Background: an optimization exercise with open tools, aiming at small area. Do not read the settings as production practice. RTL that was checked went through simulation tests only; none was proved equivalent to the original. Not every run is shown, and edits may drop behaviour that the tests do not exercise. No functional check of the RTL was part of run 6.

File: flow/config.mk
export PLATFORM = sky130hd
export DESIGN_NAME = System
export DESIGN_NICKNAME = System
export VERILOG_FILES = /design/flow/design.v
export SDC_FILE = /design/flow/constraint.sdc
export NUM_CORES = 4
export LEC_CHECK = 0
export CAP_MARGIN = 20
export CORE_MARGIN = 2
export CORE_UTILIZATION = 40
export PLACE_DENSITY = 0.6
export SLEW_MARGIN = 20
File: flow/constraint.sdc
create_clock -name core_clock -period 10.0 [get_ports {clk}]
set_input_delay 2.0000 -clock core_clock [delete_from_list [all_inputs] [get_ports {clk}]]
set_output_delay 2.0000 -clock core_clock [all_outputs]
set_load 0.01 [all_outputs]
File: flow/design.v
`timescale 1ns / 1ps
`timescale 1ns / 1ps
`timescale 1ns / 1ps
`timescale 1ns / 1ps
`timescale 1ns / 1ps
`timescale 1ns / 1ps
`timescale 1ns / 1ps
`timescale 1ns / 1ps
`timescale 1ns / 1ps
`timescale 1ns / 1ps
`timescale 1ns / 1ps
`timescale 1ns / 1ps
`timescale 1ns / 1ps
module System(input clk, rst, enable, input[4:0] button_in, output[0:6] segment, output[3:0] anodes,
              output decimal_point, output [3:0] LEDs, output mode_led, output alarm_led, output speaker);
    reg [7:0] tone;    
    reg [2:0] d5;      
    reg [2:0] a5;      
    reg csec;          
    reg alarm;         
    wire m10_9 = tone[0] & d5[2];         
    wire disp_tick = ~tone[0] & d5[2];    
    wire m50 = m10_9 & a5[2];             
    wire tick = m50 & ~csec;              
    always @(posedge clk) begin
        if (rst) begin
            tone <= 0; d5 <= 0; a5 <= 0; csec <= 0; alarm <= 0;
        end else begin
            tone <= tone + 1'b1;
            d5 <= d5[2] ? 3'd0 : d5 + 1'b1;
            if (m10_9) a5 <= a5[2] ? 3'd0 : a5 + 1'b1;
            if (m50) csec <= ~csec;
            if (tick) alarm <= ~alarm;
        end
    end
    wire [4:0] press;
    genvar i;
    generate for (i = 0; i < 5; i = i + 1) begin: btn
        reg [1:0] r, T;
        wire x = button_in[i];
        wire special = (r == 2'd2) & (T == 2'd3);
        wire ev = x & (r == 2'd2) & ~T[1];
        always @(posedge clk) begin
            if (rst) begin
                r <= 0; T <= 0;
            end else if (ev) begin
                r <= 2'd2; T <= 2'd3;
            end else if (special) begin
                r <= x ? 2'd3 : 2'd0; T <= 2'd3;
            end else begin
                r <= x ? ((r == 2'd3) ? 2'd3 : r + 1'b1) : 2'd0;
                T <= (T == 2'd0) ? 2'd0 : T - 1'b1;
            end
        end
        assign press[i] = (T == 2'd1);
    end endgenerate
    reg [3:0] su, mu, hu;
    reg [2:0] sn, mt;      
    reg [1:0] ht;
    reg p;                 
    reg [3:0] Emu, Ehu;    
    reg [2:0] Emt;
    reg [1:0] Eht;
    wire rcs = sn[2] & sn[1];
    wire c_s = (su == 4'd9);
    wire c_st = c_s & (sn == 3'd5);
    wire c_m = c_st & (mu == 4'd9);
    wire c_mt = c_m & (mt == 3'd5);
    wire c_h = c_mt & (hu == 4'd9);
    wire wrap = c_mt & (hu == 4'd3) & (ht == 2'd2);
    always @(posedge clk) begin
        if (rst) begin
            su <= 0; sn <= 0; mu <= 0; mt <= 0; hu <= 0; ht <= 0;
        end else if (tick) begin
            if (wrap | rcs) begin
                su <= 0; mu <= 0; mt <= 0; hu <= 0; ht <= 0;
                sn <= wrap ? 3'd6 : 3'd0;
            end else begin
                if (enable) su <= c_s ? 4'd0 : su + 1'b1;
                if (c_s) sn <= (sn == 3'd5) ? 3'd0 : sn + 1'b1;
                if (p) begin
                    mu <= Emu; mt <= Emt; hu <= Ehu; ht <= Eht;
                end else begin
                    if (c_st) mu <= (mu == 4'd9) ? 4'd0 : mu + 1'b1;
                    if (c_m) mt <= (mt == 3'd5) ? 3'd0 : mt + 1'b1;
                    if (c_mt) hu <= (hu == 4'd9) ? 4'd0 : hu + 1'b1;
                    if (c_h) ht <= ht + 1'b1;
                end
            end
        end
    end
    localparam [2:0] S_INIT = 3'd0, S_TH = 3'd1, S_TM = 3'd2, S_AH = 3'd3, S_AM = 3'd4;
    reg mode;
    reg [2:0] st;
    reg [3:0] Amu, Ahu, Lmu, Lhu;    
    reg [2:0] Amt, Lmt;
    reg [1:0] Aht, Lht;
    reg sr, alarm_flag;
    wire up = press[3], dn = press[4];
    wire s_th = (st == S_TH), s_tm = (st == S_TM), s_ah = (st == S_AH), s_am = (st == S_AM);
    wire adjusted = ({mu, mt, hu, ht} != {Amu, Amt, Ahu, Aht});
    wire trig = press[0] & mode & adjusted;
    always @(posedge clk) begin
        if (rst) begin
            mode <= 0; st <= S_INIT; sr <= 0; p <= 0;
        end else begin
            mode <= mode ^ press[0];
            if (press[0]) st <= S_INIT;
            else case (st)
                S_TH: st <= press[2] ? S_TM : press[1] ? S_AM : S_TH;
                S_TM: st <= press[2] ? S_AH : press[1] ? S_TH : S_TM;
                S_AH: st <= press[2] ? S_AM : press[1] ? S_TM : S_AH;
                S_AM: st <= press[2] ? S_TH : press[1] ? S_AH : S_AM;
                default: st <= S_TH;
            endcase
            sr <= trig;
            p <= sr | (p & ~tick);
        end
    end
    always @(posedge clk) if (trig) {Emu, Emt, Ehu, Eht} <= {Amu, Amt, Ahu, Aht};
    function [6:0] min_next(input [6:0] m, input u, input d);
        reg [2:0] t; reg [3:0] o;
        begin
            {t, o} = m;
            if (u & (m == {3'd5, 4'd9})) min_next = 0;
            else if (d & (m == 0)) min_next = {3'd5, 4'd9};
            else if (u) min_next = (o == 4'd9) ? {t + 3'd1, 4'd0} : {t, o + 4'd1};
            else if (d) min_next = (o == 4'd0) ? {t - 3'd1, 4'd9} : {t, o - 4'd1};
            else min_next = m;
        end
    endfunction
    function [5:0] hour_next(input [5:0] h, input u, input d);
        reg [1:0] t; reg [3:0] o;
        begin
            {t, o} = h;
            if (u & (h == {2'd2, 4'd3})) hour_next = 0;
            else if (d & (h == 0)) hour_next = {2'd2, 4'd3};
            else if (u) hour_next = (o == 4'd9) ? {t + 2'd1, 4'd0} : {t, o + 4'd1};
            else if (d) hour_next = (o == 4'd0) ? {t - 2'd1, 4'd9} : {t, o - 4'd1};
            else hour_next = h;
        end
    endfunction
    always @(posedge clk) begin
        if (st == S_INIT) begin
            {Amt, Amu} <= {mt, mu};
            {Aht, Ahu} <= {ht, hu};
        end else begin
            {Amt, Amu} <= min_next({Amt, Amu}, up & s_tm, dn & s_tm);
            {Aht, Ahu} <= hour_next({Aht, Ahu}, up & s_th, dn & s_th);
        end
    end
    wire l_en = mode & ~press[0];
    always @(posedge clk) begin
        if (rst) begin
            Lmu <= 0; Lmt <= 0; Lhu <= 0; Lht <= 0;
        end else begin
            {Lmt, Lmu} <= min_next({Lmt, Lmu}, up & s_am & l_en, dn & s_am & l_en);
            {Lht, Lhu} <= hour_next({Lht, Lhu}, up & s_ah & l_en, dn & s_ah & l_en);
        end
    end
    wire sec0 = (su == 4'd0) & ~sn[0] & (sn[2] == sn[1]);
    wire amatch = ({mu, mt, hu, ht} == {Lmu, Lmt, Lhu, Lht});
    always @(posedge clk) begin
        if (rst) alarm_flag <= 0;
        else if (press != 0) alarm_flag <= 0;
        else if (~mode & amatch & sec0) alarm_flag <= 1;
    end
    wire buz_en = alarm_flag & alarm;
    reg [3:0] bz;
    reg spk;
    always @(posedge clk) begin
        if (rst) begin
            bz <= 0; spk <= 0;
        end else begin
            if (bz == 0) bz <= tone[7] ? 4'd11 : 4'd5;
            else bz <= bz - 1'b1;
            if (!buz_en) spk <= 0;
            else if (bz == 0) spk <= ~spk;
        end
    end
    reg [1:0] sw;
    reg [3:0] num;
    wire alm = s_ah | s_am;
    wire [3:0] vmu = ~mode ? mu : alm ? Lmu : Amu;
    wire [2:0] vmt = ~mode ? mt : alm ? Lmt : Amt;
    wire [3:0] vhu = ~mode ? hu : alm ? Lhu : Ahu;
    wire [1:0] vht = ~mode ? ht : alm ? Lht : Aht;
    wire [3:0] digit = (sw == 2'd0) ? vmu : (sw == 2'd1) ? {1'b0, vmt} : (sw == 2'd2) ? vhu : {2'b0, vht};
    always @(posedge clk) begin
        if (rst) sw <= 0;
        else if (disp_tick & enable) sw <= sw + 1'b1;
        num <= digit;
    end
    reg [0:6] seg;
    always @(*) begin
        case (num)
            4'd0: seg = 7'b0000001;
            4'd1: seg = 7'b1001111;
            4'd2: seg = 7'b0010010;
            4'd3: seg = 7'b0000110;
            4'd4: seg = 7'b1001100;
            4'd5: seg = 7'b0100100;
            4'd6: seg = 7'b0100000;
            4'd7: seg = 7'b0001111;
            4'd8: seg = 7'b0000000;
            4'd9: seg = 7'b0000100;
            default: seg = 7'b0110000;
        endcase
    end
    assign segment = seg;
    assign anodes = ~enable ? 4'b1111 : ~(4'b0001 << sw);
    assign decimal_point = (sw == 2'd2) ? csec : 1'b1;
    assign LEDs = mode ? {s_th, s_tm, s_ah, s_am} : 4'b0000;
    assign mode_led = mode;
    assign alarm_led = buz_en;
    assign speaker = spk;
endmodule
File: flow/run.sh
#!/bin/bash
# synth_recipe.tcl (not shown) runs the flow's synth.tcl, then flattens the netlist and writes it again
# the make line also repeats each setting of config.mk as NAME=value (left out here)
make -C /OpenROAD-flow-scripts/flow DESIGN_CONFIG=/design/flow/config.mk WORK_HOME=/design/flow/orfs CLKGATE_MAP_FILE= SYNTH_SCRIPT=/design/flow/synth_recipe.tcl finish
==> run summary, run 1 <==
* Antenna violations before repair at 0
* Total congestion overflow at 0
* Syn avg cell area at 8.25 um2
* Clock network area share at 0.0747
* Core area at 17400 um2
* Critical Path RT at 8.00 ns
* Commonest non-fill, non-tap cell in the layout: nor2_1
* Final Cycle Share at 0.530
* Antenna violation net count after detailed routing at 0
* CP startpoint kind: input pin
* GP Congestion at 0.844
* Cell family with most CP delay: buffers and inverters
* Wire length per cell at 15.3 um
* Achievable frequency at 189 MHz
* Placed cell areas at 7420 um2
* Flip-flop and latch area at 2580 um2
* Post-CTS Resized at 0
* Arr. time, crit path at 3.30 ns
* Top cell type's share of synthesized area at 0.253
* Via count at 5972
* Slowest CP cell: clkdlybuf4s50_1
* Boundary Pins at 27
* Clock transition at the registers of the reported paths at 0.05 ns
* Outcome: no timing/DRC/antenna violations
* Antenna Cells at 0
* Max-cap viol count at 0
* H-tree depth at 4
* Worst Slack Setup Final at 4.70 ns
* Slew at the pin closest to its max-slew limit at 0.970 ns
* Largest area contributor in the netlist: dfxtp_1
* Multi-input gate count at 658
* Final setup violation count at 0
* Syn_nets at 905
* CP peak stage delay at 0.71 ns
* Post-synth top cells: nor2_1 (107), dfxtp_1 (90), nand2_1 (73)
* Top-count cell post-synth: nor2_1
* Area of the multi-input gates at 4160 um2
* Post-synth ARST share at 0
* CP Class: in2out
* Area Growth Syn to Fin at 12.6%
* Final design utilization at 0.462
* Mapped Cells at 864
* Area contributors post-synth: dfxtp_1 (25%), edfxtp_1 (11%), ha_1 (5.8%)
* DP Worst Slack at 4.70 ns
* Ys flop type: dfxtp_1
* Setup TNS at 0 ns
* Number of setup buffers added after CTS at 0
* Bufs w/o clock at 28
* Cts bufs inserted at 17
* Root Buffer: clkbuf_16
* RSZ-0062 raised after global routing: false
* DRT Wirelength at 16.7 mm
* Yosys reg bits at 116
run 1: kinds of logic (layout without fill, tap and decap cells):
group           count (synthesis)  in the layout  share of synthesized area
simple gates                  363            363                      0.265
flops                         116            116                      0.362
compound gates                198            198                      0.175
fa+ha+maj                      33             33                     0.0580
xor+xnor                       45             45                     0.0553
buf+inv                        90             94                     0.0532
mux                            19             19                     0.0313
run 1: worst paths after layout:
check	startpoint	end	slack [ns]	depth (start not counted)
setup reg to reg	sw[0]$_SDFFE_PP0P_	segment[4]$_DFF_P_	7.07	9
hold / removal	d5[0]$_SDFF_PP0_	d5[0]$_SDFF_PP0_	0.43	1
setup / recovery	enable	anodes[2]	4.70	3
hold reg to reg	d5[0]$_SDFF_PP0_	d5[0]$_SDFF_PP0_	0.43	1
run 1: flip-flops by register name, indices dropped and copies added, names as in the netlist, 7 cells and up:
signal and cells:
btn.T 10, btn.r 10, tone 8, segment 7
run 1: layer usage:
metal / share of wire / global-route usage
met4: 0.015 / 0.0664
met5: 0 / 0
met2: 0.45 / 0.291
met1: 0.49 / 0.257
met3: 0.048 / 0.0453
==> run_1/clock_nets.png <==
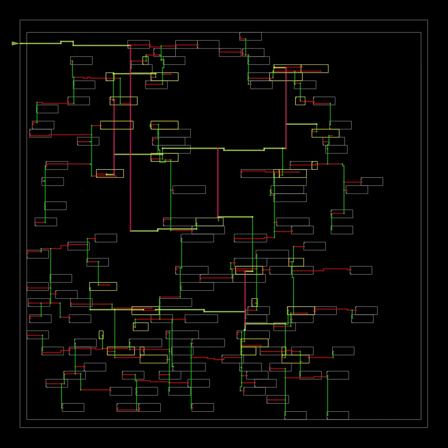
Skew-Pair Late Insertion Delay: 0.43 ns
Clock Skews: 0.0118 ns
CTS sink count: 116
Clock buffer cells: 24

==> run_1/pinout.png <==
Scale bar: 50 um. Pins as bars across the die edge, other pins in gray.
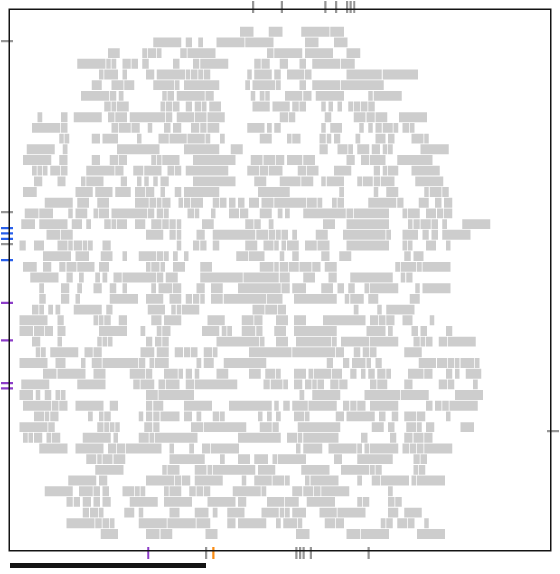
[`alarm_led`] orange | pins: 1 | direction: output | edge: bottom
[`LEDs`] blue | pins: 4 | direction: output | edge: left
[`button_in`] purple | pins: 5 | direction: input | edge: 4 left, 1 bottom
Buffers on Ports: 26
Die Wd: 137 um

==> run_1/class_map.png <==
Scale bar: 50 um.
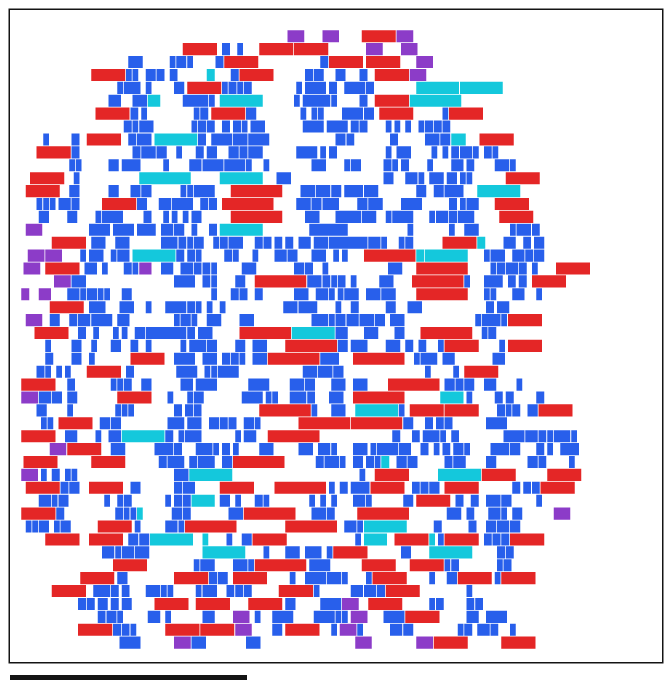
[clock drivers and dummy loads] cyan | cells: 32
[remaining buffers and delay cells] purple | cells: 28
[remaining logic cells] blue | cells: 692
[registers] red | cells: 116
Seq area share: 0.322
fin area: 8020 um2

==> run_1/closeup.png <==
Window x 19 to 49, y 88 to 118 um. Cells in gray, sequential cells in the stronger gray; small squares are vias.
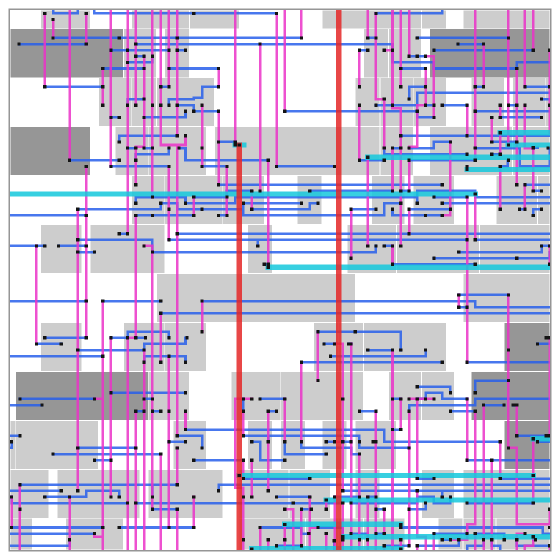
[M3] cyan
[M4] red
[M2] magenta
[M1] blue
sequential cells in the window: 4
most frequent: nor2_1 (6), a21oi_1 (6), ha_1 (6)
cells with their middle in the window: 69

==> run_1/clock_wires.png <==
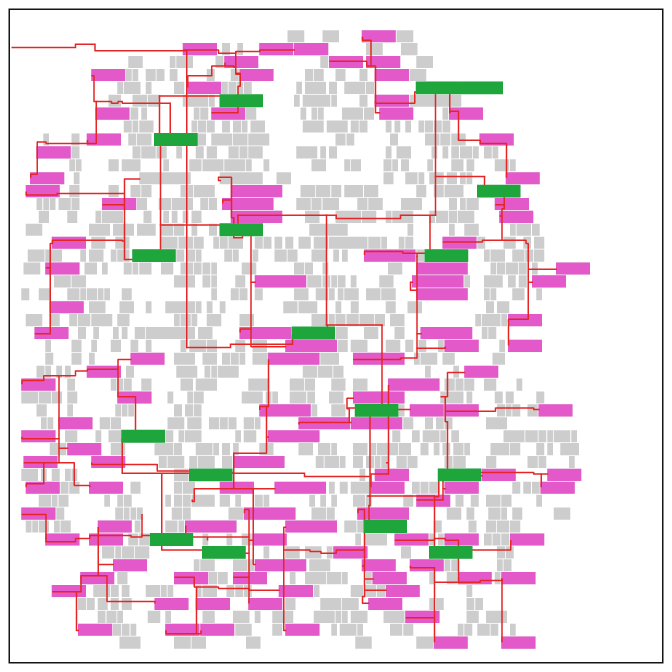

==> run 2: a larger rewrite; changed files in full <==
==> flow/design.v <==
`timescale 1ns / 1ps
`timescale 1ns / 1ps
`timescale 1ns / 1ps
`timescale 1ns / 1ps
`timescale 1ns / 1ps
`timescale 1ns / 1ps
`timescale 1ns / 1ps
`timescale 1ns / 1ps
`timescale 1ns / 1ps
`timescale 1ns / 1ps
`timescale 1ns / 1ps
`timescale 1ns / 1ps
`timescale 1ns / 1ps
module MinStep(input [2:0] t, input [3:0] o, input u, d, output [6:0] m);
    wire z = ~|{t, o};
    wire D = d & (~u | z);
    wire U = u & ~D;
    wire o9 = o[3] & o[0];
    wire o0 = ~|o;
    wire [3:0] ou = {o[0] & (o[3] | (o[1] & o[2])), o[0] & o[1], o[0] & ~o[3], 1'b1};
    wire [3:0] od = {~o[0] & ~o[1] & ~o[2], ~o[0] & ~o[1] & (o[2] | o[3]), ~o[0] & (o[1] | o[2] | o[3]), 1'b1};
    wire [2:0] tu = {t[0] & (t[1] | t[2]), t[0] & ~t[2], 1'b1};
    wire [2:0] td = {~t[0] & ~t[1], ~t[0] & (t[1] | t[2]), 1'b1};
    assign m[3:0] = ({4{U}} & ou) | ({4{D}} & od);
    assign m[6:4] = ({3{U & o9}} & tu) | ({3{D & o0}} & td);
endmodule
module HourStep(input [1:0] t, input [3:0] o, input u, d, output [5:0] m);
    wire z = ~|{t, o};
    wire D = d & (~u | z);
    wire U = u & ~D;
    wire h23 = t[1] & o[1] & o[0];
    wire o9 = o[3] & o[0];
    wire o0 = ~|o;
    wire [3:0] ou = h23 ? 4'b0011 : {o[0] & (o[3] | (o[1] & o[2])), o[0] & o[1], o[0] & ~o[3], 1'b1};
    wire [3:0] od = z ? 4'b0011 : {~o[0] & ~o[1] & ~o[2], ~o[0] & ~o[1] & (o[2] | o[3]), ~o[0] & (o[1] | o[2] | o[3]), 1'b1};
    wire [1:0] tu = h23 ? 2'b10 : o9 ? {t[0], 1'b1} : 2'b00;
    wire [1:0] td = z ? 2'b10 : o0 ? {t[1], 1'b1} : 2'b00;
    assign m[3:0] = ({4{U}} & ou) | ({4{D}} & od);
    assign m[5:4] = ({2{U}} & tu) | ({2{D}} & td);
endmodule
module Btn(input clk, rst, x, output press);
    reg [1:0] r, T;
    wire special = (r == 2'd2) & (T == 2'd3);
    wire ev = x & (r == 2'd2) & ~T[1];
    always @(posedge clk) begin
        if (rst) begin r <= 0; T <= 0; end
        else if (ev) begin r <= 2'd2; T <= 2'd3; end
        else if (special) begin r <= x ? 2'd3 : 2'd0; T <= 2'd3; end
        else begin r <= x ? ((r == 2'd3) ? 2'd3 : r + 1'b1) : 2'd0; T <= (T == 2'd0) ? 2'd0 : T - 1'b1; end
    end
    assign press = (T == 2'd1);
endmodule
module Tbase(input clk, rst, output reg [7:0] tone, output disp_tick, tick, output reg csec, alarm);
    reg [2:0] d5;      
    reg [2:0] a5;      
    wire m10_9 = tone[0] & d5[2];         
    assign disp_tick = ~tone[0] & d5[2];  
    wire m50 = m10_9 & a5[2];             
    assign tick = m50 & ~csec;            
    always @(posedge clk) begin
        if (rst) begin tone <= 0; d5 <= 0; a5 <= 0; csec <= 0; alarm <= 0; end
        else begin
            tone <= tone + 1'b1;
            d5 <= d5[2] ? 3'd0 : d5 + 1'b1;
            if (m10_9) a5 <= a5[2] ? 3'd0 : a5 + 1'b1;
            if (m50) csec <= ~csec;
            if (tick) alarm <= ~alarm;
        end
    end
endmodule
module Clk(input clk, rst, tick, enable, p, input [12:0] E, output reg [3:0] su, output reg [2:0] sn, output [12:0] R);
    wire T = tick;
    wire rcs = sn[2] & sn[1];
    wire c_s = su[3] & su[0];
    wire c_st = T & c_s & sn[2] & sn[0];
    wire c_m = c_st & mu[3] & mu[0];
    wire c_mt = c_m & mt[2] & mt[0];
    wire h23 = ht[1] & hu[1] & hu[0];
    wire wrap = c_mt & h23;
    wire ld = T & p & ~wrap & ~rcs;
    wire su_inc = T & ((enable & ~rcs) | wrap);
    wire [3:0] tsu = {su[0] & (su[3] | (su[1] & su[2])), su[0] & su[1], su[0] & ~su[3], 1'b1} & {4{su_inc}};
    wire [3:0] tmu = {mu[0] & (mu[3] | (mu[1] & mu[2])), mu[0] & mu[1], mu[0] & ~mu[3], 1'b1} & {4{c_st}};
    wire [2:0] tmt = {mt[0] & (mt[1] | mt[2]), mt[0] & ~mt[2], 1'b1} & {3{c_m}};
    wire [3:0] thu = {hu[0] & (hu[3] | (hu[1] & hu[2])), hu[0] & hu[1] & ~ht[1], hu[0] & ~hu[3], 1'b1} & {4{c_mt}};
    wire hu9 = hu[3] & hu[0];
    wire [1:0] tht = {(hu9 & ht[0]) | h23, hu9} & {2{c_mt}};
    reg [3:0] mu, hu; reg [2:0] mt; reg [1:0] ht;
    assign R = {mt, mu, ht, hu};
    always @(posedge clk) begin
        if (rst) begin su <= 0; sn <= 0; {mt, mu, ht, hu} <= 0; end
        else begin
            su <= su ^ tsu;
            if (T) sn <= rcs ? 3'd0 : wrap ? 3'd6 : c_s ? ((sn[2] & sn[0]) ? 3'd0 : sn + 1'b1) : sn;
            {mt, mu, ht, hu} <= ld ? E : {mt ^ tmt, mu ^ tmu, ht ^ tht, hu ^ thu};
        end
    end
endmodule
module System(input clk, rst, enable, input[4:0] button_in, output[0:6] segment, output[3:0] anodes,
              output decimal_point, output [3:0] LEDs, output mode_led, output alarm_led, output speaker);
    wire [7:0] tone;
    wire disp_tick, tick, csec, alarm;
    Tbase tb0(clk, rst, tone, disp_tick, tick, csec, alarm);
    wire [4:0] press;
    genvar i;
    generate for (i = 0; i < 5; i = i + 1) begin: btn
        Btn b(clk, rst, button_in[i], press[i]);
    end endgenerate
    reg p;               
    reg [12:0] E;        
    wire [3:0] su;
    wire [2:0] sn;
    wire [12:0] R;
    Clk ck(clk, rst, tick, enable, p, E, su, sn, R);
    localparam [2:0] S_INIT = 3'd0, S_TH = 3'd1, S_TM = 3'd2, S_AH = 3'd3, S_AM = 3'd4;
    reg mode, sr, alarm_flag;
    reg [2:0] st;
    reg [12:0] A, L;     
    wire s_init = (st == S_INIT), s_th = (st == S_TH), s_tm = (st == S_TM), s_ah = (st == S_AH), s_am = (st == S_AM);
    wire alm = s_ah | s_am;
    wire [12:0] dRA = R ^ A;
    wire trig = press[0] & mode & (|dRA);
    always @(posedge clk) begin
        if (rst) begin
            mode <= 0; st <= S_INIT; sr <= 0; p <= 0;
        end else begin
            mode <= mode ^ press[0];
            if (press[0]) st <= S_INIT;
            else case (st)
                S_TH: st <= press[2] ? S_TM : press[1] ? S_AM : S_TH;
                S_TM: st <= press[2] ? S_AH : press[1] ? S_TH : S_TM;
                S_AH: st <= press[2] ? S_AM : press[1] ? S_TM : S_AH;
                S_AM: st <= press[2] ? S_TH : press[1] ? S_AH : S_AM;
                default: st <= S_TH;
            endcase
            sr <= trig;
            p <= sr | (p & ~tick);
        end
    end
    always @(posedge clk) if (trig) E <= A;
    wire [12:0] v = alm ? L : A;
    wire ok = ~alm | (mode & ~press[0]);
    wire [6:0] mm;
    wire [5:0] hm;
    MinStep ms(v[12:10], v[9:6], press[3] & (s_tm | s_am) & ok, press[4] & (s_tm | s_am) & ok, mm);
    HourStep hs(v[5:4], v[3:0], press[3] & (s_th | s_ah) & ok, press[4] & (s_th | s_ah) & ok, hm);
    wire [12:0] msk = {mm, hm};
    always @(posedge clk) begin
        A <= A ^ (({13{s_init}} & dRA) | (msk & {13{~alm}}));    
        if (rst) L <= 0;
        else L <= L ^ (msk & {13{alm}});
    end
    wire sec0 = (su == 4'd0) & ~sn[0] & (sn[2] == sn[1]);
    always @(posedge clk) begin
        if (rst) alarm_flag <= 0;
        else if (press != 0) alarm_flag <= 0;
        else if (~mode & (R == L) & sec0) alarm_flag <= 1;
    end
    wire buz_en = alarm_flag & alarm;
    reg [3:0] bz;
    reg spk;
    always @(posedge clk) begin
        if (rst) begin
            bz <= 0; spk <= 0;
        end else begin
            if (bz == 0) bz <= tone[7] ? 4'd11 : 4'd5;
            else bz <= bz - 1'b1;
            if (!buz_en) spk <= 0;
            else if (bz == 0) spk <= ~spk;
        end
    end
    reg [1:0] g;    
    reg [3:0] n;
    wire p0 = ~g[1] & ~g[0], p1 = ~g[1] & g[0], p2 = g[1] & g[0], p3 = g[1] & ~g[0];
    wire [12:0] dv = mode ? v : R;
    wire [3:0] digit = ({4{p0}} & dv[9:6]) | ({4{p1}} & {1'b0, dv[12:10]}) | ({4{p2}} & dv[3:0]) | ({4{p3}} & {2'b0, dv[5:4]});
    always @(posedge clk) begin
        if (rst) g <= 0;
        else if (disp_tick & enable) g <= {g[0], ~g[1]};
        n <= digit;
    end
    assign segment[0] = (~n[3] & ~n[2] & ~n[1] & n[0]) | (n[2] & ~n[1] & ~n[0]);
    assign segment[1] = n[2] & (n[1] ^ n[0]);
    assign segment[2] = ~n[2] & n[1] & ~n[0];
    assign segment[3] = (~n[3] & ~n[2] & ~n[1] & n[0]) | (n[2] & ~n[1] & ~n[0]) | (n[2] & n[1] & n[0]);
    assign segment[4] = (n[2] & ~n[1]) | n[0];
    assign segment[5] = (~n[3] & ~n[2] & n[0]) | (~n[2] & n[1]) | (n[1] & n[0]);
    assign segment[6] = (~n[3] & ~n[2] & ~n[1]) | (n[2] & n[1] & n[0]);
    assign anodes = {~(enable & p3), ~(enable & p2), ~(enable & p1), ~(enable & p0)};
    assign decimal_point = ~p2 | csec;
    assign LEDs = mode ? {s_th, s_tm, s_ah, s_am} : 4'b0000;
    assign mode_led = mode;
    assign alarm_led = buz_en;
    assign speaker = spk;
endmodule
==> flow/config.mk <==
export PLATFORM = sky130hd
export DESIGN_NAME = System
export DESIGN_NICKNAME = System
export VERILOG_FILES = /design/flow/design.v
export SDC_FILE = /design/flow/constraint.sdc
export NUM_CORES = 4
export LEC_CHECK = 0
export CAP_MARGIN = 20
export CORE_MARGIN = 2
export CORE_UTILIZATION = 40
export CTS_BUF_LIST = sky130_fd_sc_hd__clkbuf_4
export CTS_CLUSTER_DIAMETER = 100
export CTS_CLUSTER_SIZE = 30
export PLACE_DENSITY = 0.6
export SLEW_MARGIN = 20
==> run_2/clock_wires.png <==
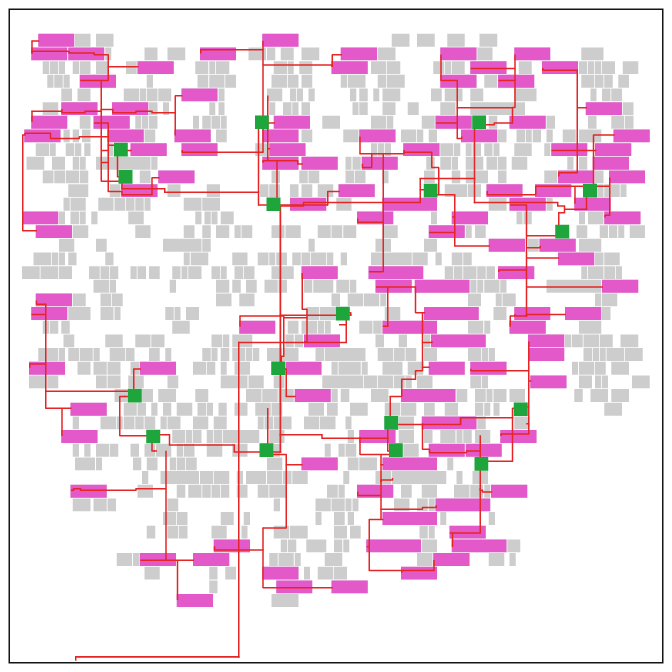
[flip-flops] magenta | count: 113
[clock-net drivers] green | count: 17
[clock wires] red | length: 1550 um
flops lie: widely spread
routed clock nets: 18
Clock Skews: 0.0202 ns
Skew-Pair Late Insertion Delay: 0.54 ns

==> run_2/class_map.png <==
Scale bar: 50 um.
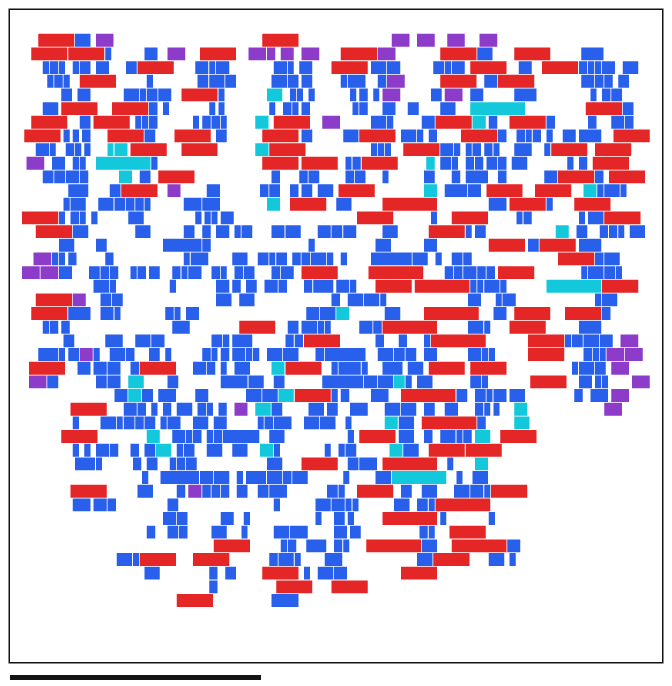
[remaining buffers and delay cells] purple | cells: 32
[registers] red | cells: 113
[clock drivers and dummy loads] cyan | cells: 32
[remaining logic cells] blue | cells: 583
Seq area share: 0.343
Rows: 45
fin area: 6970 um2
core area: 15300 um2

==> run_2/ff_map.png <==
Scale bar: 50 um. Other sequential cells in the stronger gray, the rest of the logic in the fainter gray.
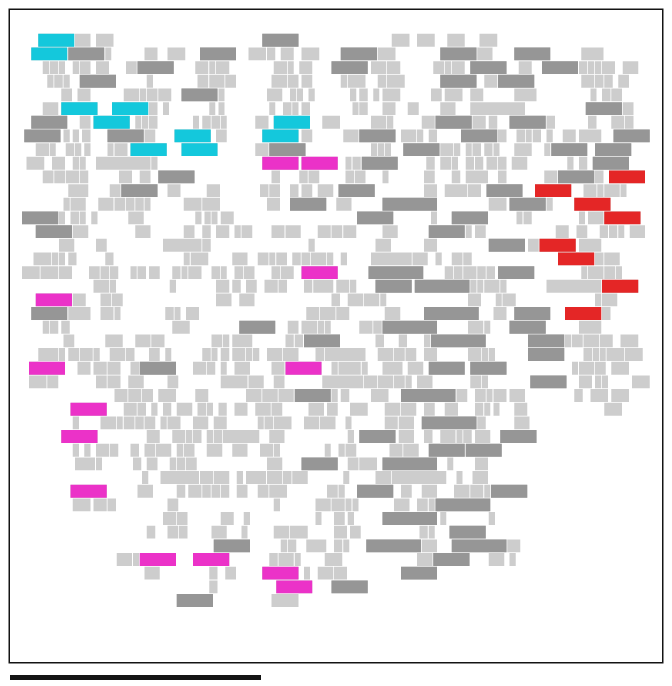
[`btn.b.T`] cyan | flops: 10 | where: top left
[`tb0.tone`] red | flops: 8
[`L`] magenta | flops: 13
flip-flop and latch area: 2390 um2
final design utilization: 0.455

==> run_2/clock_nets.png <==
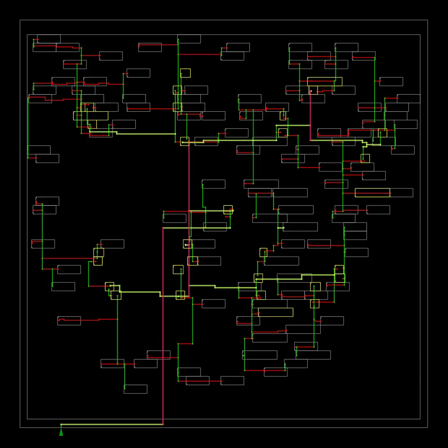
Clock buffer cells: 17
num sequential: 113

==> run summary, run 2 <==
* Outcome: no timing/DRC/antenna violations
* Achievable frequency at 181 MHz (-4.0%)
* Slew at the pin closest to its max-slew limit at 0.881 ns (-0.0892 ns)
* Die area at 16800 um2
* Largest area contributor in the netlist: dfxtp_1
* H-tree depth at 4 (unchanged)
* Antenna violation net count after detailed routing at 0 (unchanged)
* Area of the multi-input gates at 3630 um2 (-13%)
* Hold Startpoint: tb0.d5[0]$_SDFF_PP0_
* Top cell type's share of synthesized area at 0.316 (+0.0634)
* Post-Place Cells at 939
* Worst Slack Setup Final at 4.48 ns (-0.220 ns)
* Cts hold-fix bufs at 0
* CP startpoint kind: input pin
* Non-clk invs at 14
* Antenna Cells at 1 (+1)
* Most frequent CP cell: clkdlybuf4s50_1
* DRT iter0 DRCs at 497
* Area contributors post-synth: dfxtp_1 (32%), edfxtp_1 (6.2%), nor2_1 (6.1%)
* Setup crit end: anodes[0]
* Clk buf depth at 2
* Commonest non-fill, non-tap cell in the layout: nor2_1
* Placed cell areas at 6640 um2 (-11%)
* R2R depth at 7 (-2)
* Die height at 130 um
* Hold depth at 1 (unchanged)
* DP Worst Slack at 4.48 ns (-0.218 ns)
* RSZ-0062 raised after global routing: false
* Top-count cell post-synth: nor2_1
* Final Cycle Share at 0.552 (+0.0220)
* Crit path depth at 3 (unchanged)
* Slew HR at 0.413
* Antenna violations before repair at 1 (+1)
* Fin. Hold Viols at 0
* CTS sink count at 113 (-2.6%)
* GP Congestion at 0.901 (+6.7%)
* Worst R2R Setup Slack at 6.74 ns (-0.33 ns)
* Synth cell types at 72
* # nets final at 764
* Post-DP HPWL at 11.2 mm
* Critical Path RT at 8.00 ns (about the same)
* Yosys reg bits at 113 (-2.6%)
* Finished Layout Cells at 972
* Clock transition at the registers of the reported paths at 0.11 ns (+0.06 ns)
* Boundary Pins at 27 (unchanged)
* Arr. time, crit path at 3.52 ns (+0.22 ns)
* Number of setup buffers added after CTS at 0 (unchanged)
* Post-CTS Resized at 0 (unchanged)
* CTS tree: built
* Hold EP: tb0.d5[0]$_SDFF_PP0_
* Global-route wire length before repair at 26.3 mm
* Fraction of area in multi-input gates at 0.521
* Synth Warn # at 4
* EDFF count, synth at 13
* Slew Viols, Final at 0
* Root Buffer: clkbuf_4
* Num tapcells at 211
* Multi-input gate count at 569 (-14%)
* Leading cell kind: multi-input combinational cells
* Die Wd at 130 um (-5.6%)
* Max-cap viol count at 0 (unchanged)
* Minimum clock period at 5.52 ns
* Drt pass-1 iters at 5
* Area Growth Syn to Fin at 10.2%
* Largest net degree at the start of global routing at 82
* Total GRT Usage at 0.200
* Worst Path Buf+Inv at 2
* Hold WC Path Type: reg2reg
* DRT Wirelength at 16.1 mm (-3.6%)
* Mapped Cells at 751 (-13%)
* Largest registers: A x13, E x13, L x13
* CP Class: in2out
* Reg2Reg Launch Point: st[1]$_SDFF_PP0_
* Endpoint class of the critical path: primary output
* Ys flop type: dfxtp_1
* Via count at 5498 (-7.9%)
* Initial cell density of the core at 0.413
* Buffers on Ports at 26 (unchanged)
* Wire length per cell at 16.6 um (+8.4%)
* Cell family with most CP delay: buffers and inverters
* Setup TNS at 0 ns (unchanged)
* Post-synth top cells: nor2_1 (103), dfxtp_1 (100), nand2_1 (50)
* CP Launch Point: enable
* Commonest cells after routing, fill and taps aside: nor2_1 (103), dfxtp_1 (100), nand2_1 (50)
* Number of global-route vias before repair at 5112
* Fillers at 1543
* Total congestion overflow at 0 (unchanged)
* Clock network area share at 0.0475 (-0.0271)
* Ordered list of cells on the worst path: clkdlybuf4s50_1 > or3b_2 > clkdlybuf4s50_1
* CP peak stage delay at 0.58 ns (-0.13 ns)
* Syn_nets at 768 (-15%)
* DRC at 0
* Seq/Total Area, Yosys at 0.378
* CP max FO at 6
* Non-clock buffer share at 0.0431
* DR vias/cell at 5.66
* Final setup violation count at 0 (unchanged)
* Mapped Area at 6330 um2
* Post-synth ARST share at 0 (unchanged)
* Bufs w/o clock at 32 (+14%)
* Final hold slack at 0.463 ns
* Syn avg cell area at 8.43 um2 (+2.2%)
* Slowest CP cell: clkdlybuf4s50_1
* Cts bufs inserted at 17 (unchanged)
* Layout cells sized above 1 at 0.0816
* End of the worst register-to-register path: L[11]$_SDFF_PP0_
==> run 2: changes by cell type in the layout (fill, tap and decap cells not counted), moves of 17 or more <==
cell,change
clkbuf_16,-18
clkbuf_4,+17
ha_1,-24
inv_1,-18
nand2_1,-23
o21ai_0,-20
==> run 2: metal layers <==
metal	track usage	wire (um)
met5	0	0
met4	0.0582	232
met3	0.0451	803
met2	0.315	7430
met1	0.276	7650
==> run 2: worst register-to-register path: stages, from the launching register on <==
cell       delay [ns]
dfxtp_1          0.90
or3b_1           0.68
o32a_1           0.31
nand3_1          0.19
or3_1            0.52
mux2_2           0.27
nor2_1           0.05
a2111oi_2        0.26
==> run 2: cell families (layout without fill, tap and decap cells) <==
family,count (synthesis),count (layout),synth area share
compound gates,173,173,0.189
simple gates,320,320,0.264
buf+inv,69,78,0.0482
fa+ha+maj,9,9,0.0178
mux,16,16,0.0322
xor+xnor,51,51,0.0706
other cells,0,1,0
flops,113,113,0.378
==> run_2/closeup.png <==
Window x 17 to 47, y 82 to 112 um. Cells in gray, sequential cells in the stronger gray; small squares are vias.
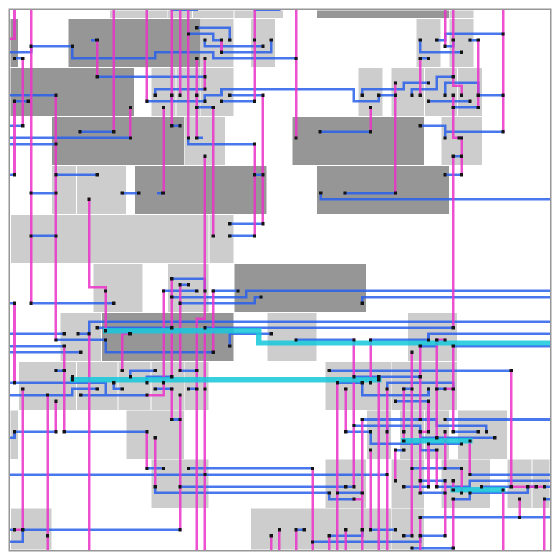

==> inputs of run 3 (changes only) <==
--- a/flow/config.mk
+++ b/flow/config.mk
@@ -8,8 +8,8 @@
 export CAP_MARGIN = 20
 export CORE_MARGIN = 2
 export CORE_UTILIZATION = 40
-export CTS_BUF_LIST = sky130_fd_sc_hd__clkbuf_4
+export CTS_BUF_LIST = sky130_fd_sc_hd__clkbuf_8
 export CTS_CLUSTER_DIAMETER = 100
-export CTS_CLUSTER_SIZE = 30
+export CTS_CLUSTER_SIZE = 60
 export PLACE_DENSITY = 0.6
 export SLEW_MARGIN = 20
==> run_3/closeup.png <==
Window x 17 to 47, y 82 to 112 um. Cells in gray, sequential cells in the stronger gray; small squares are vias.
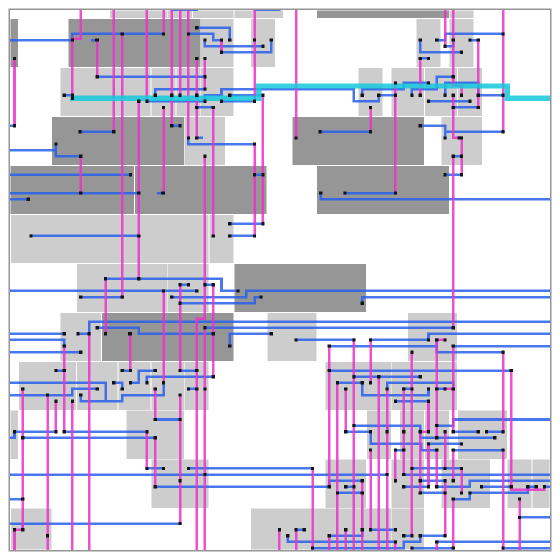
[M2] magenta
[M1] blue
[M3] cyan
most frequent: dfxtp_1 (8), nand2_1 (7), nor2_1 (6)
cells with their middle in the window: 49
netlist names of flops here include: `btn.b.T` (5)
sequential cells in the window: 8

==> run_3/class_map.png <==
Scale bar: 50 um.
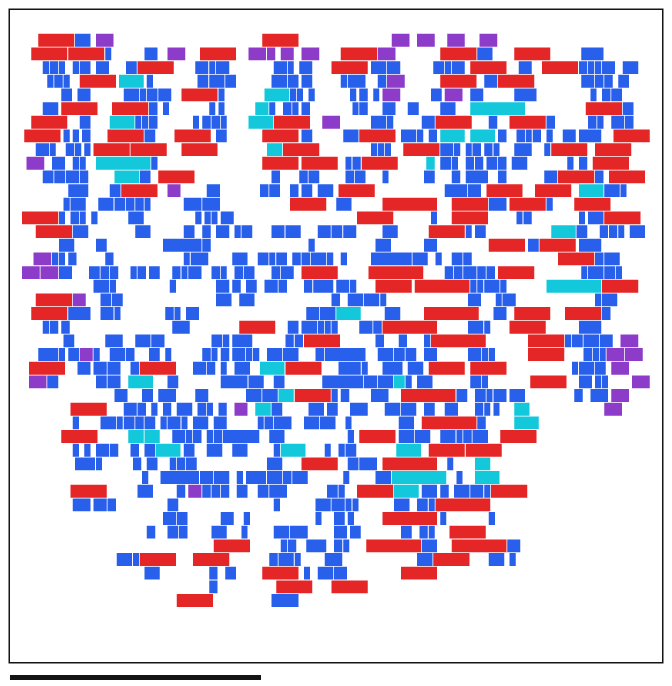
[clock drivers and dummy loads] cyan | cells: 32
[remaining buffers and delay cells] purple | cells: 32
[remaining logic cells] blue | cells: 583
[registers] red | cells: 113
final design utilization: 0.463
Seq area share: 0.338
fin area: 7090 um2

==> run summary, run 3 <==
* Outcome: no timing/DRC/antenna violations
* Non-clk invs at 14 (unchanged)
* Worst Path Buf+Inv at 2 (unchanged)
* Minimum clock period at 5.52 ns (-0.00827 ns)
* CTS tree: built
* Global-route wire length before repair at 26.4 mm (+0.24%)
* Cell family with most CP delay: buffers and inverters
* Non-clock buffer share at 0.0424 (-0.000692)
* Mux cell area share after synthesis at 0.0322 (unchanged)
* Antenna violation net count after detailed routing at 0 (unchanged)
* Root Buffer: clkbuf_8
* Yosys reg bits at 113 (unchanged)
* Ordered list of cells on the worst path: clkdlybuf4s50_1 > or3b_2 > clkdlybuf4s50_1
* Die Wd at 130 um (unchanged)
* Mapped Cells at 751 (unchanged)
* Hold WC Path Type: reg2reg
* Largest registers: A x13, E x13, L x13
* DR vias/cell at 5.70 (+0.83%)
* Number of global-route vias before repair at 5094 (-0.35%)
* Mapped Area at 6330 um2 (unchanged)
* Clk buf depth at 2 (unchanged)
* Layout cells sized above 1 at 0.0829 (+0.00132)
* Largest net degree at the start of global routing at 82 (unchanged)
* Endpoint class of the critical path: primary output
* Multi-input gate count at 569 (unchanged)
* Post-DP HPWL at 11.2 mm (unchanged)
* EDFF count, synth at 13 (unchanged)
* Bufs w/o clock at 32 (unchanged)
* Initial cell density of the core at 0.413 (unchanged)
* Top-count cell post-synth: nor2_1
* Arr. time, crit path at 3.52 ns (about the same)
* Die area at 16800 um2 (unchanged)
* Num sequential at 113 (unchanged)
* Antenna Cells at 0 (-1)
* Achievable frequency at 181 MHz (+0.15%)
* Synth cell types at 72 (unchanged)
* Cts hold-fix bufs at 0 (unchanged)
* Fillers at 1533 (-0.65%)
* DRC at 0 (unchanged)
* CP Class: in2out
* Core area at 15300 um2 (unchanged)
* Clock network area share at 0.0632 (+0.0157)
* Largest family of logic cells by synthesized area: simple AND/OR/NAND/NOR gates
* Synth Area in Simple Gates at 0.264 (unchanged)
* DRT iter0 DRCs at 481 (-3.2%)
* # nets final at 764 (unchanged)
* Ys flop type: dfxtp_1
* Slowest CP cell: clkdlybuf4s50_1
* XOR/XNOR share of the synthesized area at 0.0706 (unchanged)
* Commonest cells after routing, fill and taps aside: nor2_1 (103), dfxtp_1 (100), nand2_1 (50)
* RSZ-0062 raised after global routing: false
* Post-synth ARST share at 0 (unchanged)
* Largest area contributor in the netlist: dfxtp_1
* Total GRT Usage at 0.202 (+0.00226)
* CTS sink count at 113 (unchanged)
* DRT Wirelength at 16.3 mm (+1.1%)
* Compound-cell area share of the yosys netlist at 0.189 (unchanged)
* Post-CTS Resized at 0 (unchanged)
* Area of the multi-input gates at 3630 um2 (unchanged)
* Leading cell kind: multi-input combinational cells
* Antenna violations before repair at 0 (-1)
* Adder-Cell Fraction of Synth Area at 0.0178 (unchanged)
* Total congestion overflow at 0 (unchanged)
* Syn_nets at 768 (unchanged)
* CP peak stage delay at 0.57 ns (about the same)
==> run_3/clock_nets.png <==
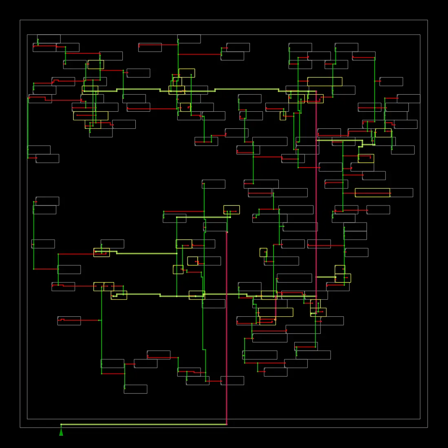
cts bufs inserted: 17

==> run_3/clock_wires.png <==
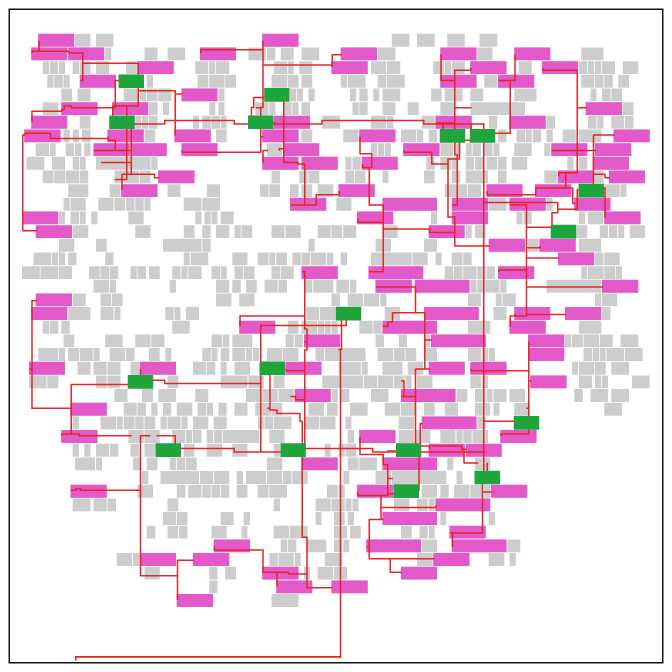
[flip-flops] magenta | count: 113
[clock-net drivers] green | count: 17
[clock wires] red | length: 1650 um
flops lie: widely spread
routed clock nets: 18
Clock Skews: 0.0143 ns
Skew-Pair Late Insertion Delay: 0.46 ns

-- run 3: cell counts after synthesis --
No cell type changed its count.
-- run 3: per-layer routing --
metal  vias to the layer above  track usage  part of all wire
met3                        21       0.0525             0.056
met5                         -            0                 0
met2                       161        0.311              0.46
met4                         0       0.0670             0.019
met1                      2649        0.277              0.47
li1                       2707            -                 -
-- run 3: path summary, 6_finish.rpt --
path,slack [ns],endpoint,from,cells past startpoint
worst max-delay path,4.48,anodes[0],enable,3
worst min-delay path,0.46,tb0.d5[0]$_SDFF_PP0_,tb0.d5[0]$_SDFF_PP0_,1
worst max register to register,6.72,A[9]$_DFF_P_,st[1]$_SDFF_PP0_,7
worst min register to register,0.46,tb0.d5[0]$_SDFF_PP0_,tb0.d5[0]$_SDFF_PP0_,1
-- run 3: metrics by stage --
step                cell area, um2  hold WS (ns)   util  cells
global route                  7090         0.488  0.463    971
global placement              6640         0.417  0.434    939
floorplan                     6330         0.406      -    751
detailed placement            6640         0.440  0.434    939
finish                        7090         0.461  0.463    971
CTS                           7090         0.456  0.463    971
==> inputs of run 4 (changes only) <==
--- a/flow/config.mk
+++ b/flow/config.mk
@@ -9,7 +9,7 @@
 export CORE_MARGIN = 2
 export CORE_UTILIZATION = 40
 export CTS_BUF_LIST = sky130_fd_sc_hd__clkbuf_8
-export CTS_CLUSTER_DIAMETER = 100
-export CTS_CLUSTER_SIZE = 60
+export CTS_CLUSTER_DIAMETER = 200
+export CTS_CLUSTER_SIZE = 100
 export PLACE_DENSITY = 0.6
 export SLEW_MARGIN = 20
==> run_4/ff_map.png <==
Scale bar: 50 um. Other sequential cells in the stronger gray, the rest of the logic in the fainter gray.
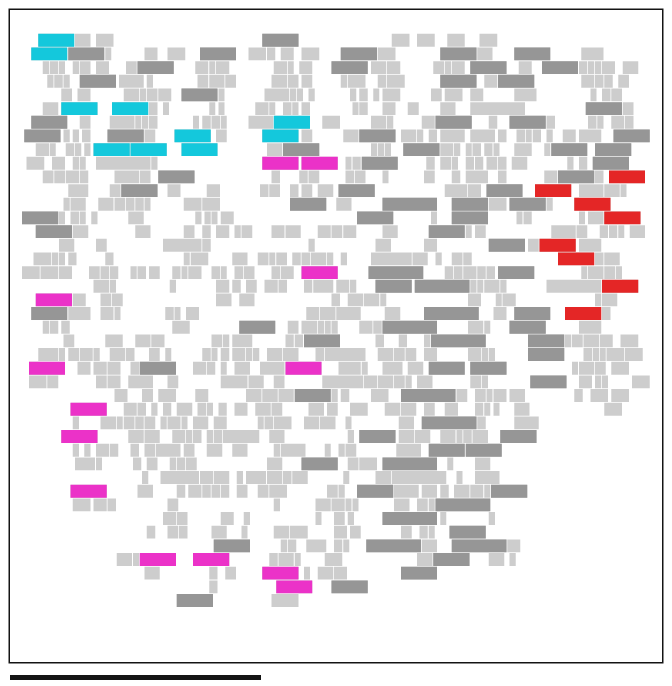
[`tb0.tone`] red | flops: 8
[`L`] magenta | flops: 13
[`btn.b.T`] cyan | flops: 10 | where: top left
not colored: 82

==> run summary, run 4 <==
* Largest area contributor in the netlist: dfxtp_1
* Mapped Area at 6330 um2 (unchanged)
* CP peak stage delay at 0.57 ns (about the same)
* Top-count cell post-synth: nor2_1
* Layout cells sized above 1 at 0.0829 (unchanged)
* Largest registers: A x13, E x13, L x13
* Arr. time, crit path at 3.52 ns (about the same)
* Post-CTS Resized at 0 (unchanged)
* Total GRT Usage at 0.202 (unchanged)
* Hold Startpoint: tb0.d5[0]$_SDFF_PP0_
* Placed cell areas at 6640 um2 (unchanged)
* Ys flop type: dfxtp_1
* Antenna violations before repair at 0 (unchanged)
* Die area at 16800 um2 (unchanged)
* Fillers at 1533 (unchanged)
* DRT iter0 DRCs at 481 (unchanged)
* Cell family with most CP delay: buffers and inverters
* CP Class: in2out
* Antenna violation net count after detailed routing at 0 (unchanged)
* Post-synth ARST share at 0 (unchanged)
* Synth cell types at 72 (unchanged)
* CTS sink count at 113 (unchanged)
* Hold EP: tb0.d5[0]$_SDFF_PP0_
* Largest net degree at the start of global routing at 82 (unchanged)
* Total congestion overflow at 0 (unchanged)
* Die Wd at 130 um (unchanged)
* Clock Skews at 0.0143 ns (unchanged)
* Outcome: no timing/DRC/antenna violations
* Ordered list of cells on the worst path: clkdlybuf4s50_1 > or3b_2 > clkdlybuf4s50_1
* Post-Place Cells at 939 (unchanged)
* Hold WC Path Type: reg2reg
* Critical Path RT at 8.00 ns
* CP Launch Point: enable
* Slowest CP cell: clkdlybuf4s50_1
* EDFF count, synth at 13 (unchanged)
* Skew-Pair Late Insertion Delay at 0.46 ns (about the same)
* Core area at 15300 um2 (unchanged)
* Achievable frequency at 181 MHz (unchanged)
* Adder-Cell Fraction of Synth Area at 0.0178 (unchanged)
* Number of global-route vias before repair at 5094 (unchanged)
* DRC at 0 (unchanged)
* RSZ-0062 raised after global routing: false
* R2R depth at 7 (unchanged)
* Worst Path Buf+Inv at 2 (unchanged)
* Area of the multi-input gates at 3630 um2 (unchanged)
* DRT Wirelength at 16.3 mm (unchanged)
* CTS tree: built
* Boundary Pins at 27
* Clk buf depth at 2 (unchanged)
* Antenna Cells at 0 (unchanged)
* Syn_nets at 768 (unchanged)
* XOR/XNOR share of the synthesized area at 0.0706 (unchanged)
* Mux cell area share after synthesis at 0.0322 (unchanged)
* Minimum clock period at 5.52 ns (unchanged)
* Crit path depth at 3 (unchanged)
* CP startpoint kind: input pin
* Cts bufs inserted at 17 (unchanged)
* Mapped Cells at 751 (unchanged)
* Root Buffer: clkbuf_8
* Reg2Reg Launch Point: st[1]$_SDFF_PP0_
* Initial cell density of the core at 0.413 (unchanged)
* Worst R2R Setup Slack at 6.72 ns (about the same)
* # nets final at 764 (unchanged)
* End of the worst register-to-register path: A[9]$_DFF_P_
* Yosys reg bits at 113 (unchanged)
* Final hold slack at 0.461 ns (unchanged)
* DR vias/cell at 5.70 (unchanged)
## run 4: how the worst max path moves through the flow
stage / to / slack [ns]
global route: anodes[0] / 4.43
floorplan: anodes[0] / 5.54
CTS: anodes[0] / 4.48
finish: anodes[0] / 4.48
global placement: anodes[0] / 4.50
detailed placement: anodes[0] / 4.48
## run 4: routing by layer
layer,GRT usage,vias to the layer above,wire length [um]
li1,-,2707,-
met1,0.277,2649,7610
met2,0.311,161,7450
met3,0.0525,21,914
met4,0.0670,0,313
met5,0,-,0
## run 4: cell families after synthesis
kind of cell / count (synthesis)
AOI/OAI and AO/OA: 173
xor gates and xnor gates: 51
adders and majority gates: 9
buffers and inverters: 69
DFF: 113
muxes: 16
and+or+nand+nor: 320
## run 4: area by class of cell
cell class	instances	share of cell area
inverters	14	0.00741
multi-input cells	569	0.512
repair buffers	32	0.0424
flip-flops and latches	113	0.338
clock inverters	14	0.0282
clock buffers	18	0.0350
well taps	211	0.0372
==> inputs of run 5 (changes only) <==
--- a/flow/config.mk
+++ b/flow/config.mk
@@ -8,8 +8,5 @@
 export CAP_MARGIN = 20
 export CORE_MARGIN = 2
 export CORE_UTILIZATION = 40
-export CTS_BUF_LIST = sky130_fd_sc_hd__clkbuf_8
-export CTS_CLUSTER_DIAMETER = 200
-export CTS_CLUSTER_SIZE = 100
 export PLACE_DENSITY = 0.6
 export SLEW_MARGIN = 20
==> run_5/clock_nets.png <==
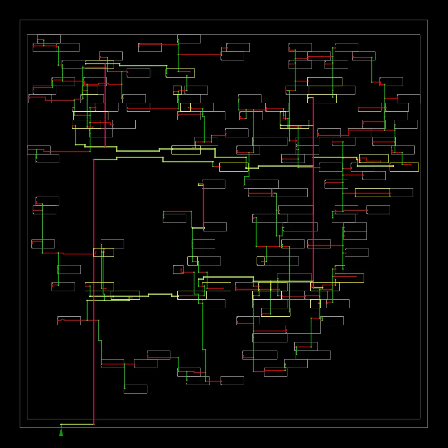
CTS sink count: 113
Skew-Pair Late Insertion Delay: 0.43 ns

==> run_5/class_map.png <==
Scale bar: 50 um.
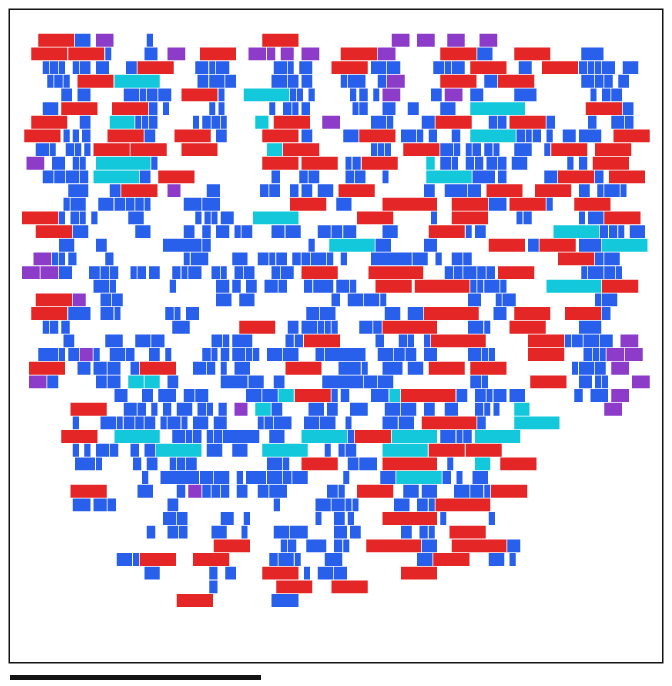
[clock drivers and dummy loads] cyan | cells: 32
[remaining logic cells] blue | cells: 583
[remaining buffers and delay cells] purple | cells: 32
[registers] red | cells: 113
fin area: 7270 um2
final design utilization: 0.475
Seq area share: 0.329

==> run_5/clock_wires.png <==
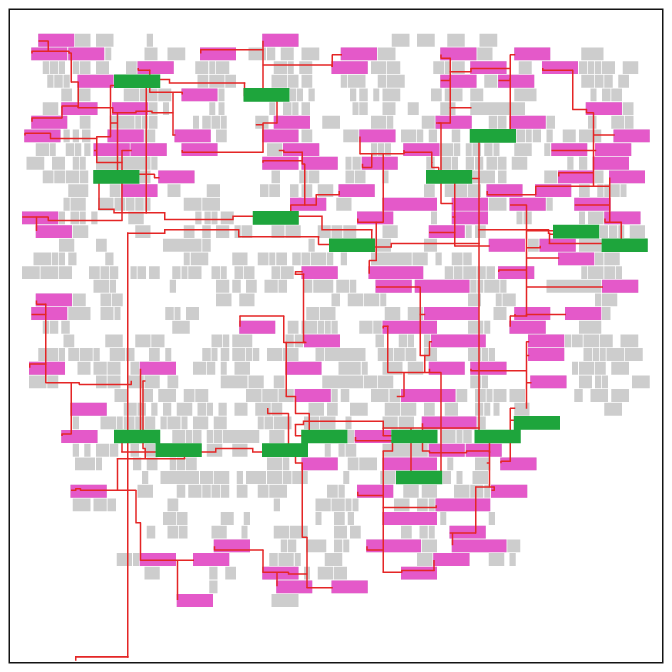
[clock wires] red | length: 1730 um
[flip-flops] magenta | count: 113
[clock-net drivers] green | count: 17
flops lie: widely spread
routed clock nets: 18
Clock Skews: 0.00946 ns

==> run_5/closeup.png <==
Window x 17 to 47, y 82 to 112 um. Cells in gray, sequential cells in the stronger gray; small squares are vias.
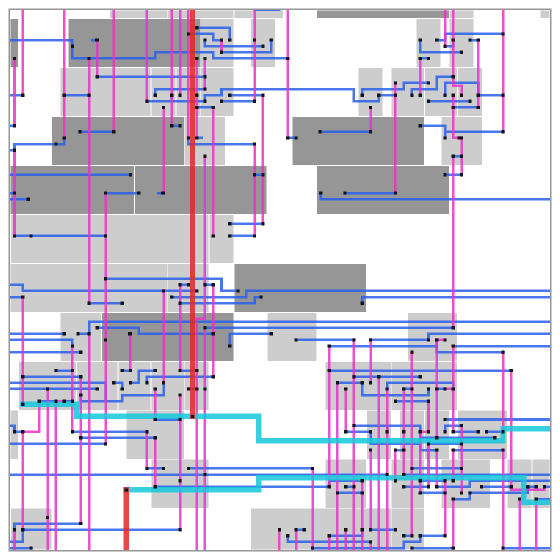
[M3] cyan
[M1] blue
[M2] magenta
[M4] red
netlist names of flops here include: `btn.b.T` (5)
most frequent: dfxtp_1 (8), nand2_1 (7), nor2_1 (6)
sequential cells in the window: 8
cells with their middle in the window: 49

==> run summary, run 5 <==
* R2R depth at 7 (unchanged)
* EDFF count, synth at 13 (unchanged)
* Largest area contributor in the netlist: dfxtp_1
* DRT Wirelength at 16.4 mm (+0.86%)
* Mux cell area share after synthesis at 0.0322 (unchanged)
* Core area at 15300 um2 (unchanged)
* Adder-Cell Fraction of Synth Area at 0.0178 (unchanged)
* Critical Path RT at 8.00 ns (about the same)
* Cts bufs inserted at 17 (unchanged)
* Reg2Reg Launch Point: st[1]$_SDFF_PP0_
* Hold WC Path Type: reg2reg
* # nets final at 764 (unchanged)
* Worst R2R Setup Slack at 6.73 ns (about the same)
* Met2 Wirelength at 7.56 mm (+1.5%)
* Hold EP: p$_SDFF_PP0_
* Antenna violation net count after detailed routing at 0 (unchanged)
* Synth cell types at 72 (unchanged)
* Grt met3 use at 0.0492 (-0.00328)
* Largest net degree at the start of global routing at 82 (unchanged)
* Yosys reg bits at 113 (unchanged)
* Most Crowded Layer GR: met2
* Post-synth ARST share at 0 (unchanged)
* Total congestion overflow at 0 (unchanged)
* Uppermost layer routed: met4
* Root Buffer: clkbuf_16
* Antenna Cells at 0 (unchanged)
* Die height at 130 um
* Total GRT Usage at 0.203 (+0.00102)
* RSZ-0062 raised after global routing: false
* Fillers at 1500 (-2.2%)
* Placed cell areas at 6640 um2 (unchanged)
* Met2 Track Usage GR at 0.315 (+0.00400)
* Largest registers: A x13, E x13, L x13
* Mapped Area at 6330 um2 (unchanged)
* DRT iter0 DRCs at 453 (-5.8%)
* Top-count cell post-synth: nor2_1
* Minimum clock period at 5.52 ns (+0.00249 ns)
* XOR/XNOR share of the synthesized area at 0.0706 (unchanged)
* DRC at 0 (unchanged)
* Clk buf depth at 2 (unchanged)
* Layout cells sized above 1 at 0.0829 (unchanged)
* Hold Startpoint: sr$_SDFF_PP0_
* Met1 Use GR at 0.276 (-0.00110)
* CTS tree: built
* CP Class: in2out
* DR vias/cell at 5.73 (+0.40%)
* Achievable frequency at 181 MHz (about the same)
* Post-CTS Resized at 0 (unchanged)
* Mapped Cells at 751 (unchanged)
* Met1 WL at 7.65 mm (+0.49%)
* Antenna violations before repair at 0 (unchanged)
* Initial cell density of the core at 0.413 (unchanged)
* Final hold slack at 0.447 ns (-0.0143 ns)
* Die Wd at 130 um (unchanged)
* Die area at 16800 um2 (unchanged)
* GP Congestion at 0.901
* Boundary Pins at 27 (unchanged)
* Outcome: no timing/DRC/antenna violations
-- run 5: cell types whose count changed in the layout (fill, tap and decap cells not counted), sizes merged --
cell	previous run	this run
bufinv	4	3
clkbuf	18	19
-- run 5: how the worst max path moves through the flow --
stage / from / end / slack [ns] / cells past startpoint
floorplan: enable / anodes[0] / 5.54 / 1
global placement: enable / anodes[0] / 4.50 / 3
detailed placement: enable / anodes[0] / 4.48 / 3
CTS: enable / anodes[0] / 4.48 / 3
global route: enable / anodes[0] / 4.43 / 3
finish: enable / anodes[0] / 4.48 / 3
-- run 5: final cells by class --
| cell class | instances | area [um2] | area share |
|---|---|---|---|
| Timing Repair Buffer | 32 | 300 | 0.0413 |
| Multi-Input combinational cell | 569 | 3630 | 0.499 |
| Inverter | 14 | 52.6 | 0.00722 |
| Tap cell | 211 | 264 | 0.0363 |
| Clock inverter | 13 | 170 | 0.0234 |
| Sequential cell | 113 | 2390 | 0.329 |
| Clock buffer | 19 | 464 | 0.0638 |
-- run 5: worst max-delay path, cell delays in order --
cell,delay (ns)
clkdlybuf4s50_1,0.57
or3b_2,0.46
clkdlybuf4s50_1,0.49
==> run_5/ff_map.png <==
Scale bar: 50 um. Other sequential cells in the stronger gray, the rest of the logic in the fainter gray.
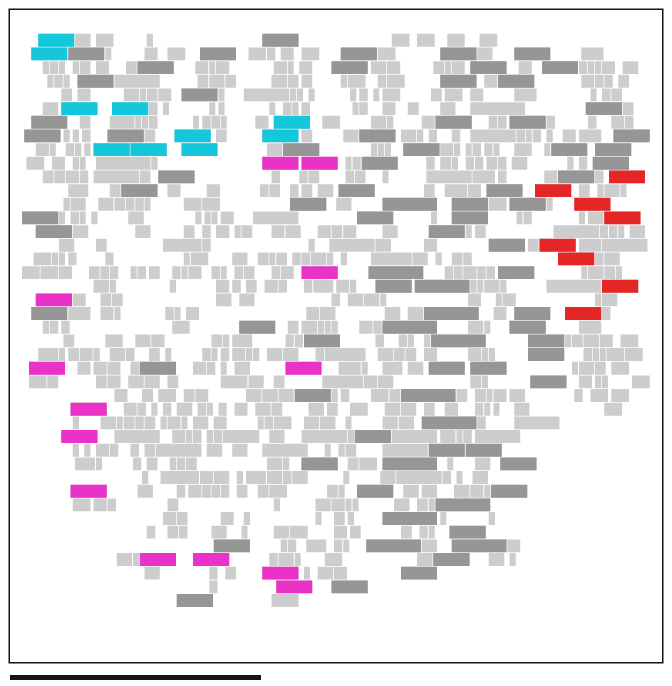

==> inputs of run 6 (changes only) <==
--- a/flow/design.v
+++ b/flow/design.v
@@ -112,12 +112,12 @@
     wire [2:0] sn;
     wire [12:0] R;
     Clk ck(clk, rst, tick, enable, p, E, su, sn, R);
-    localparam [2:0] S_INIT = 3'd0, S_TH = 3'd1, S_TM = 3'd2, S_AH = 3'd3, S_AM = 3'd4;
+    localparam [2:0] S_INIT = 3'd0, S_TH = 3'd4, S_TM = 3'd5, S_AH = 3'd6, S_AM = 3'd7;
     reg mode, sr, alarm_flag;
     reg [2:0] st;
     reg [12:0] A, L;     
-    wire s_init = (st == S_INIT), s_th = (st == S_TH), s_tm = (st == S_TM), s_ah = (st == S_AH), s_am = (st == S_AM);
-    wire alm = s_ah | s_am;
+    wire s_init = ~st[2], s_th = (st == S_TH), s_tm = (st == S_TM), s_ah = (st == S_AH), s_am = (st == S_AM);
+    wire alm = st[2] & st[1];
     wire [12:0] dRA = R ^ A;
     wire trig = press[0] & mode & (|dRA);
     always @(posedge clk) begin
@@ -126,13 +126,9 @@
         end else begin
             mode <= mode ^ press[0];
             if (press[0]) st <= S_INIT;
-            else case (st)
-                S_TH: st <= press[2] ? S_TM : press[1] ? S_AM : S_TH;
-                S_TM: st <= press[2] ? S_AH : press[1] ? S_TH : S_TM;
-                S_AH: st <= press[2] ? S_AM : press[1] ? S_TM : S_AH;
-                S_AM: st <= press[2] ? S_TH : press[1] ? S_AH : S_AM;
-                default: st <= S_TH;
-            endcase
+            else if (~st[2]) st <= S_TH;
+            else if (press[2]) st[1:0] <= st[1:0] + 1'b1;
+            else if (press[1]) st[1:0] <= st[1:0] - 1'b1;
             sr <= trig;
             p <= sr | (p & ~tick);
         end
@@ -142,8 +138,8 @@
     wire ok = ~alm | (mode & ~press[0]);
     wire [6:0] mm;
     wire [5:0] hm;
-    MinStep ms(v[12:10], v[9:6], press[3] & (s_tm | s_am) & ok, press[4] & (s_tm | s_am) & ok, mm);
-    HourStep hs(v[5:4], v[3:0], press[3] & (s_th | s_ah) & ok, press[4] & (s_th | s_ah) & ok, hm);
+    MinStep ms(v[12:10], v[9:6], press[3] & st[2] & st[0] & ok, press[4] & st[2] & st[0] & ok, mm);
+    HourStep hs(v[5:4], v[3:0], press[3] & st[2] & ~st[0] & ok, press[4] & st[2] & ~st[0] & ok, hm);
     wire [12:0] msk = {mm, hm};
     always @(posedge clk) begin
         A <= A ^ (({13{s_init}} & dRA) | (msk & {13{~alm}}));    
@@ -159,14 +155,14 @@
     wire buz_en = alarm_flag & alarm;
     reg [3:0] bz;
     reg spk;
+    wire bz_end = &bz;
     always @(posedge clk) begin
         if (rst) begin
-            bz <= 0; spk <= 0;
+            bz <= 4'd15; spk <= 0;
         end else begin
-            if (bz == 0) bz <= tone[7] ? 4'd11 : 4'd5;
-            else bz <= bz - 1'b1;
+            bz <= bz_end ? (tone[7] ? 4'd5 : 4'd4) : {bz[2:0], bz[3] ^ bz[0]};
             if (!buz_en) spk <= 0;
-            else if (bz == 0) spk <= ~spk;
+            else if (bz_end) spk <= ~spk;
         end
     end
     reg [1:0] g;    
--- a/flow/config.mk
+++ b/flow/config.mk
@@ -5,8 +5,10 @@
 export SDC_FILE = /design/flow/constraint.sdc
 export NUM_CORES = 4
 export LEC_CHECK = 0
+export ABC_AREA = 1
 export CAP_MARGIN = 20
 export CORE_MARGIN = 2
 export CORE_UTILIZATION = 40
+export CTS_BUF_LIST = sky130_fd_sc_hd__clkbuf_8
 export PLACE_DENSITY = 0.6
 export SLEW_MARGIN = 20
==> run_6/ff_map.png <==
Scale bar: 50 um. Other sequential cells in the stronger gray, the rest of the logic in the fainter gray.
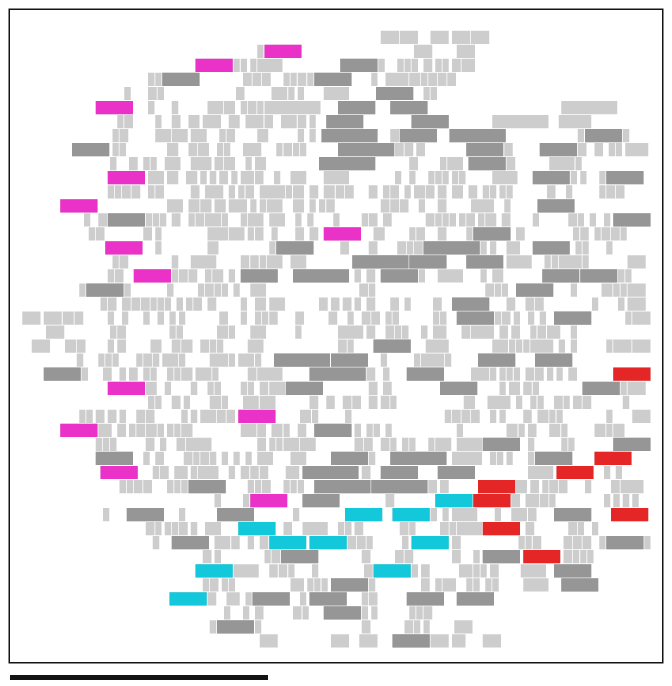
[`btn.b.T`] cyan | flops: 10 | where: bottom middle
[`tb0.tone`] red | flops: 8 | where: bottom right
[`L`] magenta | flops: 13
not colored: 82
final design utilization: 0.465
Seq area share: 0.352

==> run_6/closeup.png <==
Window x 17 to 47, y 80 to 110 um. Cells in gray, sequential cells in the stronger gray; small squares are vias.
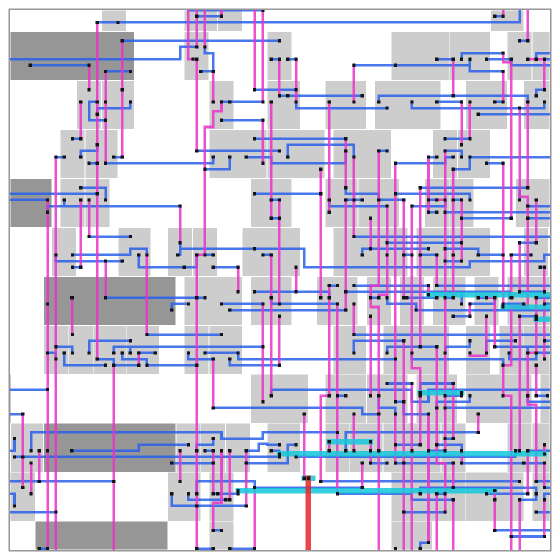
[M3] cyan
[M2] magenta
[M4] red
[M1] blue
cells with their middle in the window: 83
most frequent: nand2_1 (19), nand3_1 (10)
sequential cells in the window: 4
netlist names of flops here include: `L` (3), `A` (1)

==> run_6/clock_wires.png <==
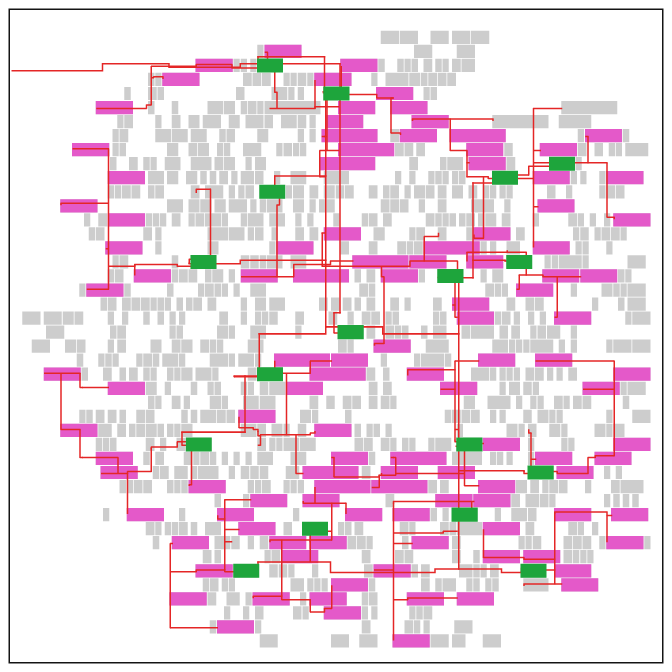
[clock-net drivers] green | count: 17
[flip-flops] magenta | count: 113
[clock wires] red | length: 1590 um
flops lie: widely spread
routed clock nets: 18
Skew-Pair Late Insertion Delay: 0.46 ns
Clock Skews: 0.0131 ns

==> run_6/clock_nets.png <==
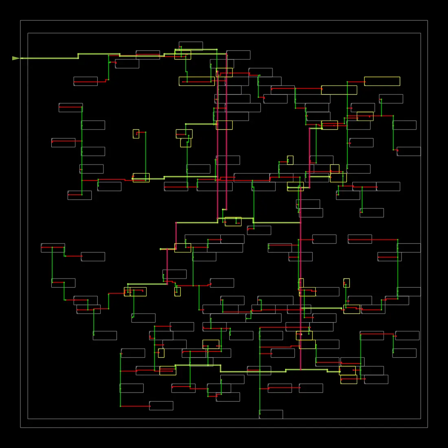
Clock buffer cells: 20

==> run summary, run 6 <==
* Final hold slack at 0.419 ns (-0.0277 ns)
* Antenna violation net count after detailed routing at 0 (unchanged)
* Antenna violations before repair at 0 (unchanged)
* Rows at 44
* Yosys reg bits at 113 (unchanged)
* Critical Path RT at 8.00 ns (about the same)
* Reg2Reg Launch Point: st[2]$_SDFF_PP0_
* Post-CTS Resized at 0 (unchanged)
* RSZ-0062 raised after global routing: false
* DRT iter0 DRCs at 347 (-23%)
* Fraction of area in multi-input gates at 0.448 (-0.0516)
* Worst R2R Setup Slack at 7.31 ns (+0.58 ns)
* Non-clk invs at 113 (+99)
* Hold Startpoint: tb0.d5[0]$_SDFF_PP0_
* CP Launch Point: enable
* EDFF count, synth at 13 (unchanged)
* Cts hold-fix bufs at 0
* Layout cells sized above 1 at 0.0902 (+0.00730)
* CTS sink count at 113 (unchanged)
* Flip-flop and latch area at 2390 um2 (unchanged)
* Synth cell types at 44 (-39%)
* Setup crit end: anodes[1]
* Leading cell kind: multi-input combinational cells
* Hold EP: tb0.d5[0]$_SDFF_PP0_
* Clock network area share at 0.0612 (-0.0260)
* CP Class: in2out
* Antenna Cells at 0 (unchanged)
* Initial cell density of the core at 0.410 (-0.00286)
* Minimum clock period at 5.12 ns (-0.397 ns)
* Total GRT Usage at 0.189 (-0.0139)
* Fillers at 1446 (-3.6%)
* Num tapcells at 184 (-13%)
* Core area at 14600 um2 (-4.7%)
* Slowest CP cell: clkdlybuf4s50_1
* DRT Wirelength at 14.2 mm (-14%)
* Setup TNS at 0 ns
* GP Congestion at 0.908 (+0.83%)
* Post-synth ARST share at 0 (unchanged)
* Syn avg cell area at 7.04 um2
* Syn_nets at 867
* Mapped Area at 5990 um2 (-5.4%)
* Commonest cells after routing, fill and taps aside: nand2_1 (177), inv_1 (108), dfxtp_1 (100)
* Die Wd at 126 um (-2.7%)
* DRC at 0 (unchanged)
* DR vias/cell at 4.98 (-13%)
* Crit path depth at 3 (unchanged)
* Non-clock buffer share at 0.0417 (+0.000379)
* Root Buffer: clkbuf_8
* Cts bufs inserted at 17 (unchanged)
* Boundary Pins at 27 (unchanged)
* Multi-input gate count at 600 (+5.4%)
* Die height at 126 um (-2.7%)
* Die area at 16000 um2 (-5.2%)
* Top-count cell post-synth: nand2_1
* Number of global-route vias before repair at 4818
* Ordered list of cells on the worst path: clkdlybuf4s50_1 > nand2_1 > clkdlybuf4s50_1
* Area of the multi-input gates at 3040 um2 (-16%)
* # nets final at 890 (+16%)
* Seq/Total Area, Yosys at 0.400
* Worst Path Buf+Inv at 2 (unchanged)
* Cell family with most CP delay: buffers and inverters
* Achievable frequency at 195 MHz (+7.7%)
* Worst Slack Setup Final at 4.88 ns
* Num sequential at 113 (unchanged)
* Largest area contributor in the netlist: dfxtp_1
* Hold WC Path Type: reg2reg
* Clk buf depth at 2 (unchanged)
* Largest net degree at the start of global routing at 51 (-38%)
* Outcome: no timing/DRC/antenna violations
* Fin area at 6790 um2 (-6.7%)
* Mapped Cells at 851 (+13%)
* CTS tree: built
* Most frequent CP cell: clkdlybuf4s50_1
* R2R depth at 13 (+6)
* Placed cell areas at 6370 um2 (-4.0%)
* H-tree depth at 4
* Largest registers: A x13, E x13, L x13
* Bufs w/o clock at 29 (-9.4%)
* CP peak stage delay at 0.53 ns (-0.04 ns)
* Total congestion overflow at 0 (unchanged)
-- run 6: cell count changes after synthesis, moves of 18 or more --
| cell | before | now |
|---|---|---|
| clkbuf_1 | 38 | 12 |
| xnor2_1 | 27 | 9 |
| nand3_1 | 19 | 68 |
| nand2_1 | 50 | 177 |
| nor3b_1 | 24 | 0 |
| inv_1 | 14 | 107 |
| a21oi_1 | 46 | 71 |
| o21ai_0 | 35 | 56 |
-- run 6: logic make-up after synthesis --
logic type      after synthesis  synth area share
xor+xnor                     30            0.0439
simple gates                418             0.319
fa+ha+maj                     8            0.0167
flops                       113             0.400
buf+inv                     138            0.0930
compound gates              144             0.128
-- run 6: routing by layer --
metal,up-vias,routed length [um],part of all wire,GRT usage
met4,0,320,0.023,0.0698
met1,2382,7350,0.52,0.274
met3,27,685,0.048,0.0489
met5,-,0,0,0
met2,112,5850,0.41,0.270
li1,2816,-,-,-
==> run_6/class_map.png <==
Scale bar: 50 um.
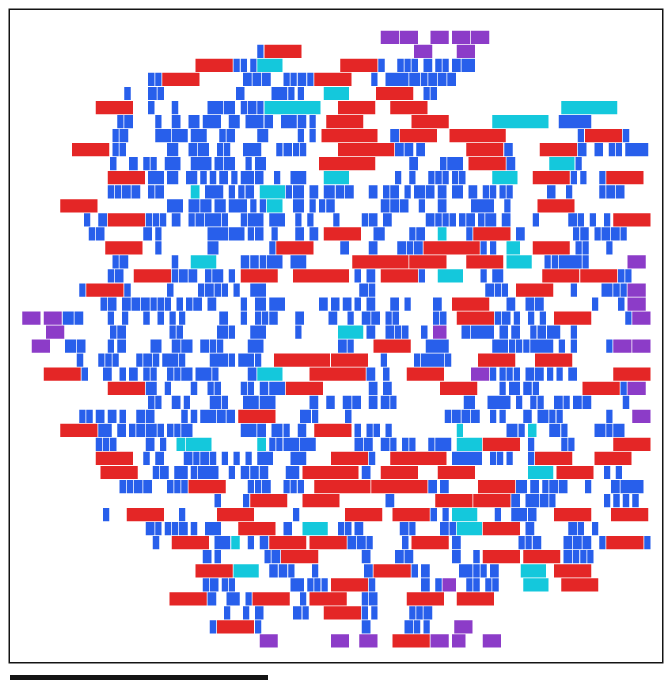

==> inputs of run 7 (changes only) <==
--- a/flow/design.v
+++ b/flow/design.v
@@ -153,16 +153,16 @@
         else if (~mode & (R == L) & sec0) alarm_flag <= 1;
     end
     wire buz_en = alarm_flag & alarm;
-    reg [3:0] bz;
+    reg [2:0] bz;
     reg spk;
-    wire bz_end = &bz;
+    wire bz_end = (bz == 3'd3);
     always @(posedge clk) begin
         if (rst) begin
-            bz <= 4'd15; spk <= 0;
+            bz <= 3'd3; spk <= 0;
         end else begin
-            bz <= bz_end ? (tone[7] ? 4'd5 : 4'd4) : {bz[2:0], bz[3] ^ bz[0]};
+            if (~tone[0]) bz <= bz_end ? (tone[7] ? 3'd6 : 3'd2) : {bz[1:0], bz[2] ^ bz[1]};
             if (!buz_en) spk <= 0;
-            else if (bz_end) spk <= ~spk;
+            else if (bz_end & ~tone[0]) spk <= ~spk;
         end
     end
     reg [1:0] g;    
==> run_7/class_map.png <==
Scale bar: 50 um.
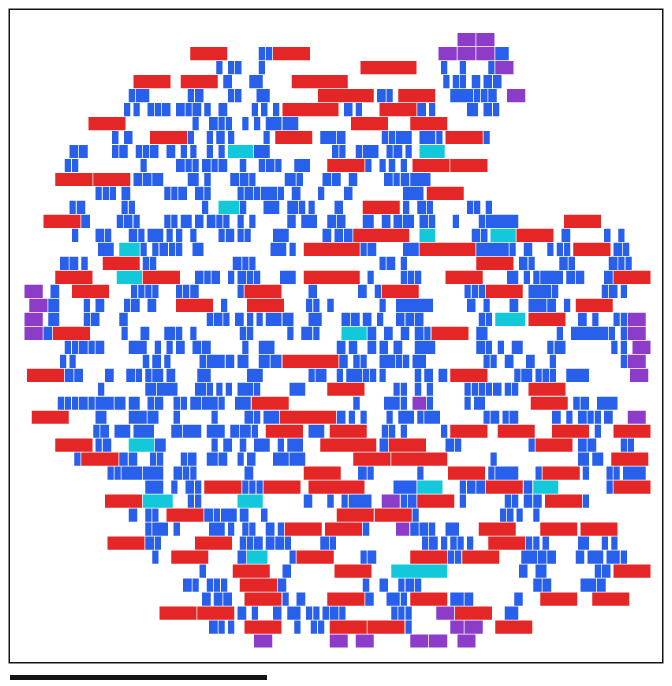
[registers] red | cells: 112
[clock drivers and dummy loads] cyan | cells: 16
[remaining buffers and delay cells] purple | cells: 29
[remaining logic cells] blue | cells: 711
Rows: 44
fin area: 6640 um2
core area: 14600 um2
Seq area share: 0.357
final design utilization: 0.453

==> run_7/clock_nets.png <==
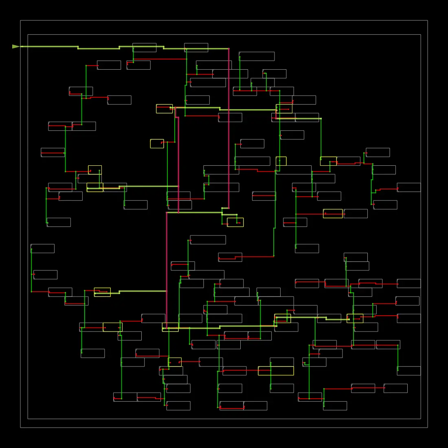
CTS sink count: 112
Clock Skews: 0.0149 ns

==> run_7/closeup.png <==
Window x 17 to 47, y 80 to 110 um. Cells in gray, sequential cells in the stronger gray; small squares are vias.
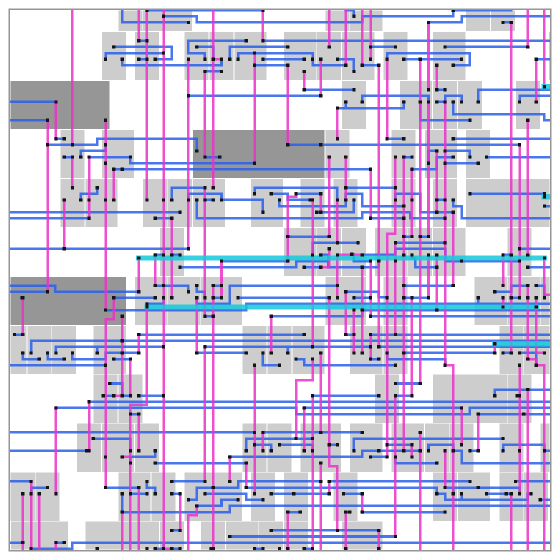
[M3] cyan
[M1] blue
[M2] magenta
most frequent: nand2_1 (38), nand3_1 (21), inv_1 (10)
netlist names of flops here include: `L` (2), `A` (1)
cells with their middle in the window: 97
sequential cells in the window: 3

==> run_7/clock_wires.png <==
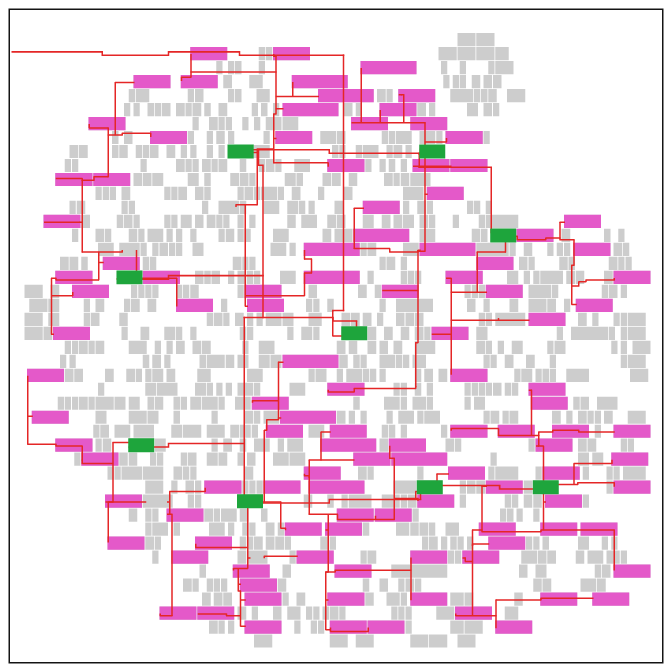
[flip-flops] magenta | count: 112
[clock wires] red | length: 1460 um
[clock-net drivers] green | count: 9
routed clock nets: 10
Skew-Pair Late Insertion Delay: 0.42 ns

==> run summary, run 7 <==
* Syn avg cell area at 7.11 um2 (+1.1%)
* Layout cells sized above 1 at 0.0737 (-0.0165)
* Area Growth Syn to Fin at 10.1%
* Seq/Total Area, Yosys at 0.393 (-0.00630)
* Clock transition at the registers of the reported paths at 0.13 ns
* Root Buffer: clkbuf_8
* Hold WC Path Type: reg2reg
* Wire length per cell at 13.4 um
* Max-cap viol count at 0
* Cts bufs inserted at 9 (-8)
* Outcome: no timing/DRC/antenna violations
* CP Class: in2out
* Cts hold-fix bufs at 0 (unchanged)
* Antenna violation net count after detailed routing at 0 (unchanged)
* Slowest CP cell: clkdlybuf4s50_1
* Ys flop type: dfxtp_1
* Yosys reg bits at 112 (-0.88%)
* Reg2Reg Launch Point: st[2]$_SDFF_PP0_
* DR vias/cell at 4.96 (-0.43%)
* CP max FO at 6
* Final Cycle Share at 0.513
* Initial cell density of the core at 0.412 (+0.00153)
* H-tree depth at 3 (-1)
* Ordered list of cells on the worst path: clkdlybuf4s50_1 > nand2_1 > clkdlybuf4s50_1
* Critical Path RT at 8.00 ns (about the same)
* Adder-Cell Fraction of Synth Area at 0.0166 (-0.000125)
* XOR/XNOR share of the synthesized area at 0.0508 (+0.00693)
* DP Worst Slack at 4.86 ns
* Antenna violations before repair at 0 (unchanged)
* Hold EP: tb0.d5[0]$_SDFF_PP0_
* # nets final at 879 (-1.2%)
* Via count at 5220
* GP Congestion at 0.891 (-1.9%)
* Slew at the pin closest to its max-slew limit at 0.799 ns
* Arr. time, crit path at 3.13 ns
* Setup crit end: anodes[3]
* Post-synth top cells: nand2_1 (167), nor2_1 (108), inv_1 (103)
* Largest net degree at the start of global routing at 50 (-2.0%)
* Mux cell area share after synthesis at 0 (unchanged)
* Crit path depth at 3 (unchanged)
* Fin. Hold Viols at 0
* EDFF count, synth at 13 (unchanged)
* DRC at 0 (unchanged)
* Area contributors post-synth: dfxtp_1 (33%), nand2_1 (10%), nor2_1 (6.7%)
* Commonest cells after routing, fill and taps aside: nand2_1 (167), nor2_1 (108), inv_1 (103)
* Synth Area in Simple Gates at 0.322 (+0.00322)
* Largest family of logic cells by synthesized area: simple AND/OR/NAND/NOR gates
* Most frequent CP cell: clkdlybuf4s50_1
* Clk buf depth at 2 (unchanged)
* Mapped Area at 6030 um2 (+0.75%)
* Buffers on Ports at 26
* Largest area contributor in the netlist: dfxtp_1
* CP startpoint kind: input pin
* Slew HR at 0.467
* Slew Viols, Final at 0
* Worst Slack Setup Final at 4.87 ns (-0.0114 ns)
* Finished Layout Cells at 1052
* End of the worst register-to-register path: L[5]$_SDFF_PP0_
* CP peak stage delay at 0.53 ns (about the same)
* Post-Place Cells at 1036
* Placed cell areas at 6410 um2 (+0.59%)
* Number of setup buffers added after CTS at 0
* CTS tree: built
* Worst Path Buf+Inv at 2 (unchanged)
* Commonest non-fill, non-tap cell in the layout: nand2_1
* DRT Wirelength at 14.1 mm (-0.53%)
* Hold depth at 1
* Hold Startpoint: tb0.d5[0]$_SDFF_PP0_
* Achievable frequency at 195 MHz (-0.22%)
* Final hold slack at 0.436 ns (+0.0172 ns)
* Endpoint class of the critical path: primary output
* Die height at 127 um (+0.36%)
* CP Launch Point: enable
* Post-CTS Resized at 0 (unchanged)
* Die area at 16100 um2 (+0.73%)
* Synth Warn # at 4
* Boundary Pins at 27 (unchanged)
* Post-synth ARST share at 0 (unchanged)
* Total congestion overflow at 0 (unchanged)
* Top cell type's share of synthesized area at 0.329
* Number of global-route vias before repair at 4728 (-1.9%)
* Final setup violation count at 0
* RSZ-0062 raised after global routing: false
* Minimum clock period at 5.13 ns (+0.0114 ns)
* Compound-cell area share of the yosys netlist at 0.126 (-0.00179)
* Antenna Cells at 0 (unchanged)
* Worst R2R Setup Slack at 7.18 ns (-0.13 ns)
* Syn_nets at 864 (-0.35%)
* Top-count cell post-synth: nand2_1
* Synth cell types at 45 (+2.3%)
* Die Wd at 127 um (+0.36%)
* Global-route wire length before repair at 23.5 mm
* Total GRT Usage at 0.184 (-0.00522)
* Cell family with most CP delay: buffers and inverters
* Largest registers: A x13, E x13, L x13
* Setup TNS at 0 ns (unchanged)
* Mapped Cells at 848 (-0.35%)
* DRT iter0 DRCs at 384 (+11%)
* Drt pass-1 iters at 5
* R2R depth at 13 (unchanged)
* Post-DP HPWL at 10.5 mm
-- run 7: cell type report --
class	count	area [um2]
clock buffers	9	124
fillers	1504	8010
repair buffers	29	283
clock inverters	7	105
well taps	184	230
flip-flops and latches	112	2370
inverters	109	414
multi-input cells	602	3110
-- run 7: routing by layer --
metal  vias to the layer above  global-route usage  part of all wire
met5                         -                   0                 0
met4                         0              0.0446             0.011
met3                        12              0.0418             0.041
met2                        77               0.280              0.43
met1                      2346               0.265              0.52
li1                       2785                   -                 -
-- run 7: cell families (layout without fill, tap and decap cells) --
family,Yosys count,in the layout
AO/OA/AOI/OAI,142,142
XOR/XNOR,35,35
adder cells (fa/ha/maj),8,8
buffers and inverters,134,154
flip-flops,112,112
AND/OR/NAND/NOR,417,417
==> run_7/ff_map.png <==
Scale bar: 50 um. Other sequential cells in the stronger gray, the rest of the logic in the fainter gray.
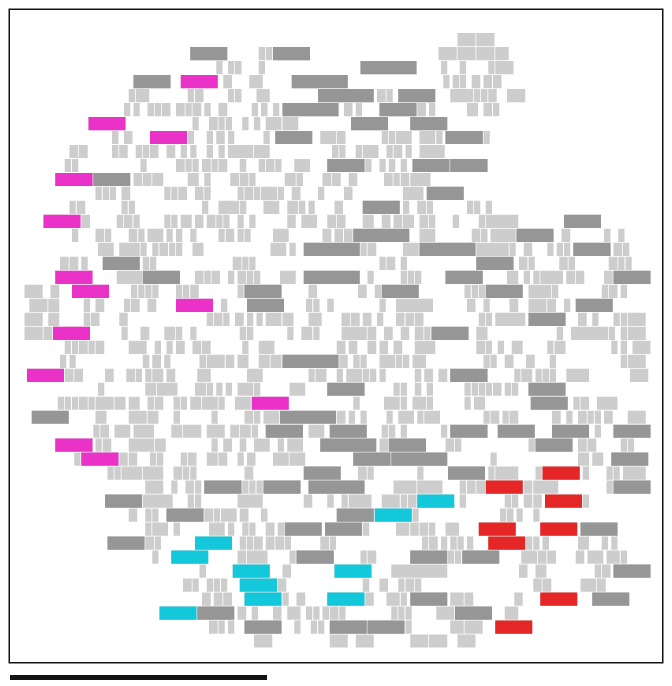

==> inputs of run 8 (changes only) <==
--- a/flow/config.mk
+++ b/flow/config.mk
@@ -9,6 +9,5 @@
 export CAP_MARGIN = 20
 export CORE_MARGIN = 2
 export CORE_UTILIZATION = 40
-export CTS_BUF_LIST = sky130_fd_sc_hd__clkbuf_8
 export PLACE_DENSITY = 0.6
 export SLEW_MARGIN = 20
==> run_8/ff_map.png <==
Scale bar: 50 um. Other sequential cells in the stronger gray, the rest of the logic in the fainter gray.
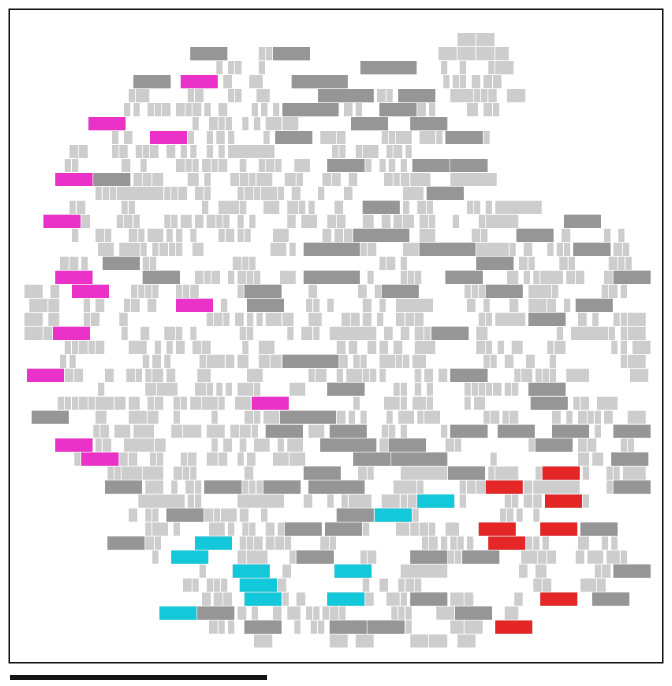
[`tb0.tone`] red | flops: 8 | where: bottom right
[`L`] magenta | flops: 13
[`btn.b.T`] cyan | flops: 10
not colored: 81
final design utilization: 0.460
flip-flop and latch area: 2370 um2
Seq area share: 0.352

==> run_8/clock_wires.png <==
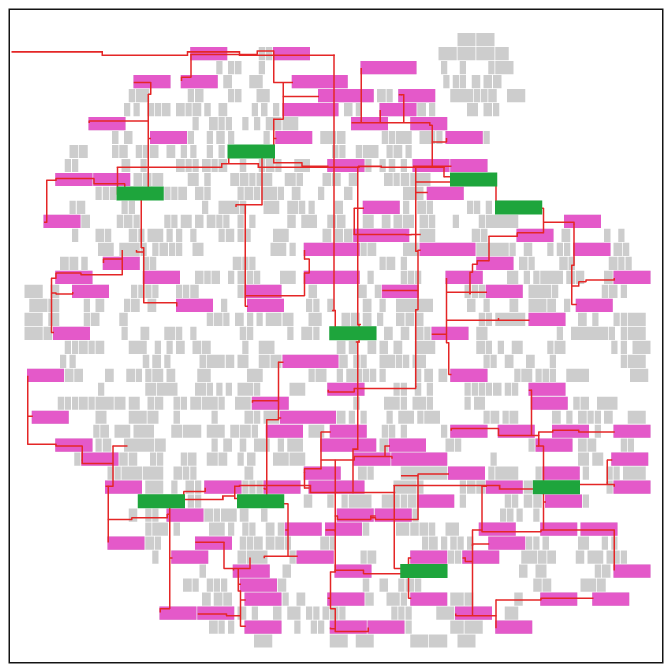
[clock-net drivers] green | count: 9
[clock wires] red | length: 1450 um
[flip-flops] magenta | count: 112
routed clock nets: 10
flops lie: widely spread
Clock Skews: 0.00977 ns
Skew-Pair Late Insertion Delay: 0.36 ns

==> run summary, run 8 <==
* Commonest non-fill, non-tap cell in the layout: nand2_1
* DRT iter0 DRCs at 424 (+10%)
* Final setup violation count at 0 (unchanged)
* R2R depth at 13 (unchanged)
* Fillers at 1493 (-0.73%)
* Endpoint class of the critical path: primary output
* EDFF count, synth at 13 (unchanged)
* H-tree depth at 3 (unchanged)
* Wire length per cell at 13.5 um (+0.47%)
* Syn_nets at 864 (unchanged)
* Worst R2R Setup Slack at 7.20 ns (+0.02 ns)
* Max-cap viol count at 0 (unchanged)
* Largest net degree at the start of global routing at 50 (unchanged)
* Setup TNS at 0 ns (unchanged)
* Die height at 127 um (unchanged)
* DP Worst Slack at 4.86 ns (unchanged)
* CP Class: in2out
* Area contributors post-synth: dfxtp_1 (33%), nand2_1 (10%), nor2_1 (6.7%)
* Slew at the pin closest to its max-slew limit at 0.813 ns (+0.0142 ns)
* Met2 Track Usage GR at 0.278 (-0.00127)
* Slew HR at 0.457 (-0.00949)
* Top-count cell post-synth: nand2_1
* Layout cells sized above 1 at 0.0737 (unchanged)
* Die Wd at 127 um (unchanged)
* Largest area contributor in the netlist: dfxtp_1
* Cts hold-fix bufs at 0 (unchanged)
* Hold depth at 1 (unchanged)
* CP Launch Point: enable
* Post-synth top cells: nand2_1 (167), nor2_1 (108), inv_1 (103)
* Post-DP HPWL at 10.5 mm (unchanged)
* Ys flop type: dfxtp_1
* Total GRT Usage at 0.184 (about the same)
* Mapped Area at 6030 um2 (unchanged)
* RSZ-0062 raised after global routing: false
* Clk buf depth at 2 (unchanged)
* Hold WC Path Type: reg2reg
* Rows at 44 (unchanged)
* GP Congestion at 0.891 (unchanged)
* Post-Place Cells at 1036 (unchanged)
* Mapped Cells at 848 (unchanged)
* Area Growth Syn to Fin at 11.7%
* Drt pass-1 iters at 6 (+1)
* CP startpoint kind: input pin
* Clock transition at the registers of the reported paths at 0.08 ns (-0.05 ns)
* Most Crowded Layer GR: met2
* Achievable frequency at 195 MHz (unchanged)
* Minimum clock period at 5.13 ns (unchanged)
* Met1 Use GR at 0.265 (unchanged)
* Slew Viols, Final at 0 (unchanged)
* Met1 WL at 7.30 mm (about the same)
* Finished Layout Cells at 1052 (unchanged)
* Outcome: no timing/DRC/antenna violations
* Arr. time, crit path at 3.13 ns (about the same)
* Met2 Wirelength at 6.07 mm (-0.61%)
* Die area at 16100 um2 (unchanged)
* CTS tree: built
* Synth Warn # at 4 (unchanged)
* Largest registers: A x13, E x13, L x13
* Post-synth ARST share at 0 (unchanged)
* Number of setup buffers added after CTS at 0 (unchanged)
* Hold Startpoint: tb0.d5[0]$_SDFF_PP0_
==> run_8/class_map.png <==
Scale bar: 50 um.
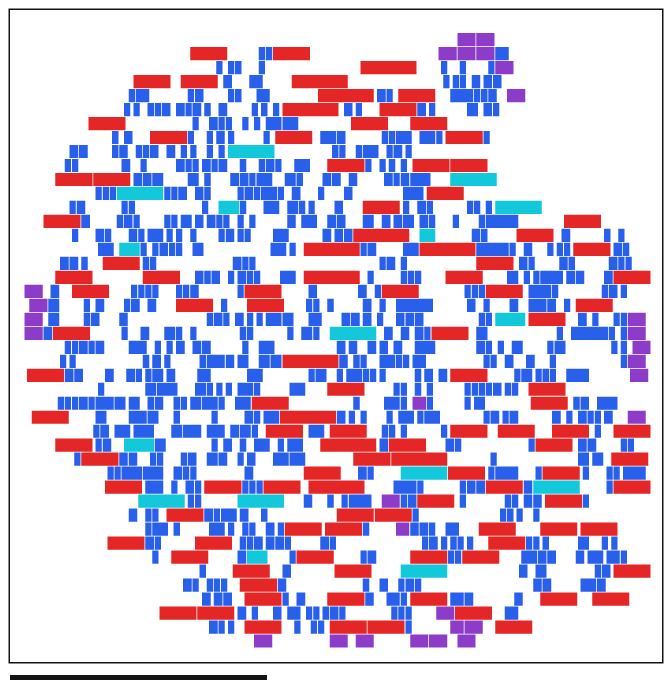
[remaining buffers and delay cells] purple | cells: 29
[remaining logic cells] blue | cells: 711
[registers] red | cells: 112
[clock drivers and dummy loads] cyan | cells: 16
fin area: 6740 um2

==> run_8/clock_nets.png <==
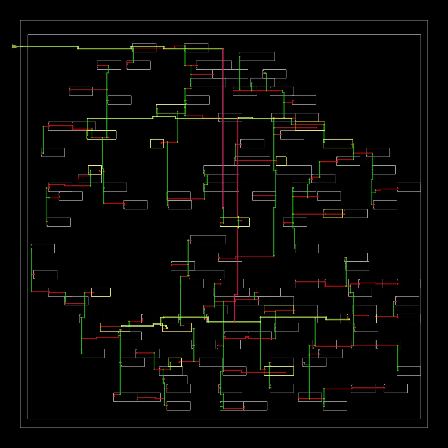
cts bufs inserted: 9
Clock buffer cells: 10
num sequential: 112

## run 8: worst max-delay path: stages
cell and delay [ns]:
clkdlybuf4s50_1 0.50, nand2_1 0.11, clkdlybuf4s50_1 0.53
## run 8: worst paths after layout
check	to
max	anodes[3]
min	tb0.d5[0]$_SDFF_PP0_
max reg2reg	L[5]$_SDFF_PP0_
min reg2reg	tb0.d5[0]$_SDFF_PP0_
## run 8: layout make-up
type | count | area, um2 | area share
Timing Repair Buffer | 29 | 283 | 0.0420
Tap cell | 184 | 230 | 0.0342
Inverter | 109 | 414 | 0.0615
Clock inverter | 6 | 75.1 | 0.0111
Clock buffer | 10 | 250 | 0.0372
Multi-Input combinational cell | 602 | 3110 | 0.462
Sequential cell | 112 | 2370 | 0.352
## run 8: logic make-up after synthesis
logic type / count (synthesis) / share of synthesized area
AOI/OAI and AO/OA: 142 / 0.126
and+or+nand+nor: 417 / 0.322
xor gates and xnor gates: 35 / 0.0508
DFF: 112 / 0.393
buffers and inverters: 134 / 0.0911
adders and majority gates: 8 / 0.0166
==> inputs of run 9 (changes only) <==
--- a/flow/config.mk
+++ b/flow/config.mk
@@ -9,5 +9,6 @@
 export CAP_MARGIN = 20
 export CORE_MARGIN = 2
 export CORE_UTILIZATION = 40
+export CTS_BUF_LIST = sky130_fd_sc_hd__clkbuf_8 sky130_fd_sc_hd__clkbuf_16
 export PLACE_DENSITY = 0.6
 export SLEW_MARGIN = 20
==> run_9/closeup.png <==
Window x 17 to 47, y 80 to 110 um. Cells in gray, sequential cells in the stronger gray; small squares are vias.
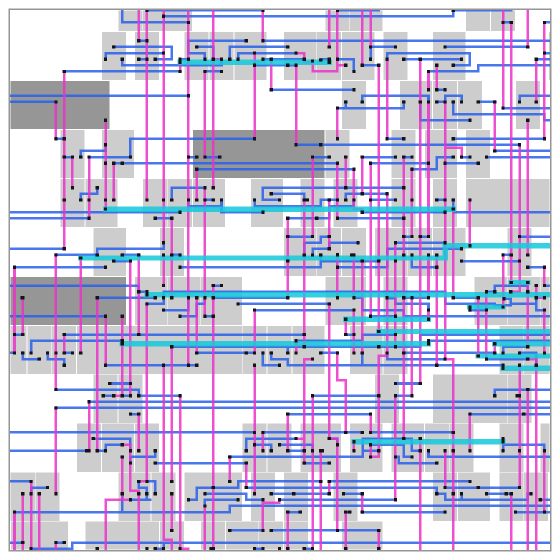
[M3] cyan
[M2] magenta
[M1] blue
netlist names of flops here include: `L` (2), `A` (1)
cells with their middle in the window: 98
most frequent: nand2_1 (38), nand3_1 (21), inv_1 (10)
sequential cells in the window: 3

==> run summary, run 9 <==
* Minimum clock period at 5.13 ns (unchanged)
* Area Growth Syn to Fin at 11.7% (unchanged)
* Multi-input gate count at 602 (unchanged)
* Hold depth at 1 (unchanged)
* CTS tree: built
* Cts hold-fix bufs at 0 (unchanged)
* Setup TNS at 0 ns (unchanged)
* Fillers at 1493 (unchanged)
* Clock network area share at 0.0483 (unchanged)
* RSZ-0062 raised after global routing: false
* Slew Viols, Final at 0 (unchanged)
* Largest area contributor in the netlist: dfxtp_1
* Post-Place Cells at 1036 (unchanged)
* Hold Startpoint: tb0.d5[0]$_SDFF_PP0_
* CP peak stage delay at 0.53 ns (about the same)
* Final hold slack at 0.431 ns
* Ys flop type: dfxtp_1
* Hold EP: tb0.d5[0]$_SDFF_PP0_
* Worst R2R Setup Slack at 7.20 ns (about the same)
* Wire length per cell at 13.5 um (unchanged)
* Largest net degree at the start of global routing at 50 (unchanged)
* CP Launch Point: enable
* Clock transition at the registers of the reported paths at 0.08 ns (about the same)
* Area of the multi-input gates at 3110 um2 (unchanged)
* Num sequential at 112 (unchanged)
* Mux cell area share after synthesis at 0 (unchanged)
* Final design utilization at 0.460 (unchanged)
* DRT iter0 DRCs at 424 (unchanged)
* Mapped Cells at 848 (unchanged)
* Endpoint class of the critical path: primary output
* Top-count cell post-synth: nand2_1
* Slowest CP cell: clkdlybuf4s50_1
* Hold WC Path Type: reg2reg
* Post-synth top cells: nand2_1 (167), nor2_1 (108), inv_1 (103)
* Skew-Pair Late Insertion Delay at 0.36 ns (about the same)
* End of the worst register-to-register path: L[5]$_SDFF_PP0_
* CP Class: in2out
* Synth Warn # at 4 (unchanged)
* Die area at 16100 um2 (unchanged)
* XOR/XNOR share of the synthesized area at 0.0508 (unchanged)
* Post-DP HPWL at 10.5 mm (unchanged)
* Setup crit end: anodes[3]
* Drt pass-1 iters at 6 (unchanged)
* Num tapcells at 184 (unchanged)
* Clk buf depth at 2 (unchanged)
* Cts bufs inserted at 9 (unchanged)
* Post-synth ARST share at 0 (unchanged)
* Flip-flop and latch area at 2370 um2 (unchanged)
* Worst Slack Setup Final at 4.87 ns
* Synth Area in Simple Gates at 0.322 (unchanged)
* Max-cap viol count at 0 (unchanged)
* GP Congestion at 0.891 (unchanged)
* Die height at 127 um (unchanged)
* Bufs w/o clock at 29 (unchanged)
* Mapped Area at 6030 um2 (unchanged)
* Clock buffer cells at 10 (unchanged)
* Area contributors post-synth: dfxtp_1 (33%), nand2_1 (10%), nor2_1 (6.7%)
* Slew at the pin closest to its max-slew limit at 0.813 ns (unchanged)
* Final setup violation count at 0 (unchanged)
* Largest registers: A x13, E x13, L x13
* Clock Skews at 0.00977 ns (unchanged)
* R2R depth at 13 (unchanged)
* Fin area at 6740 um2 (unchanged)
* DP Worst Slack at 4.86 ns (unchanged)
* Non-clock buffer share at 0.0420 (unchanged)
* Fraction of area in multi-input gates at 0.462 (unchanged)
* Total GRT Usage at 0.184 (unchanged)
* Non-clk invs at 109 (unchanged)
* Syn_nets at 864 (unchanged)
* Commonest non-fill, non-tap cell in the layout: nand2_1
* Outcome: no timing/DRC/antenna violations
* H-tree depth at 3 (unchanged)
[run 9: cell counts in the layout (fill, tap and decap cells not counted)]
No cell type changed its count.
[run 9: logic make-up (layout without fill, tap and decap cells)]
group                    Yosys count  in the layout
flip-flops                       112            112
AND/OR/NAND/NOR                  417            417
XOR/XNOR                          35             35
AO/OA/AOI/OAI                    142            142
buffers and inverters            134            154
adder cells (fa/ha/maj)            8              8
[run 9: critical path, delay by kind of cell]
family                 cells  cell delay [ns]
buffers and inverters      2             1.03
and+or+nand+nor            1             0.11
[run 9: metal layers]
layer | routed length [um] | track usage | vias up
met5 | 0 | 0 | -
met4 | 187 | 0.0517 | 0
met3 | 645 | 0.0384 | 12
met2 | 6070 | 0.278 | 93
met1 | 7300 | 0.265 | 2390
li1 | - | - | 2789
==> inputs of run 10 (changes only) <==
==> flow/flow/run.sh (new file) <==
#!/bin/bash
# Own layout flow: the standard flow (standard.sh, standard synthesis unchanged) with two
# changes to how the layout is made: the clock tree is built without dummy loads from
# clkbuf_8 buffers, and ports are buffered with buf_1 cells. Each step's output goes to its own log.
set -euo pipefail
export CTS_ARGS="-sink_clustering_enable -repair_clock_nets -dont_use_dummy_load -buf_list sky130_fd_sc_hd__clkbuf_8"
export BUFFER_PORTS_ARGS="-buffer_cell sky130_fd_sc_hd__buf_1"
for step in synth floorplan place cts route finish; do
  bash standard.sh $step > log_$step.txt 2>&1
done
==> flow/standard.sh (new file) <==
#!/bin/bash
# synth_recipe.tcl (not shown) runs the flow's synth.tcl, then flattens the netlist and writes it again
# the make line also repeats each setting of config.mk as NAME=value (left out here)
make -C /OpenROAD-flow-scripts/flow DESIGN_CONFIG=/design/flow/config.mk WORK_HOME=/design/flow/orfs CLKGATE_MAP_FILE= SYNTH_SCRIPT=/design/flow/synth_recipe.tcl "${@:-finish}"
--- a/flow/config.mk
+++ b/flow/config.mk
@@ -9,6 +9,5 @@
 export CAP_MARGIN = 20
 export CORE_MARGIN = 2
 export CORE_UTILIZATION = 40
-export CTS_BUF_LIST = sky130_fd_sc_hd__clkbuf_8 sky130_fd_sc_hd__clkbuf_16
 export PLACE_DENSITY = 0.6
 export SLEW_MARGIN = 20
removed: flow/run.sh
==> run_10/class_map.png <==
Scale bar: 50 um.
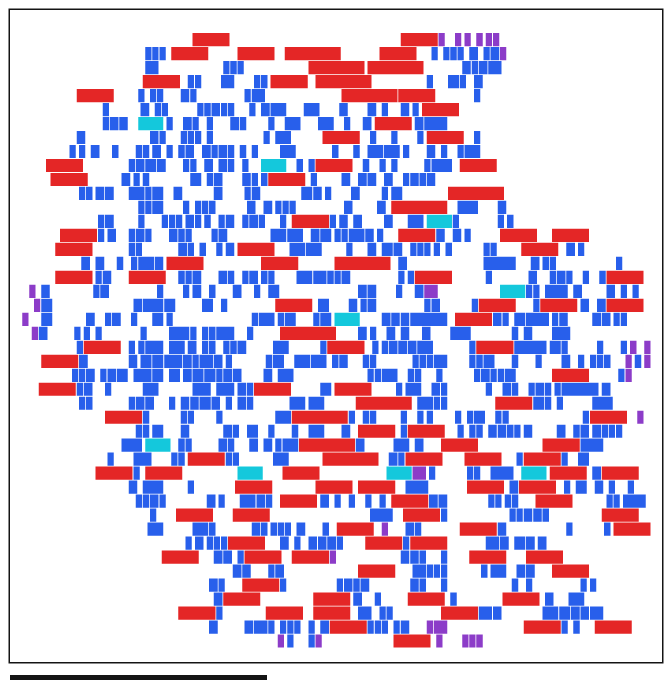
[clock-net drivers] cyan | cells: 9
[registers] red | cells: 112
[remaining logic cells] blue | cells: 711
[remaining buffers and delay cells] purple | cells: 29
final design utilization: 0.435
Seq area share: 0.372

==> run_10/ff_map.png <==
Scale bar: 50 um. Other sequential cells in the stronger gray, the rest of the logic in the fainter gray.
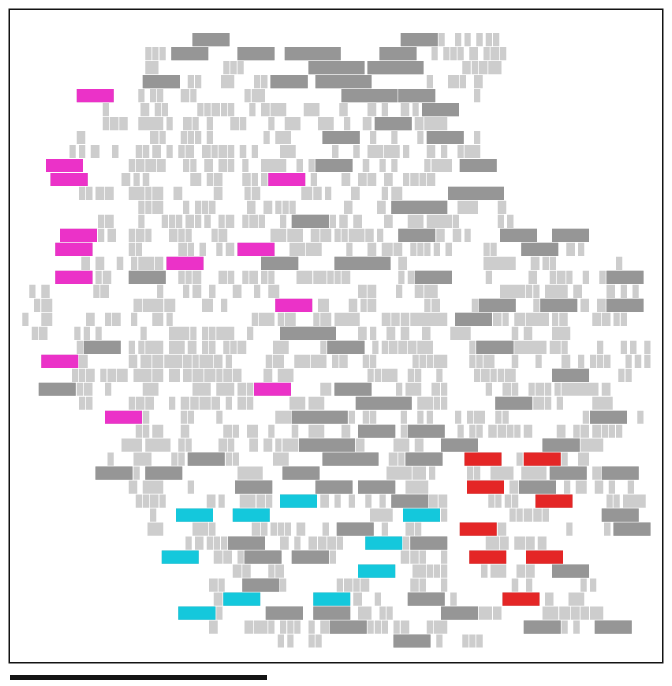
[`btn.b.T`] cyan | flops: 10
[`L`] magenta | flops: 13
[`tb0.tone`] red | flops: 8 | where: bottom right

==> run summary, run 10 <==
* Via count at 5277
* Cell family with most CP delay: buffers and inverters
* Synth cell types at 45
* Synth Area in Simple Gates at 0.322 (unchanged)
* Worst R2R Setup Slack at 7.15 ns (-0.05 ns)
* Slew at the pin closest to its max-slew limit at 0.799 ns (-0.0144 ns)
* Antenna violations before repair at 0
* Area Growth Syn to Fin at 5.62%
* Wire length per cell at 13.7 um (+1.7%)
* Hold EP: btn[1].b.T[0]$_SDFF_PP0_
* Root Buffer: clkbuf_8
* Final setup violation count at 0 (unchanged)
* Endpoint class of the critical path: primary output
* Core area at 14600 um2
* Largest registers: A x13, E x13, L x13
* DR vias/cell at 5.05
* DP Worst Slack at 5.57 ns (+0.717 ns)
* Antenna Cells at 0
* Largest area contributor in the netlist: dfxtp_1
* Number of setup buffers added after CTS at 0
* Antenna violation net count after detailed routing at 0
* Initial cell density of the core at 0.412
* Achievable frequency at 227 MHz
* End of the worst register-to-register path: L[9]$_SDFF_PP0_
* Top-count cell post-synth: nand2_1
* Clk buf depth at 2 (unchanged)
* Largest net degree at the start of global routing at 50 (unchanged)
* Slew HR at 0.467
* Mapped Area at 6030 um2 (unchanged)
* Hold WC Path Type: reg2reg
* Fin. Hold Viols at 0
* Arr. time, crit path at 2.41 ns
* Mux cell area share after synthesis at 0 (unchanged)
* Total GRT Usage at 0.184 (about the same)
* CP startpoint kind: input pin
* Ys flop type: dfxtp_1
* Buffers on Ports at 26
* Area of the multi-input gates at 3110 um2 (unchanged)
* GP Congestion at 0.923 (+3.6%)
* Final Cycle Share at 0.441
* Rows at 44
* Number of global-route vias before repair at 4671
* Commonest non-fill, non-tap cell in the layout: nand2_1
* Clock transition at the registers of the reported paths at 0.07 ns (about the same)
* Post-DP HPWL at 10.5 mm (+0.46%)
* Cts hold-fix bufs at 0 (unchanged)
* Commonest cells after routing, fill and taps aside: nand2_1 (167), nor2_1 (108), inv_1 (103)
* CP Class: in2out
* Yosys reg bits at 112
* Slowest CP cell: buf_1
* Hold depth at 1 (unchanged)
* Post-CTS Resized at 0
* # nets final at 879
* EDFF count, synth at 13
* Layout cells sized above 1 at 0.0662
* Synth Warn # at 4 (unchanged)
* R2R depth at 13 (unchanged)
* Hold Startpoint: btn[1].b.T[0]$_SDFF_PP0_
* Setup TNS at 0 ns (unchanged)
* Placed cell areas at 6250 um2
* Mapped Cells at 848 (unchanged)
* DRT Wirelength at 14.3 mm
* Ordered list of cells on the worst path: buf_1 > nand2_1 > buf_1
* DRT iter0 DRCs at 430 (+1.4%)
* CP max FO at 6
* Post-synth top cells: nand2_1 (167), nor2_1 (108), inv_1 (103)
* Final hold slack at 0.427 ns (-0.00414 ns)
* Global-route wire length before repair at 23.5 mm
* Slew Viols, Final at 0 (unchanged)
* Post-synth ARST share at 0 (unchanged)
* Die area at 16100 um2 (unchanged)
* Reg2Reg Launch Point: st[2]$_SDFF_PP0_
* Die height at 127 um (unchanged)
* Worst Path Buf+Inv at 2 (unchanged)
* Outcome: no timing/DRC/antenna violations
* Total congestion overflow at 0
* Worst Slack Setup Final at 5.59 ns (+0.725 ns)
* Fin area at 6370 um2 (-5.4%)
* Syn avg cell area at 7.11 um2
* Cts bufs inserted at 9 (unchanged)
* Compound-cell area share of the yosys netlist at 0.126
* Flip-flop and latch area at 2370 um2 (unchanged)
* Minimum clock period at 4.41 ns (-0.725 ns)
* Max-cap viol count at 0 (unchanged)
* CTS tree: built
* DRC at 0
* XOR/XNOR share of the synthesized area at 0.0508 (unchanged)
* CP peak stage delay at 0.20 ns (-0.33 ns)
* Seq/Total Area, Yosys at 0.393
* Fillers at 1539 (+3.1%)
* Boundary Pins at 27
* Finished Layout Cells at 1045
* Largest family of logic cells by synthesized area: simple AND/OR/NAND/NOR gates
* H-tree depth at 3 (unchanged)
* Die Wd at 127 um
* RSZ-0062 raised after global routing: false
* Syn_nets at 864 (unchanged)
* CTS sink count at 112
* Critical Path RT at 8.00 ns
* Drt pass-1 iters at 5 (-1)
* Top cell type's share of synthesized area at 0.329
* Area contributors post-synth: dfxtp_1 (33%), nand2_1 (10%), nor2_1 (6.7%)
* Adder-Cell Fraction of Synth Area at 0.0166
* Most frequent CP cell: buf_1
* Post-Place Cells at 1036 (unchanged)
==> run_10/clock_wires.png <==
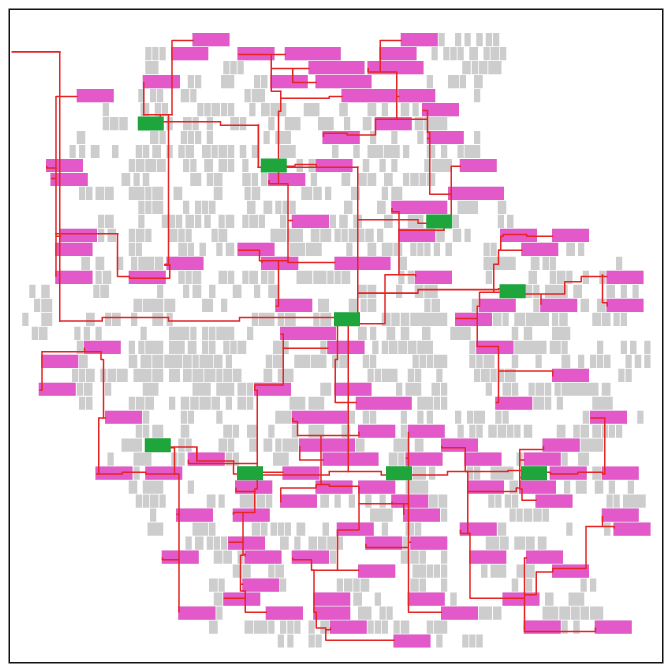
[clock wires] red | length: 1460 um
[clock-net drivers] green | count: 9
[flip-flops] magenta | count: 112
flops lie: widely spread
Skew-Pair Late Insertion Delay: 0.40 ns
Clock Skews: 0.0453 ns

==> run_10/closeup.png <==
Window x 17 to 47, y 80 to 110 um. Cells in gray, sequential cells in the stronger gray; small squares are vias.
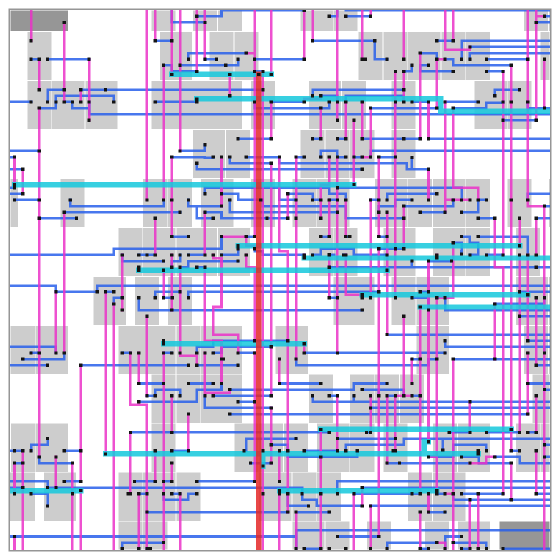
[M4] red
[M1] blue
[M3] cyan
[M2] magenta
cells with their middle in the window: 99
sequential cells in the window: 0
most frequent: nand2_1 (38), nand3_1 (23), inv_1 (12)

## run 10: cell counts after synthesis
Identical to the previous run, type by type.
## run 10: how the worst max path moves through the flow
stage          startpoint  depth (start not counted)         to  slack, ns
2_1_floorplan      enable                          1  anodes[0]       5.91
3_3_place_gp       enable                          3  anodes[3]       5.61
3_5_place_dp       enable                          3  anodes[2]       5.57
4_1_cts            enable                          3  anodes[2]       5.57
5_1_grt            enable                          3  anodes[1]       5.52
6_report           enable                          3  anodes[2]       5.59
## run 10: metal layers
layer	GRT usage	share of wire	vias up
li1	-	-	2775
met1	0.267	0.51	2370
met2	0.276	0.42	120
met3	0.0418	0.052	12
met4	0.0478	0.010	0
met5	0	0	-
## run 10: final cells by class
class,count,area share
flip-flops and latches,112,0.372
multi-input cells,602,0.488
repair buffers,29,0.0189
clock buffers,9,0.0194
inverters,109,0.0650
well taps,184,0.0361

==> separate check: timing with driven ports <==
The results above use ideal ports. As a check the final layouts listed here were re-extracted and re-timed, cells and wires unchanged.
Step 1 (the two cells are an assumption about what drives the block):
set clk [get_ports {clk}]
set_driving_cell -lib_cell sky130_fd_sc_hd__clkbuf_16 $clk
set_driving_cell -lib_cell sky130_fd_sc_hd__buf_2 [delete_from_list [all_inputs] $clk]
Step 2 moves the port delays by t, midway between the first and last clock arrival at a register: inputs arrive t later, outputs are due t later. That takes back most of the time a late clock gives input paths.
Three values: no drivers, after step 1, after step 2; two values: the first two.
| run | shift t [ns] | slack for setup (ns) | latest minus earliest clock arrival (ns) |
|---|---|---|---|
| run 1 | 0.464 | 4.696 / 4.662 / 4.662 | 0.011 / 0.012 |
| run 2 | 0.573 | 4.476 / 4.450 / 4.450 | 0.020 / 0.021 |
| run 3 | 0.485 | 4.484 / 4.459 / 4.459 | 0.014 / 0.014 |
| run 4 | 0.485 | 4.484 / 4.459 / 4.459 | 0.014 / 0.014 |
| run 5 | 0.468 | 4.482 / 4.456 / 4.456 | 0.010 / 0.010 |
| run 6 | 0.488 | 4.878 / 4.854 / 4.854 | 0.013 / 0.013 |
| run 7 | 0.445 | 4.867 / 4.844 / 4.844 | 0.017 / 0.018 |
| run 8 | 0.399 | 4.867 / 4.844 / 4.844 | 0.012 / 0.012 |
| run 9 | 0.399 | 4.867 / 4.844 / 4.844 | 0.012 / 0.012 |
| run 10 | 0.416 | 5.592 / 5.570 / 5.570 | 0.046 / 0.045 |
After both steps setup and hold are still met in every run listed. The setup slack of run 1, which loses most, moves by -0.034 ns with the drivers and by -0.034 ns with both steps.
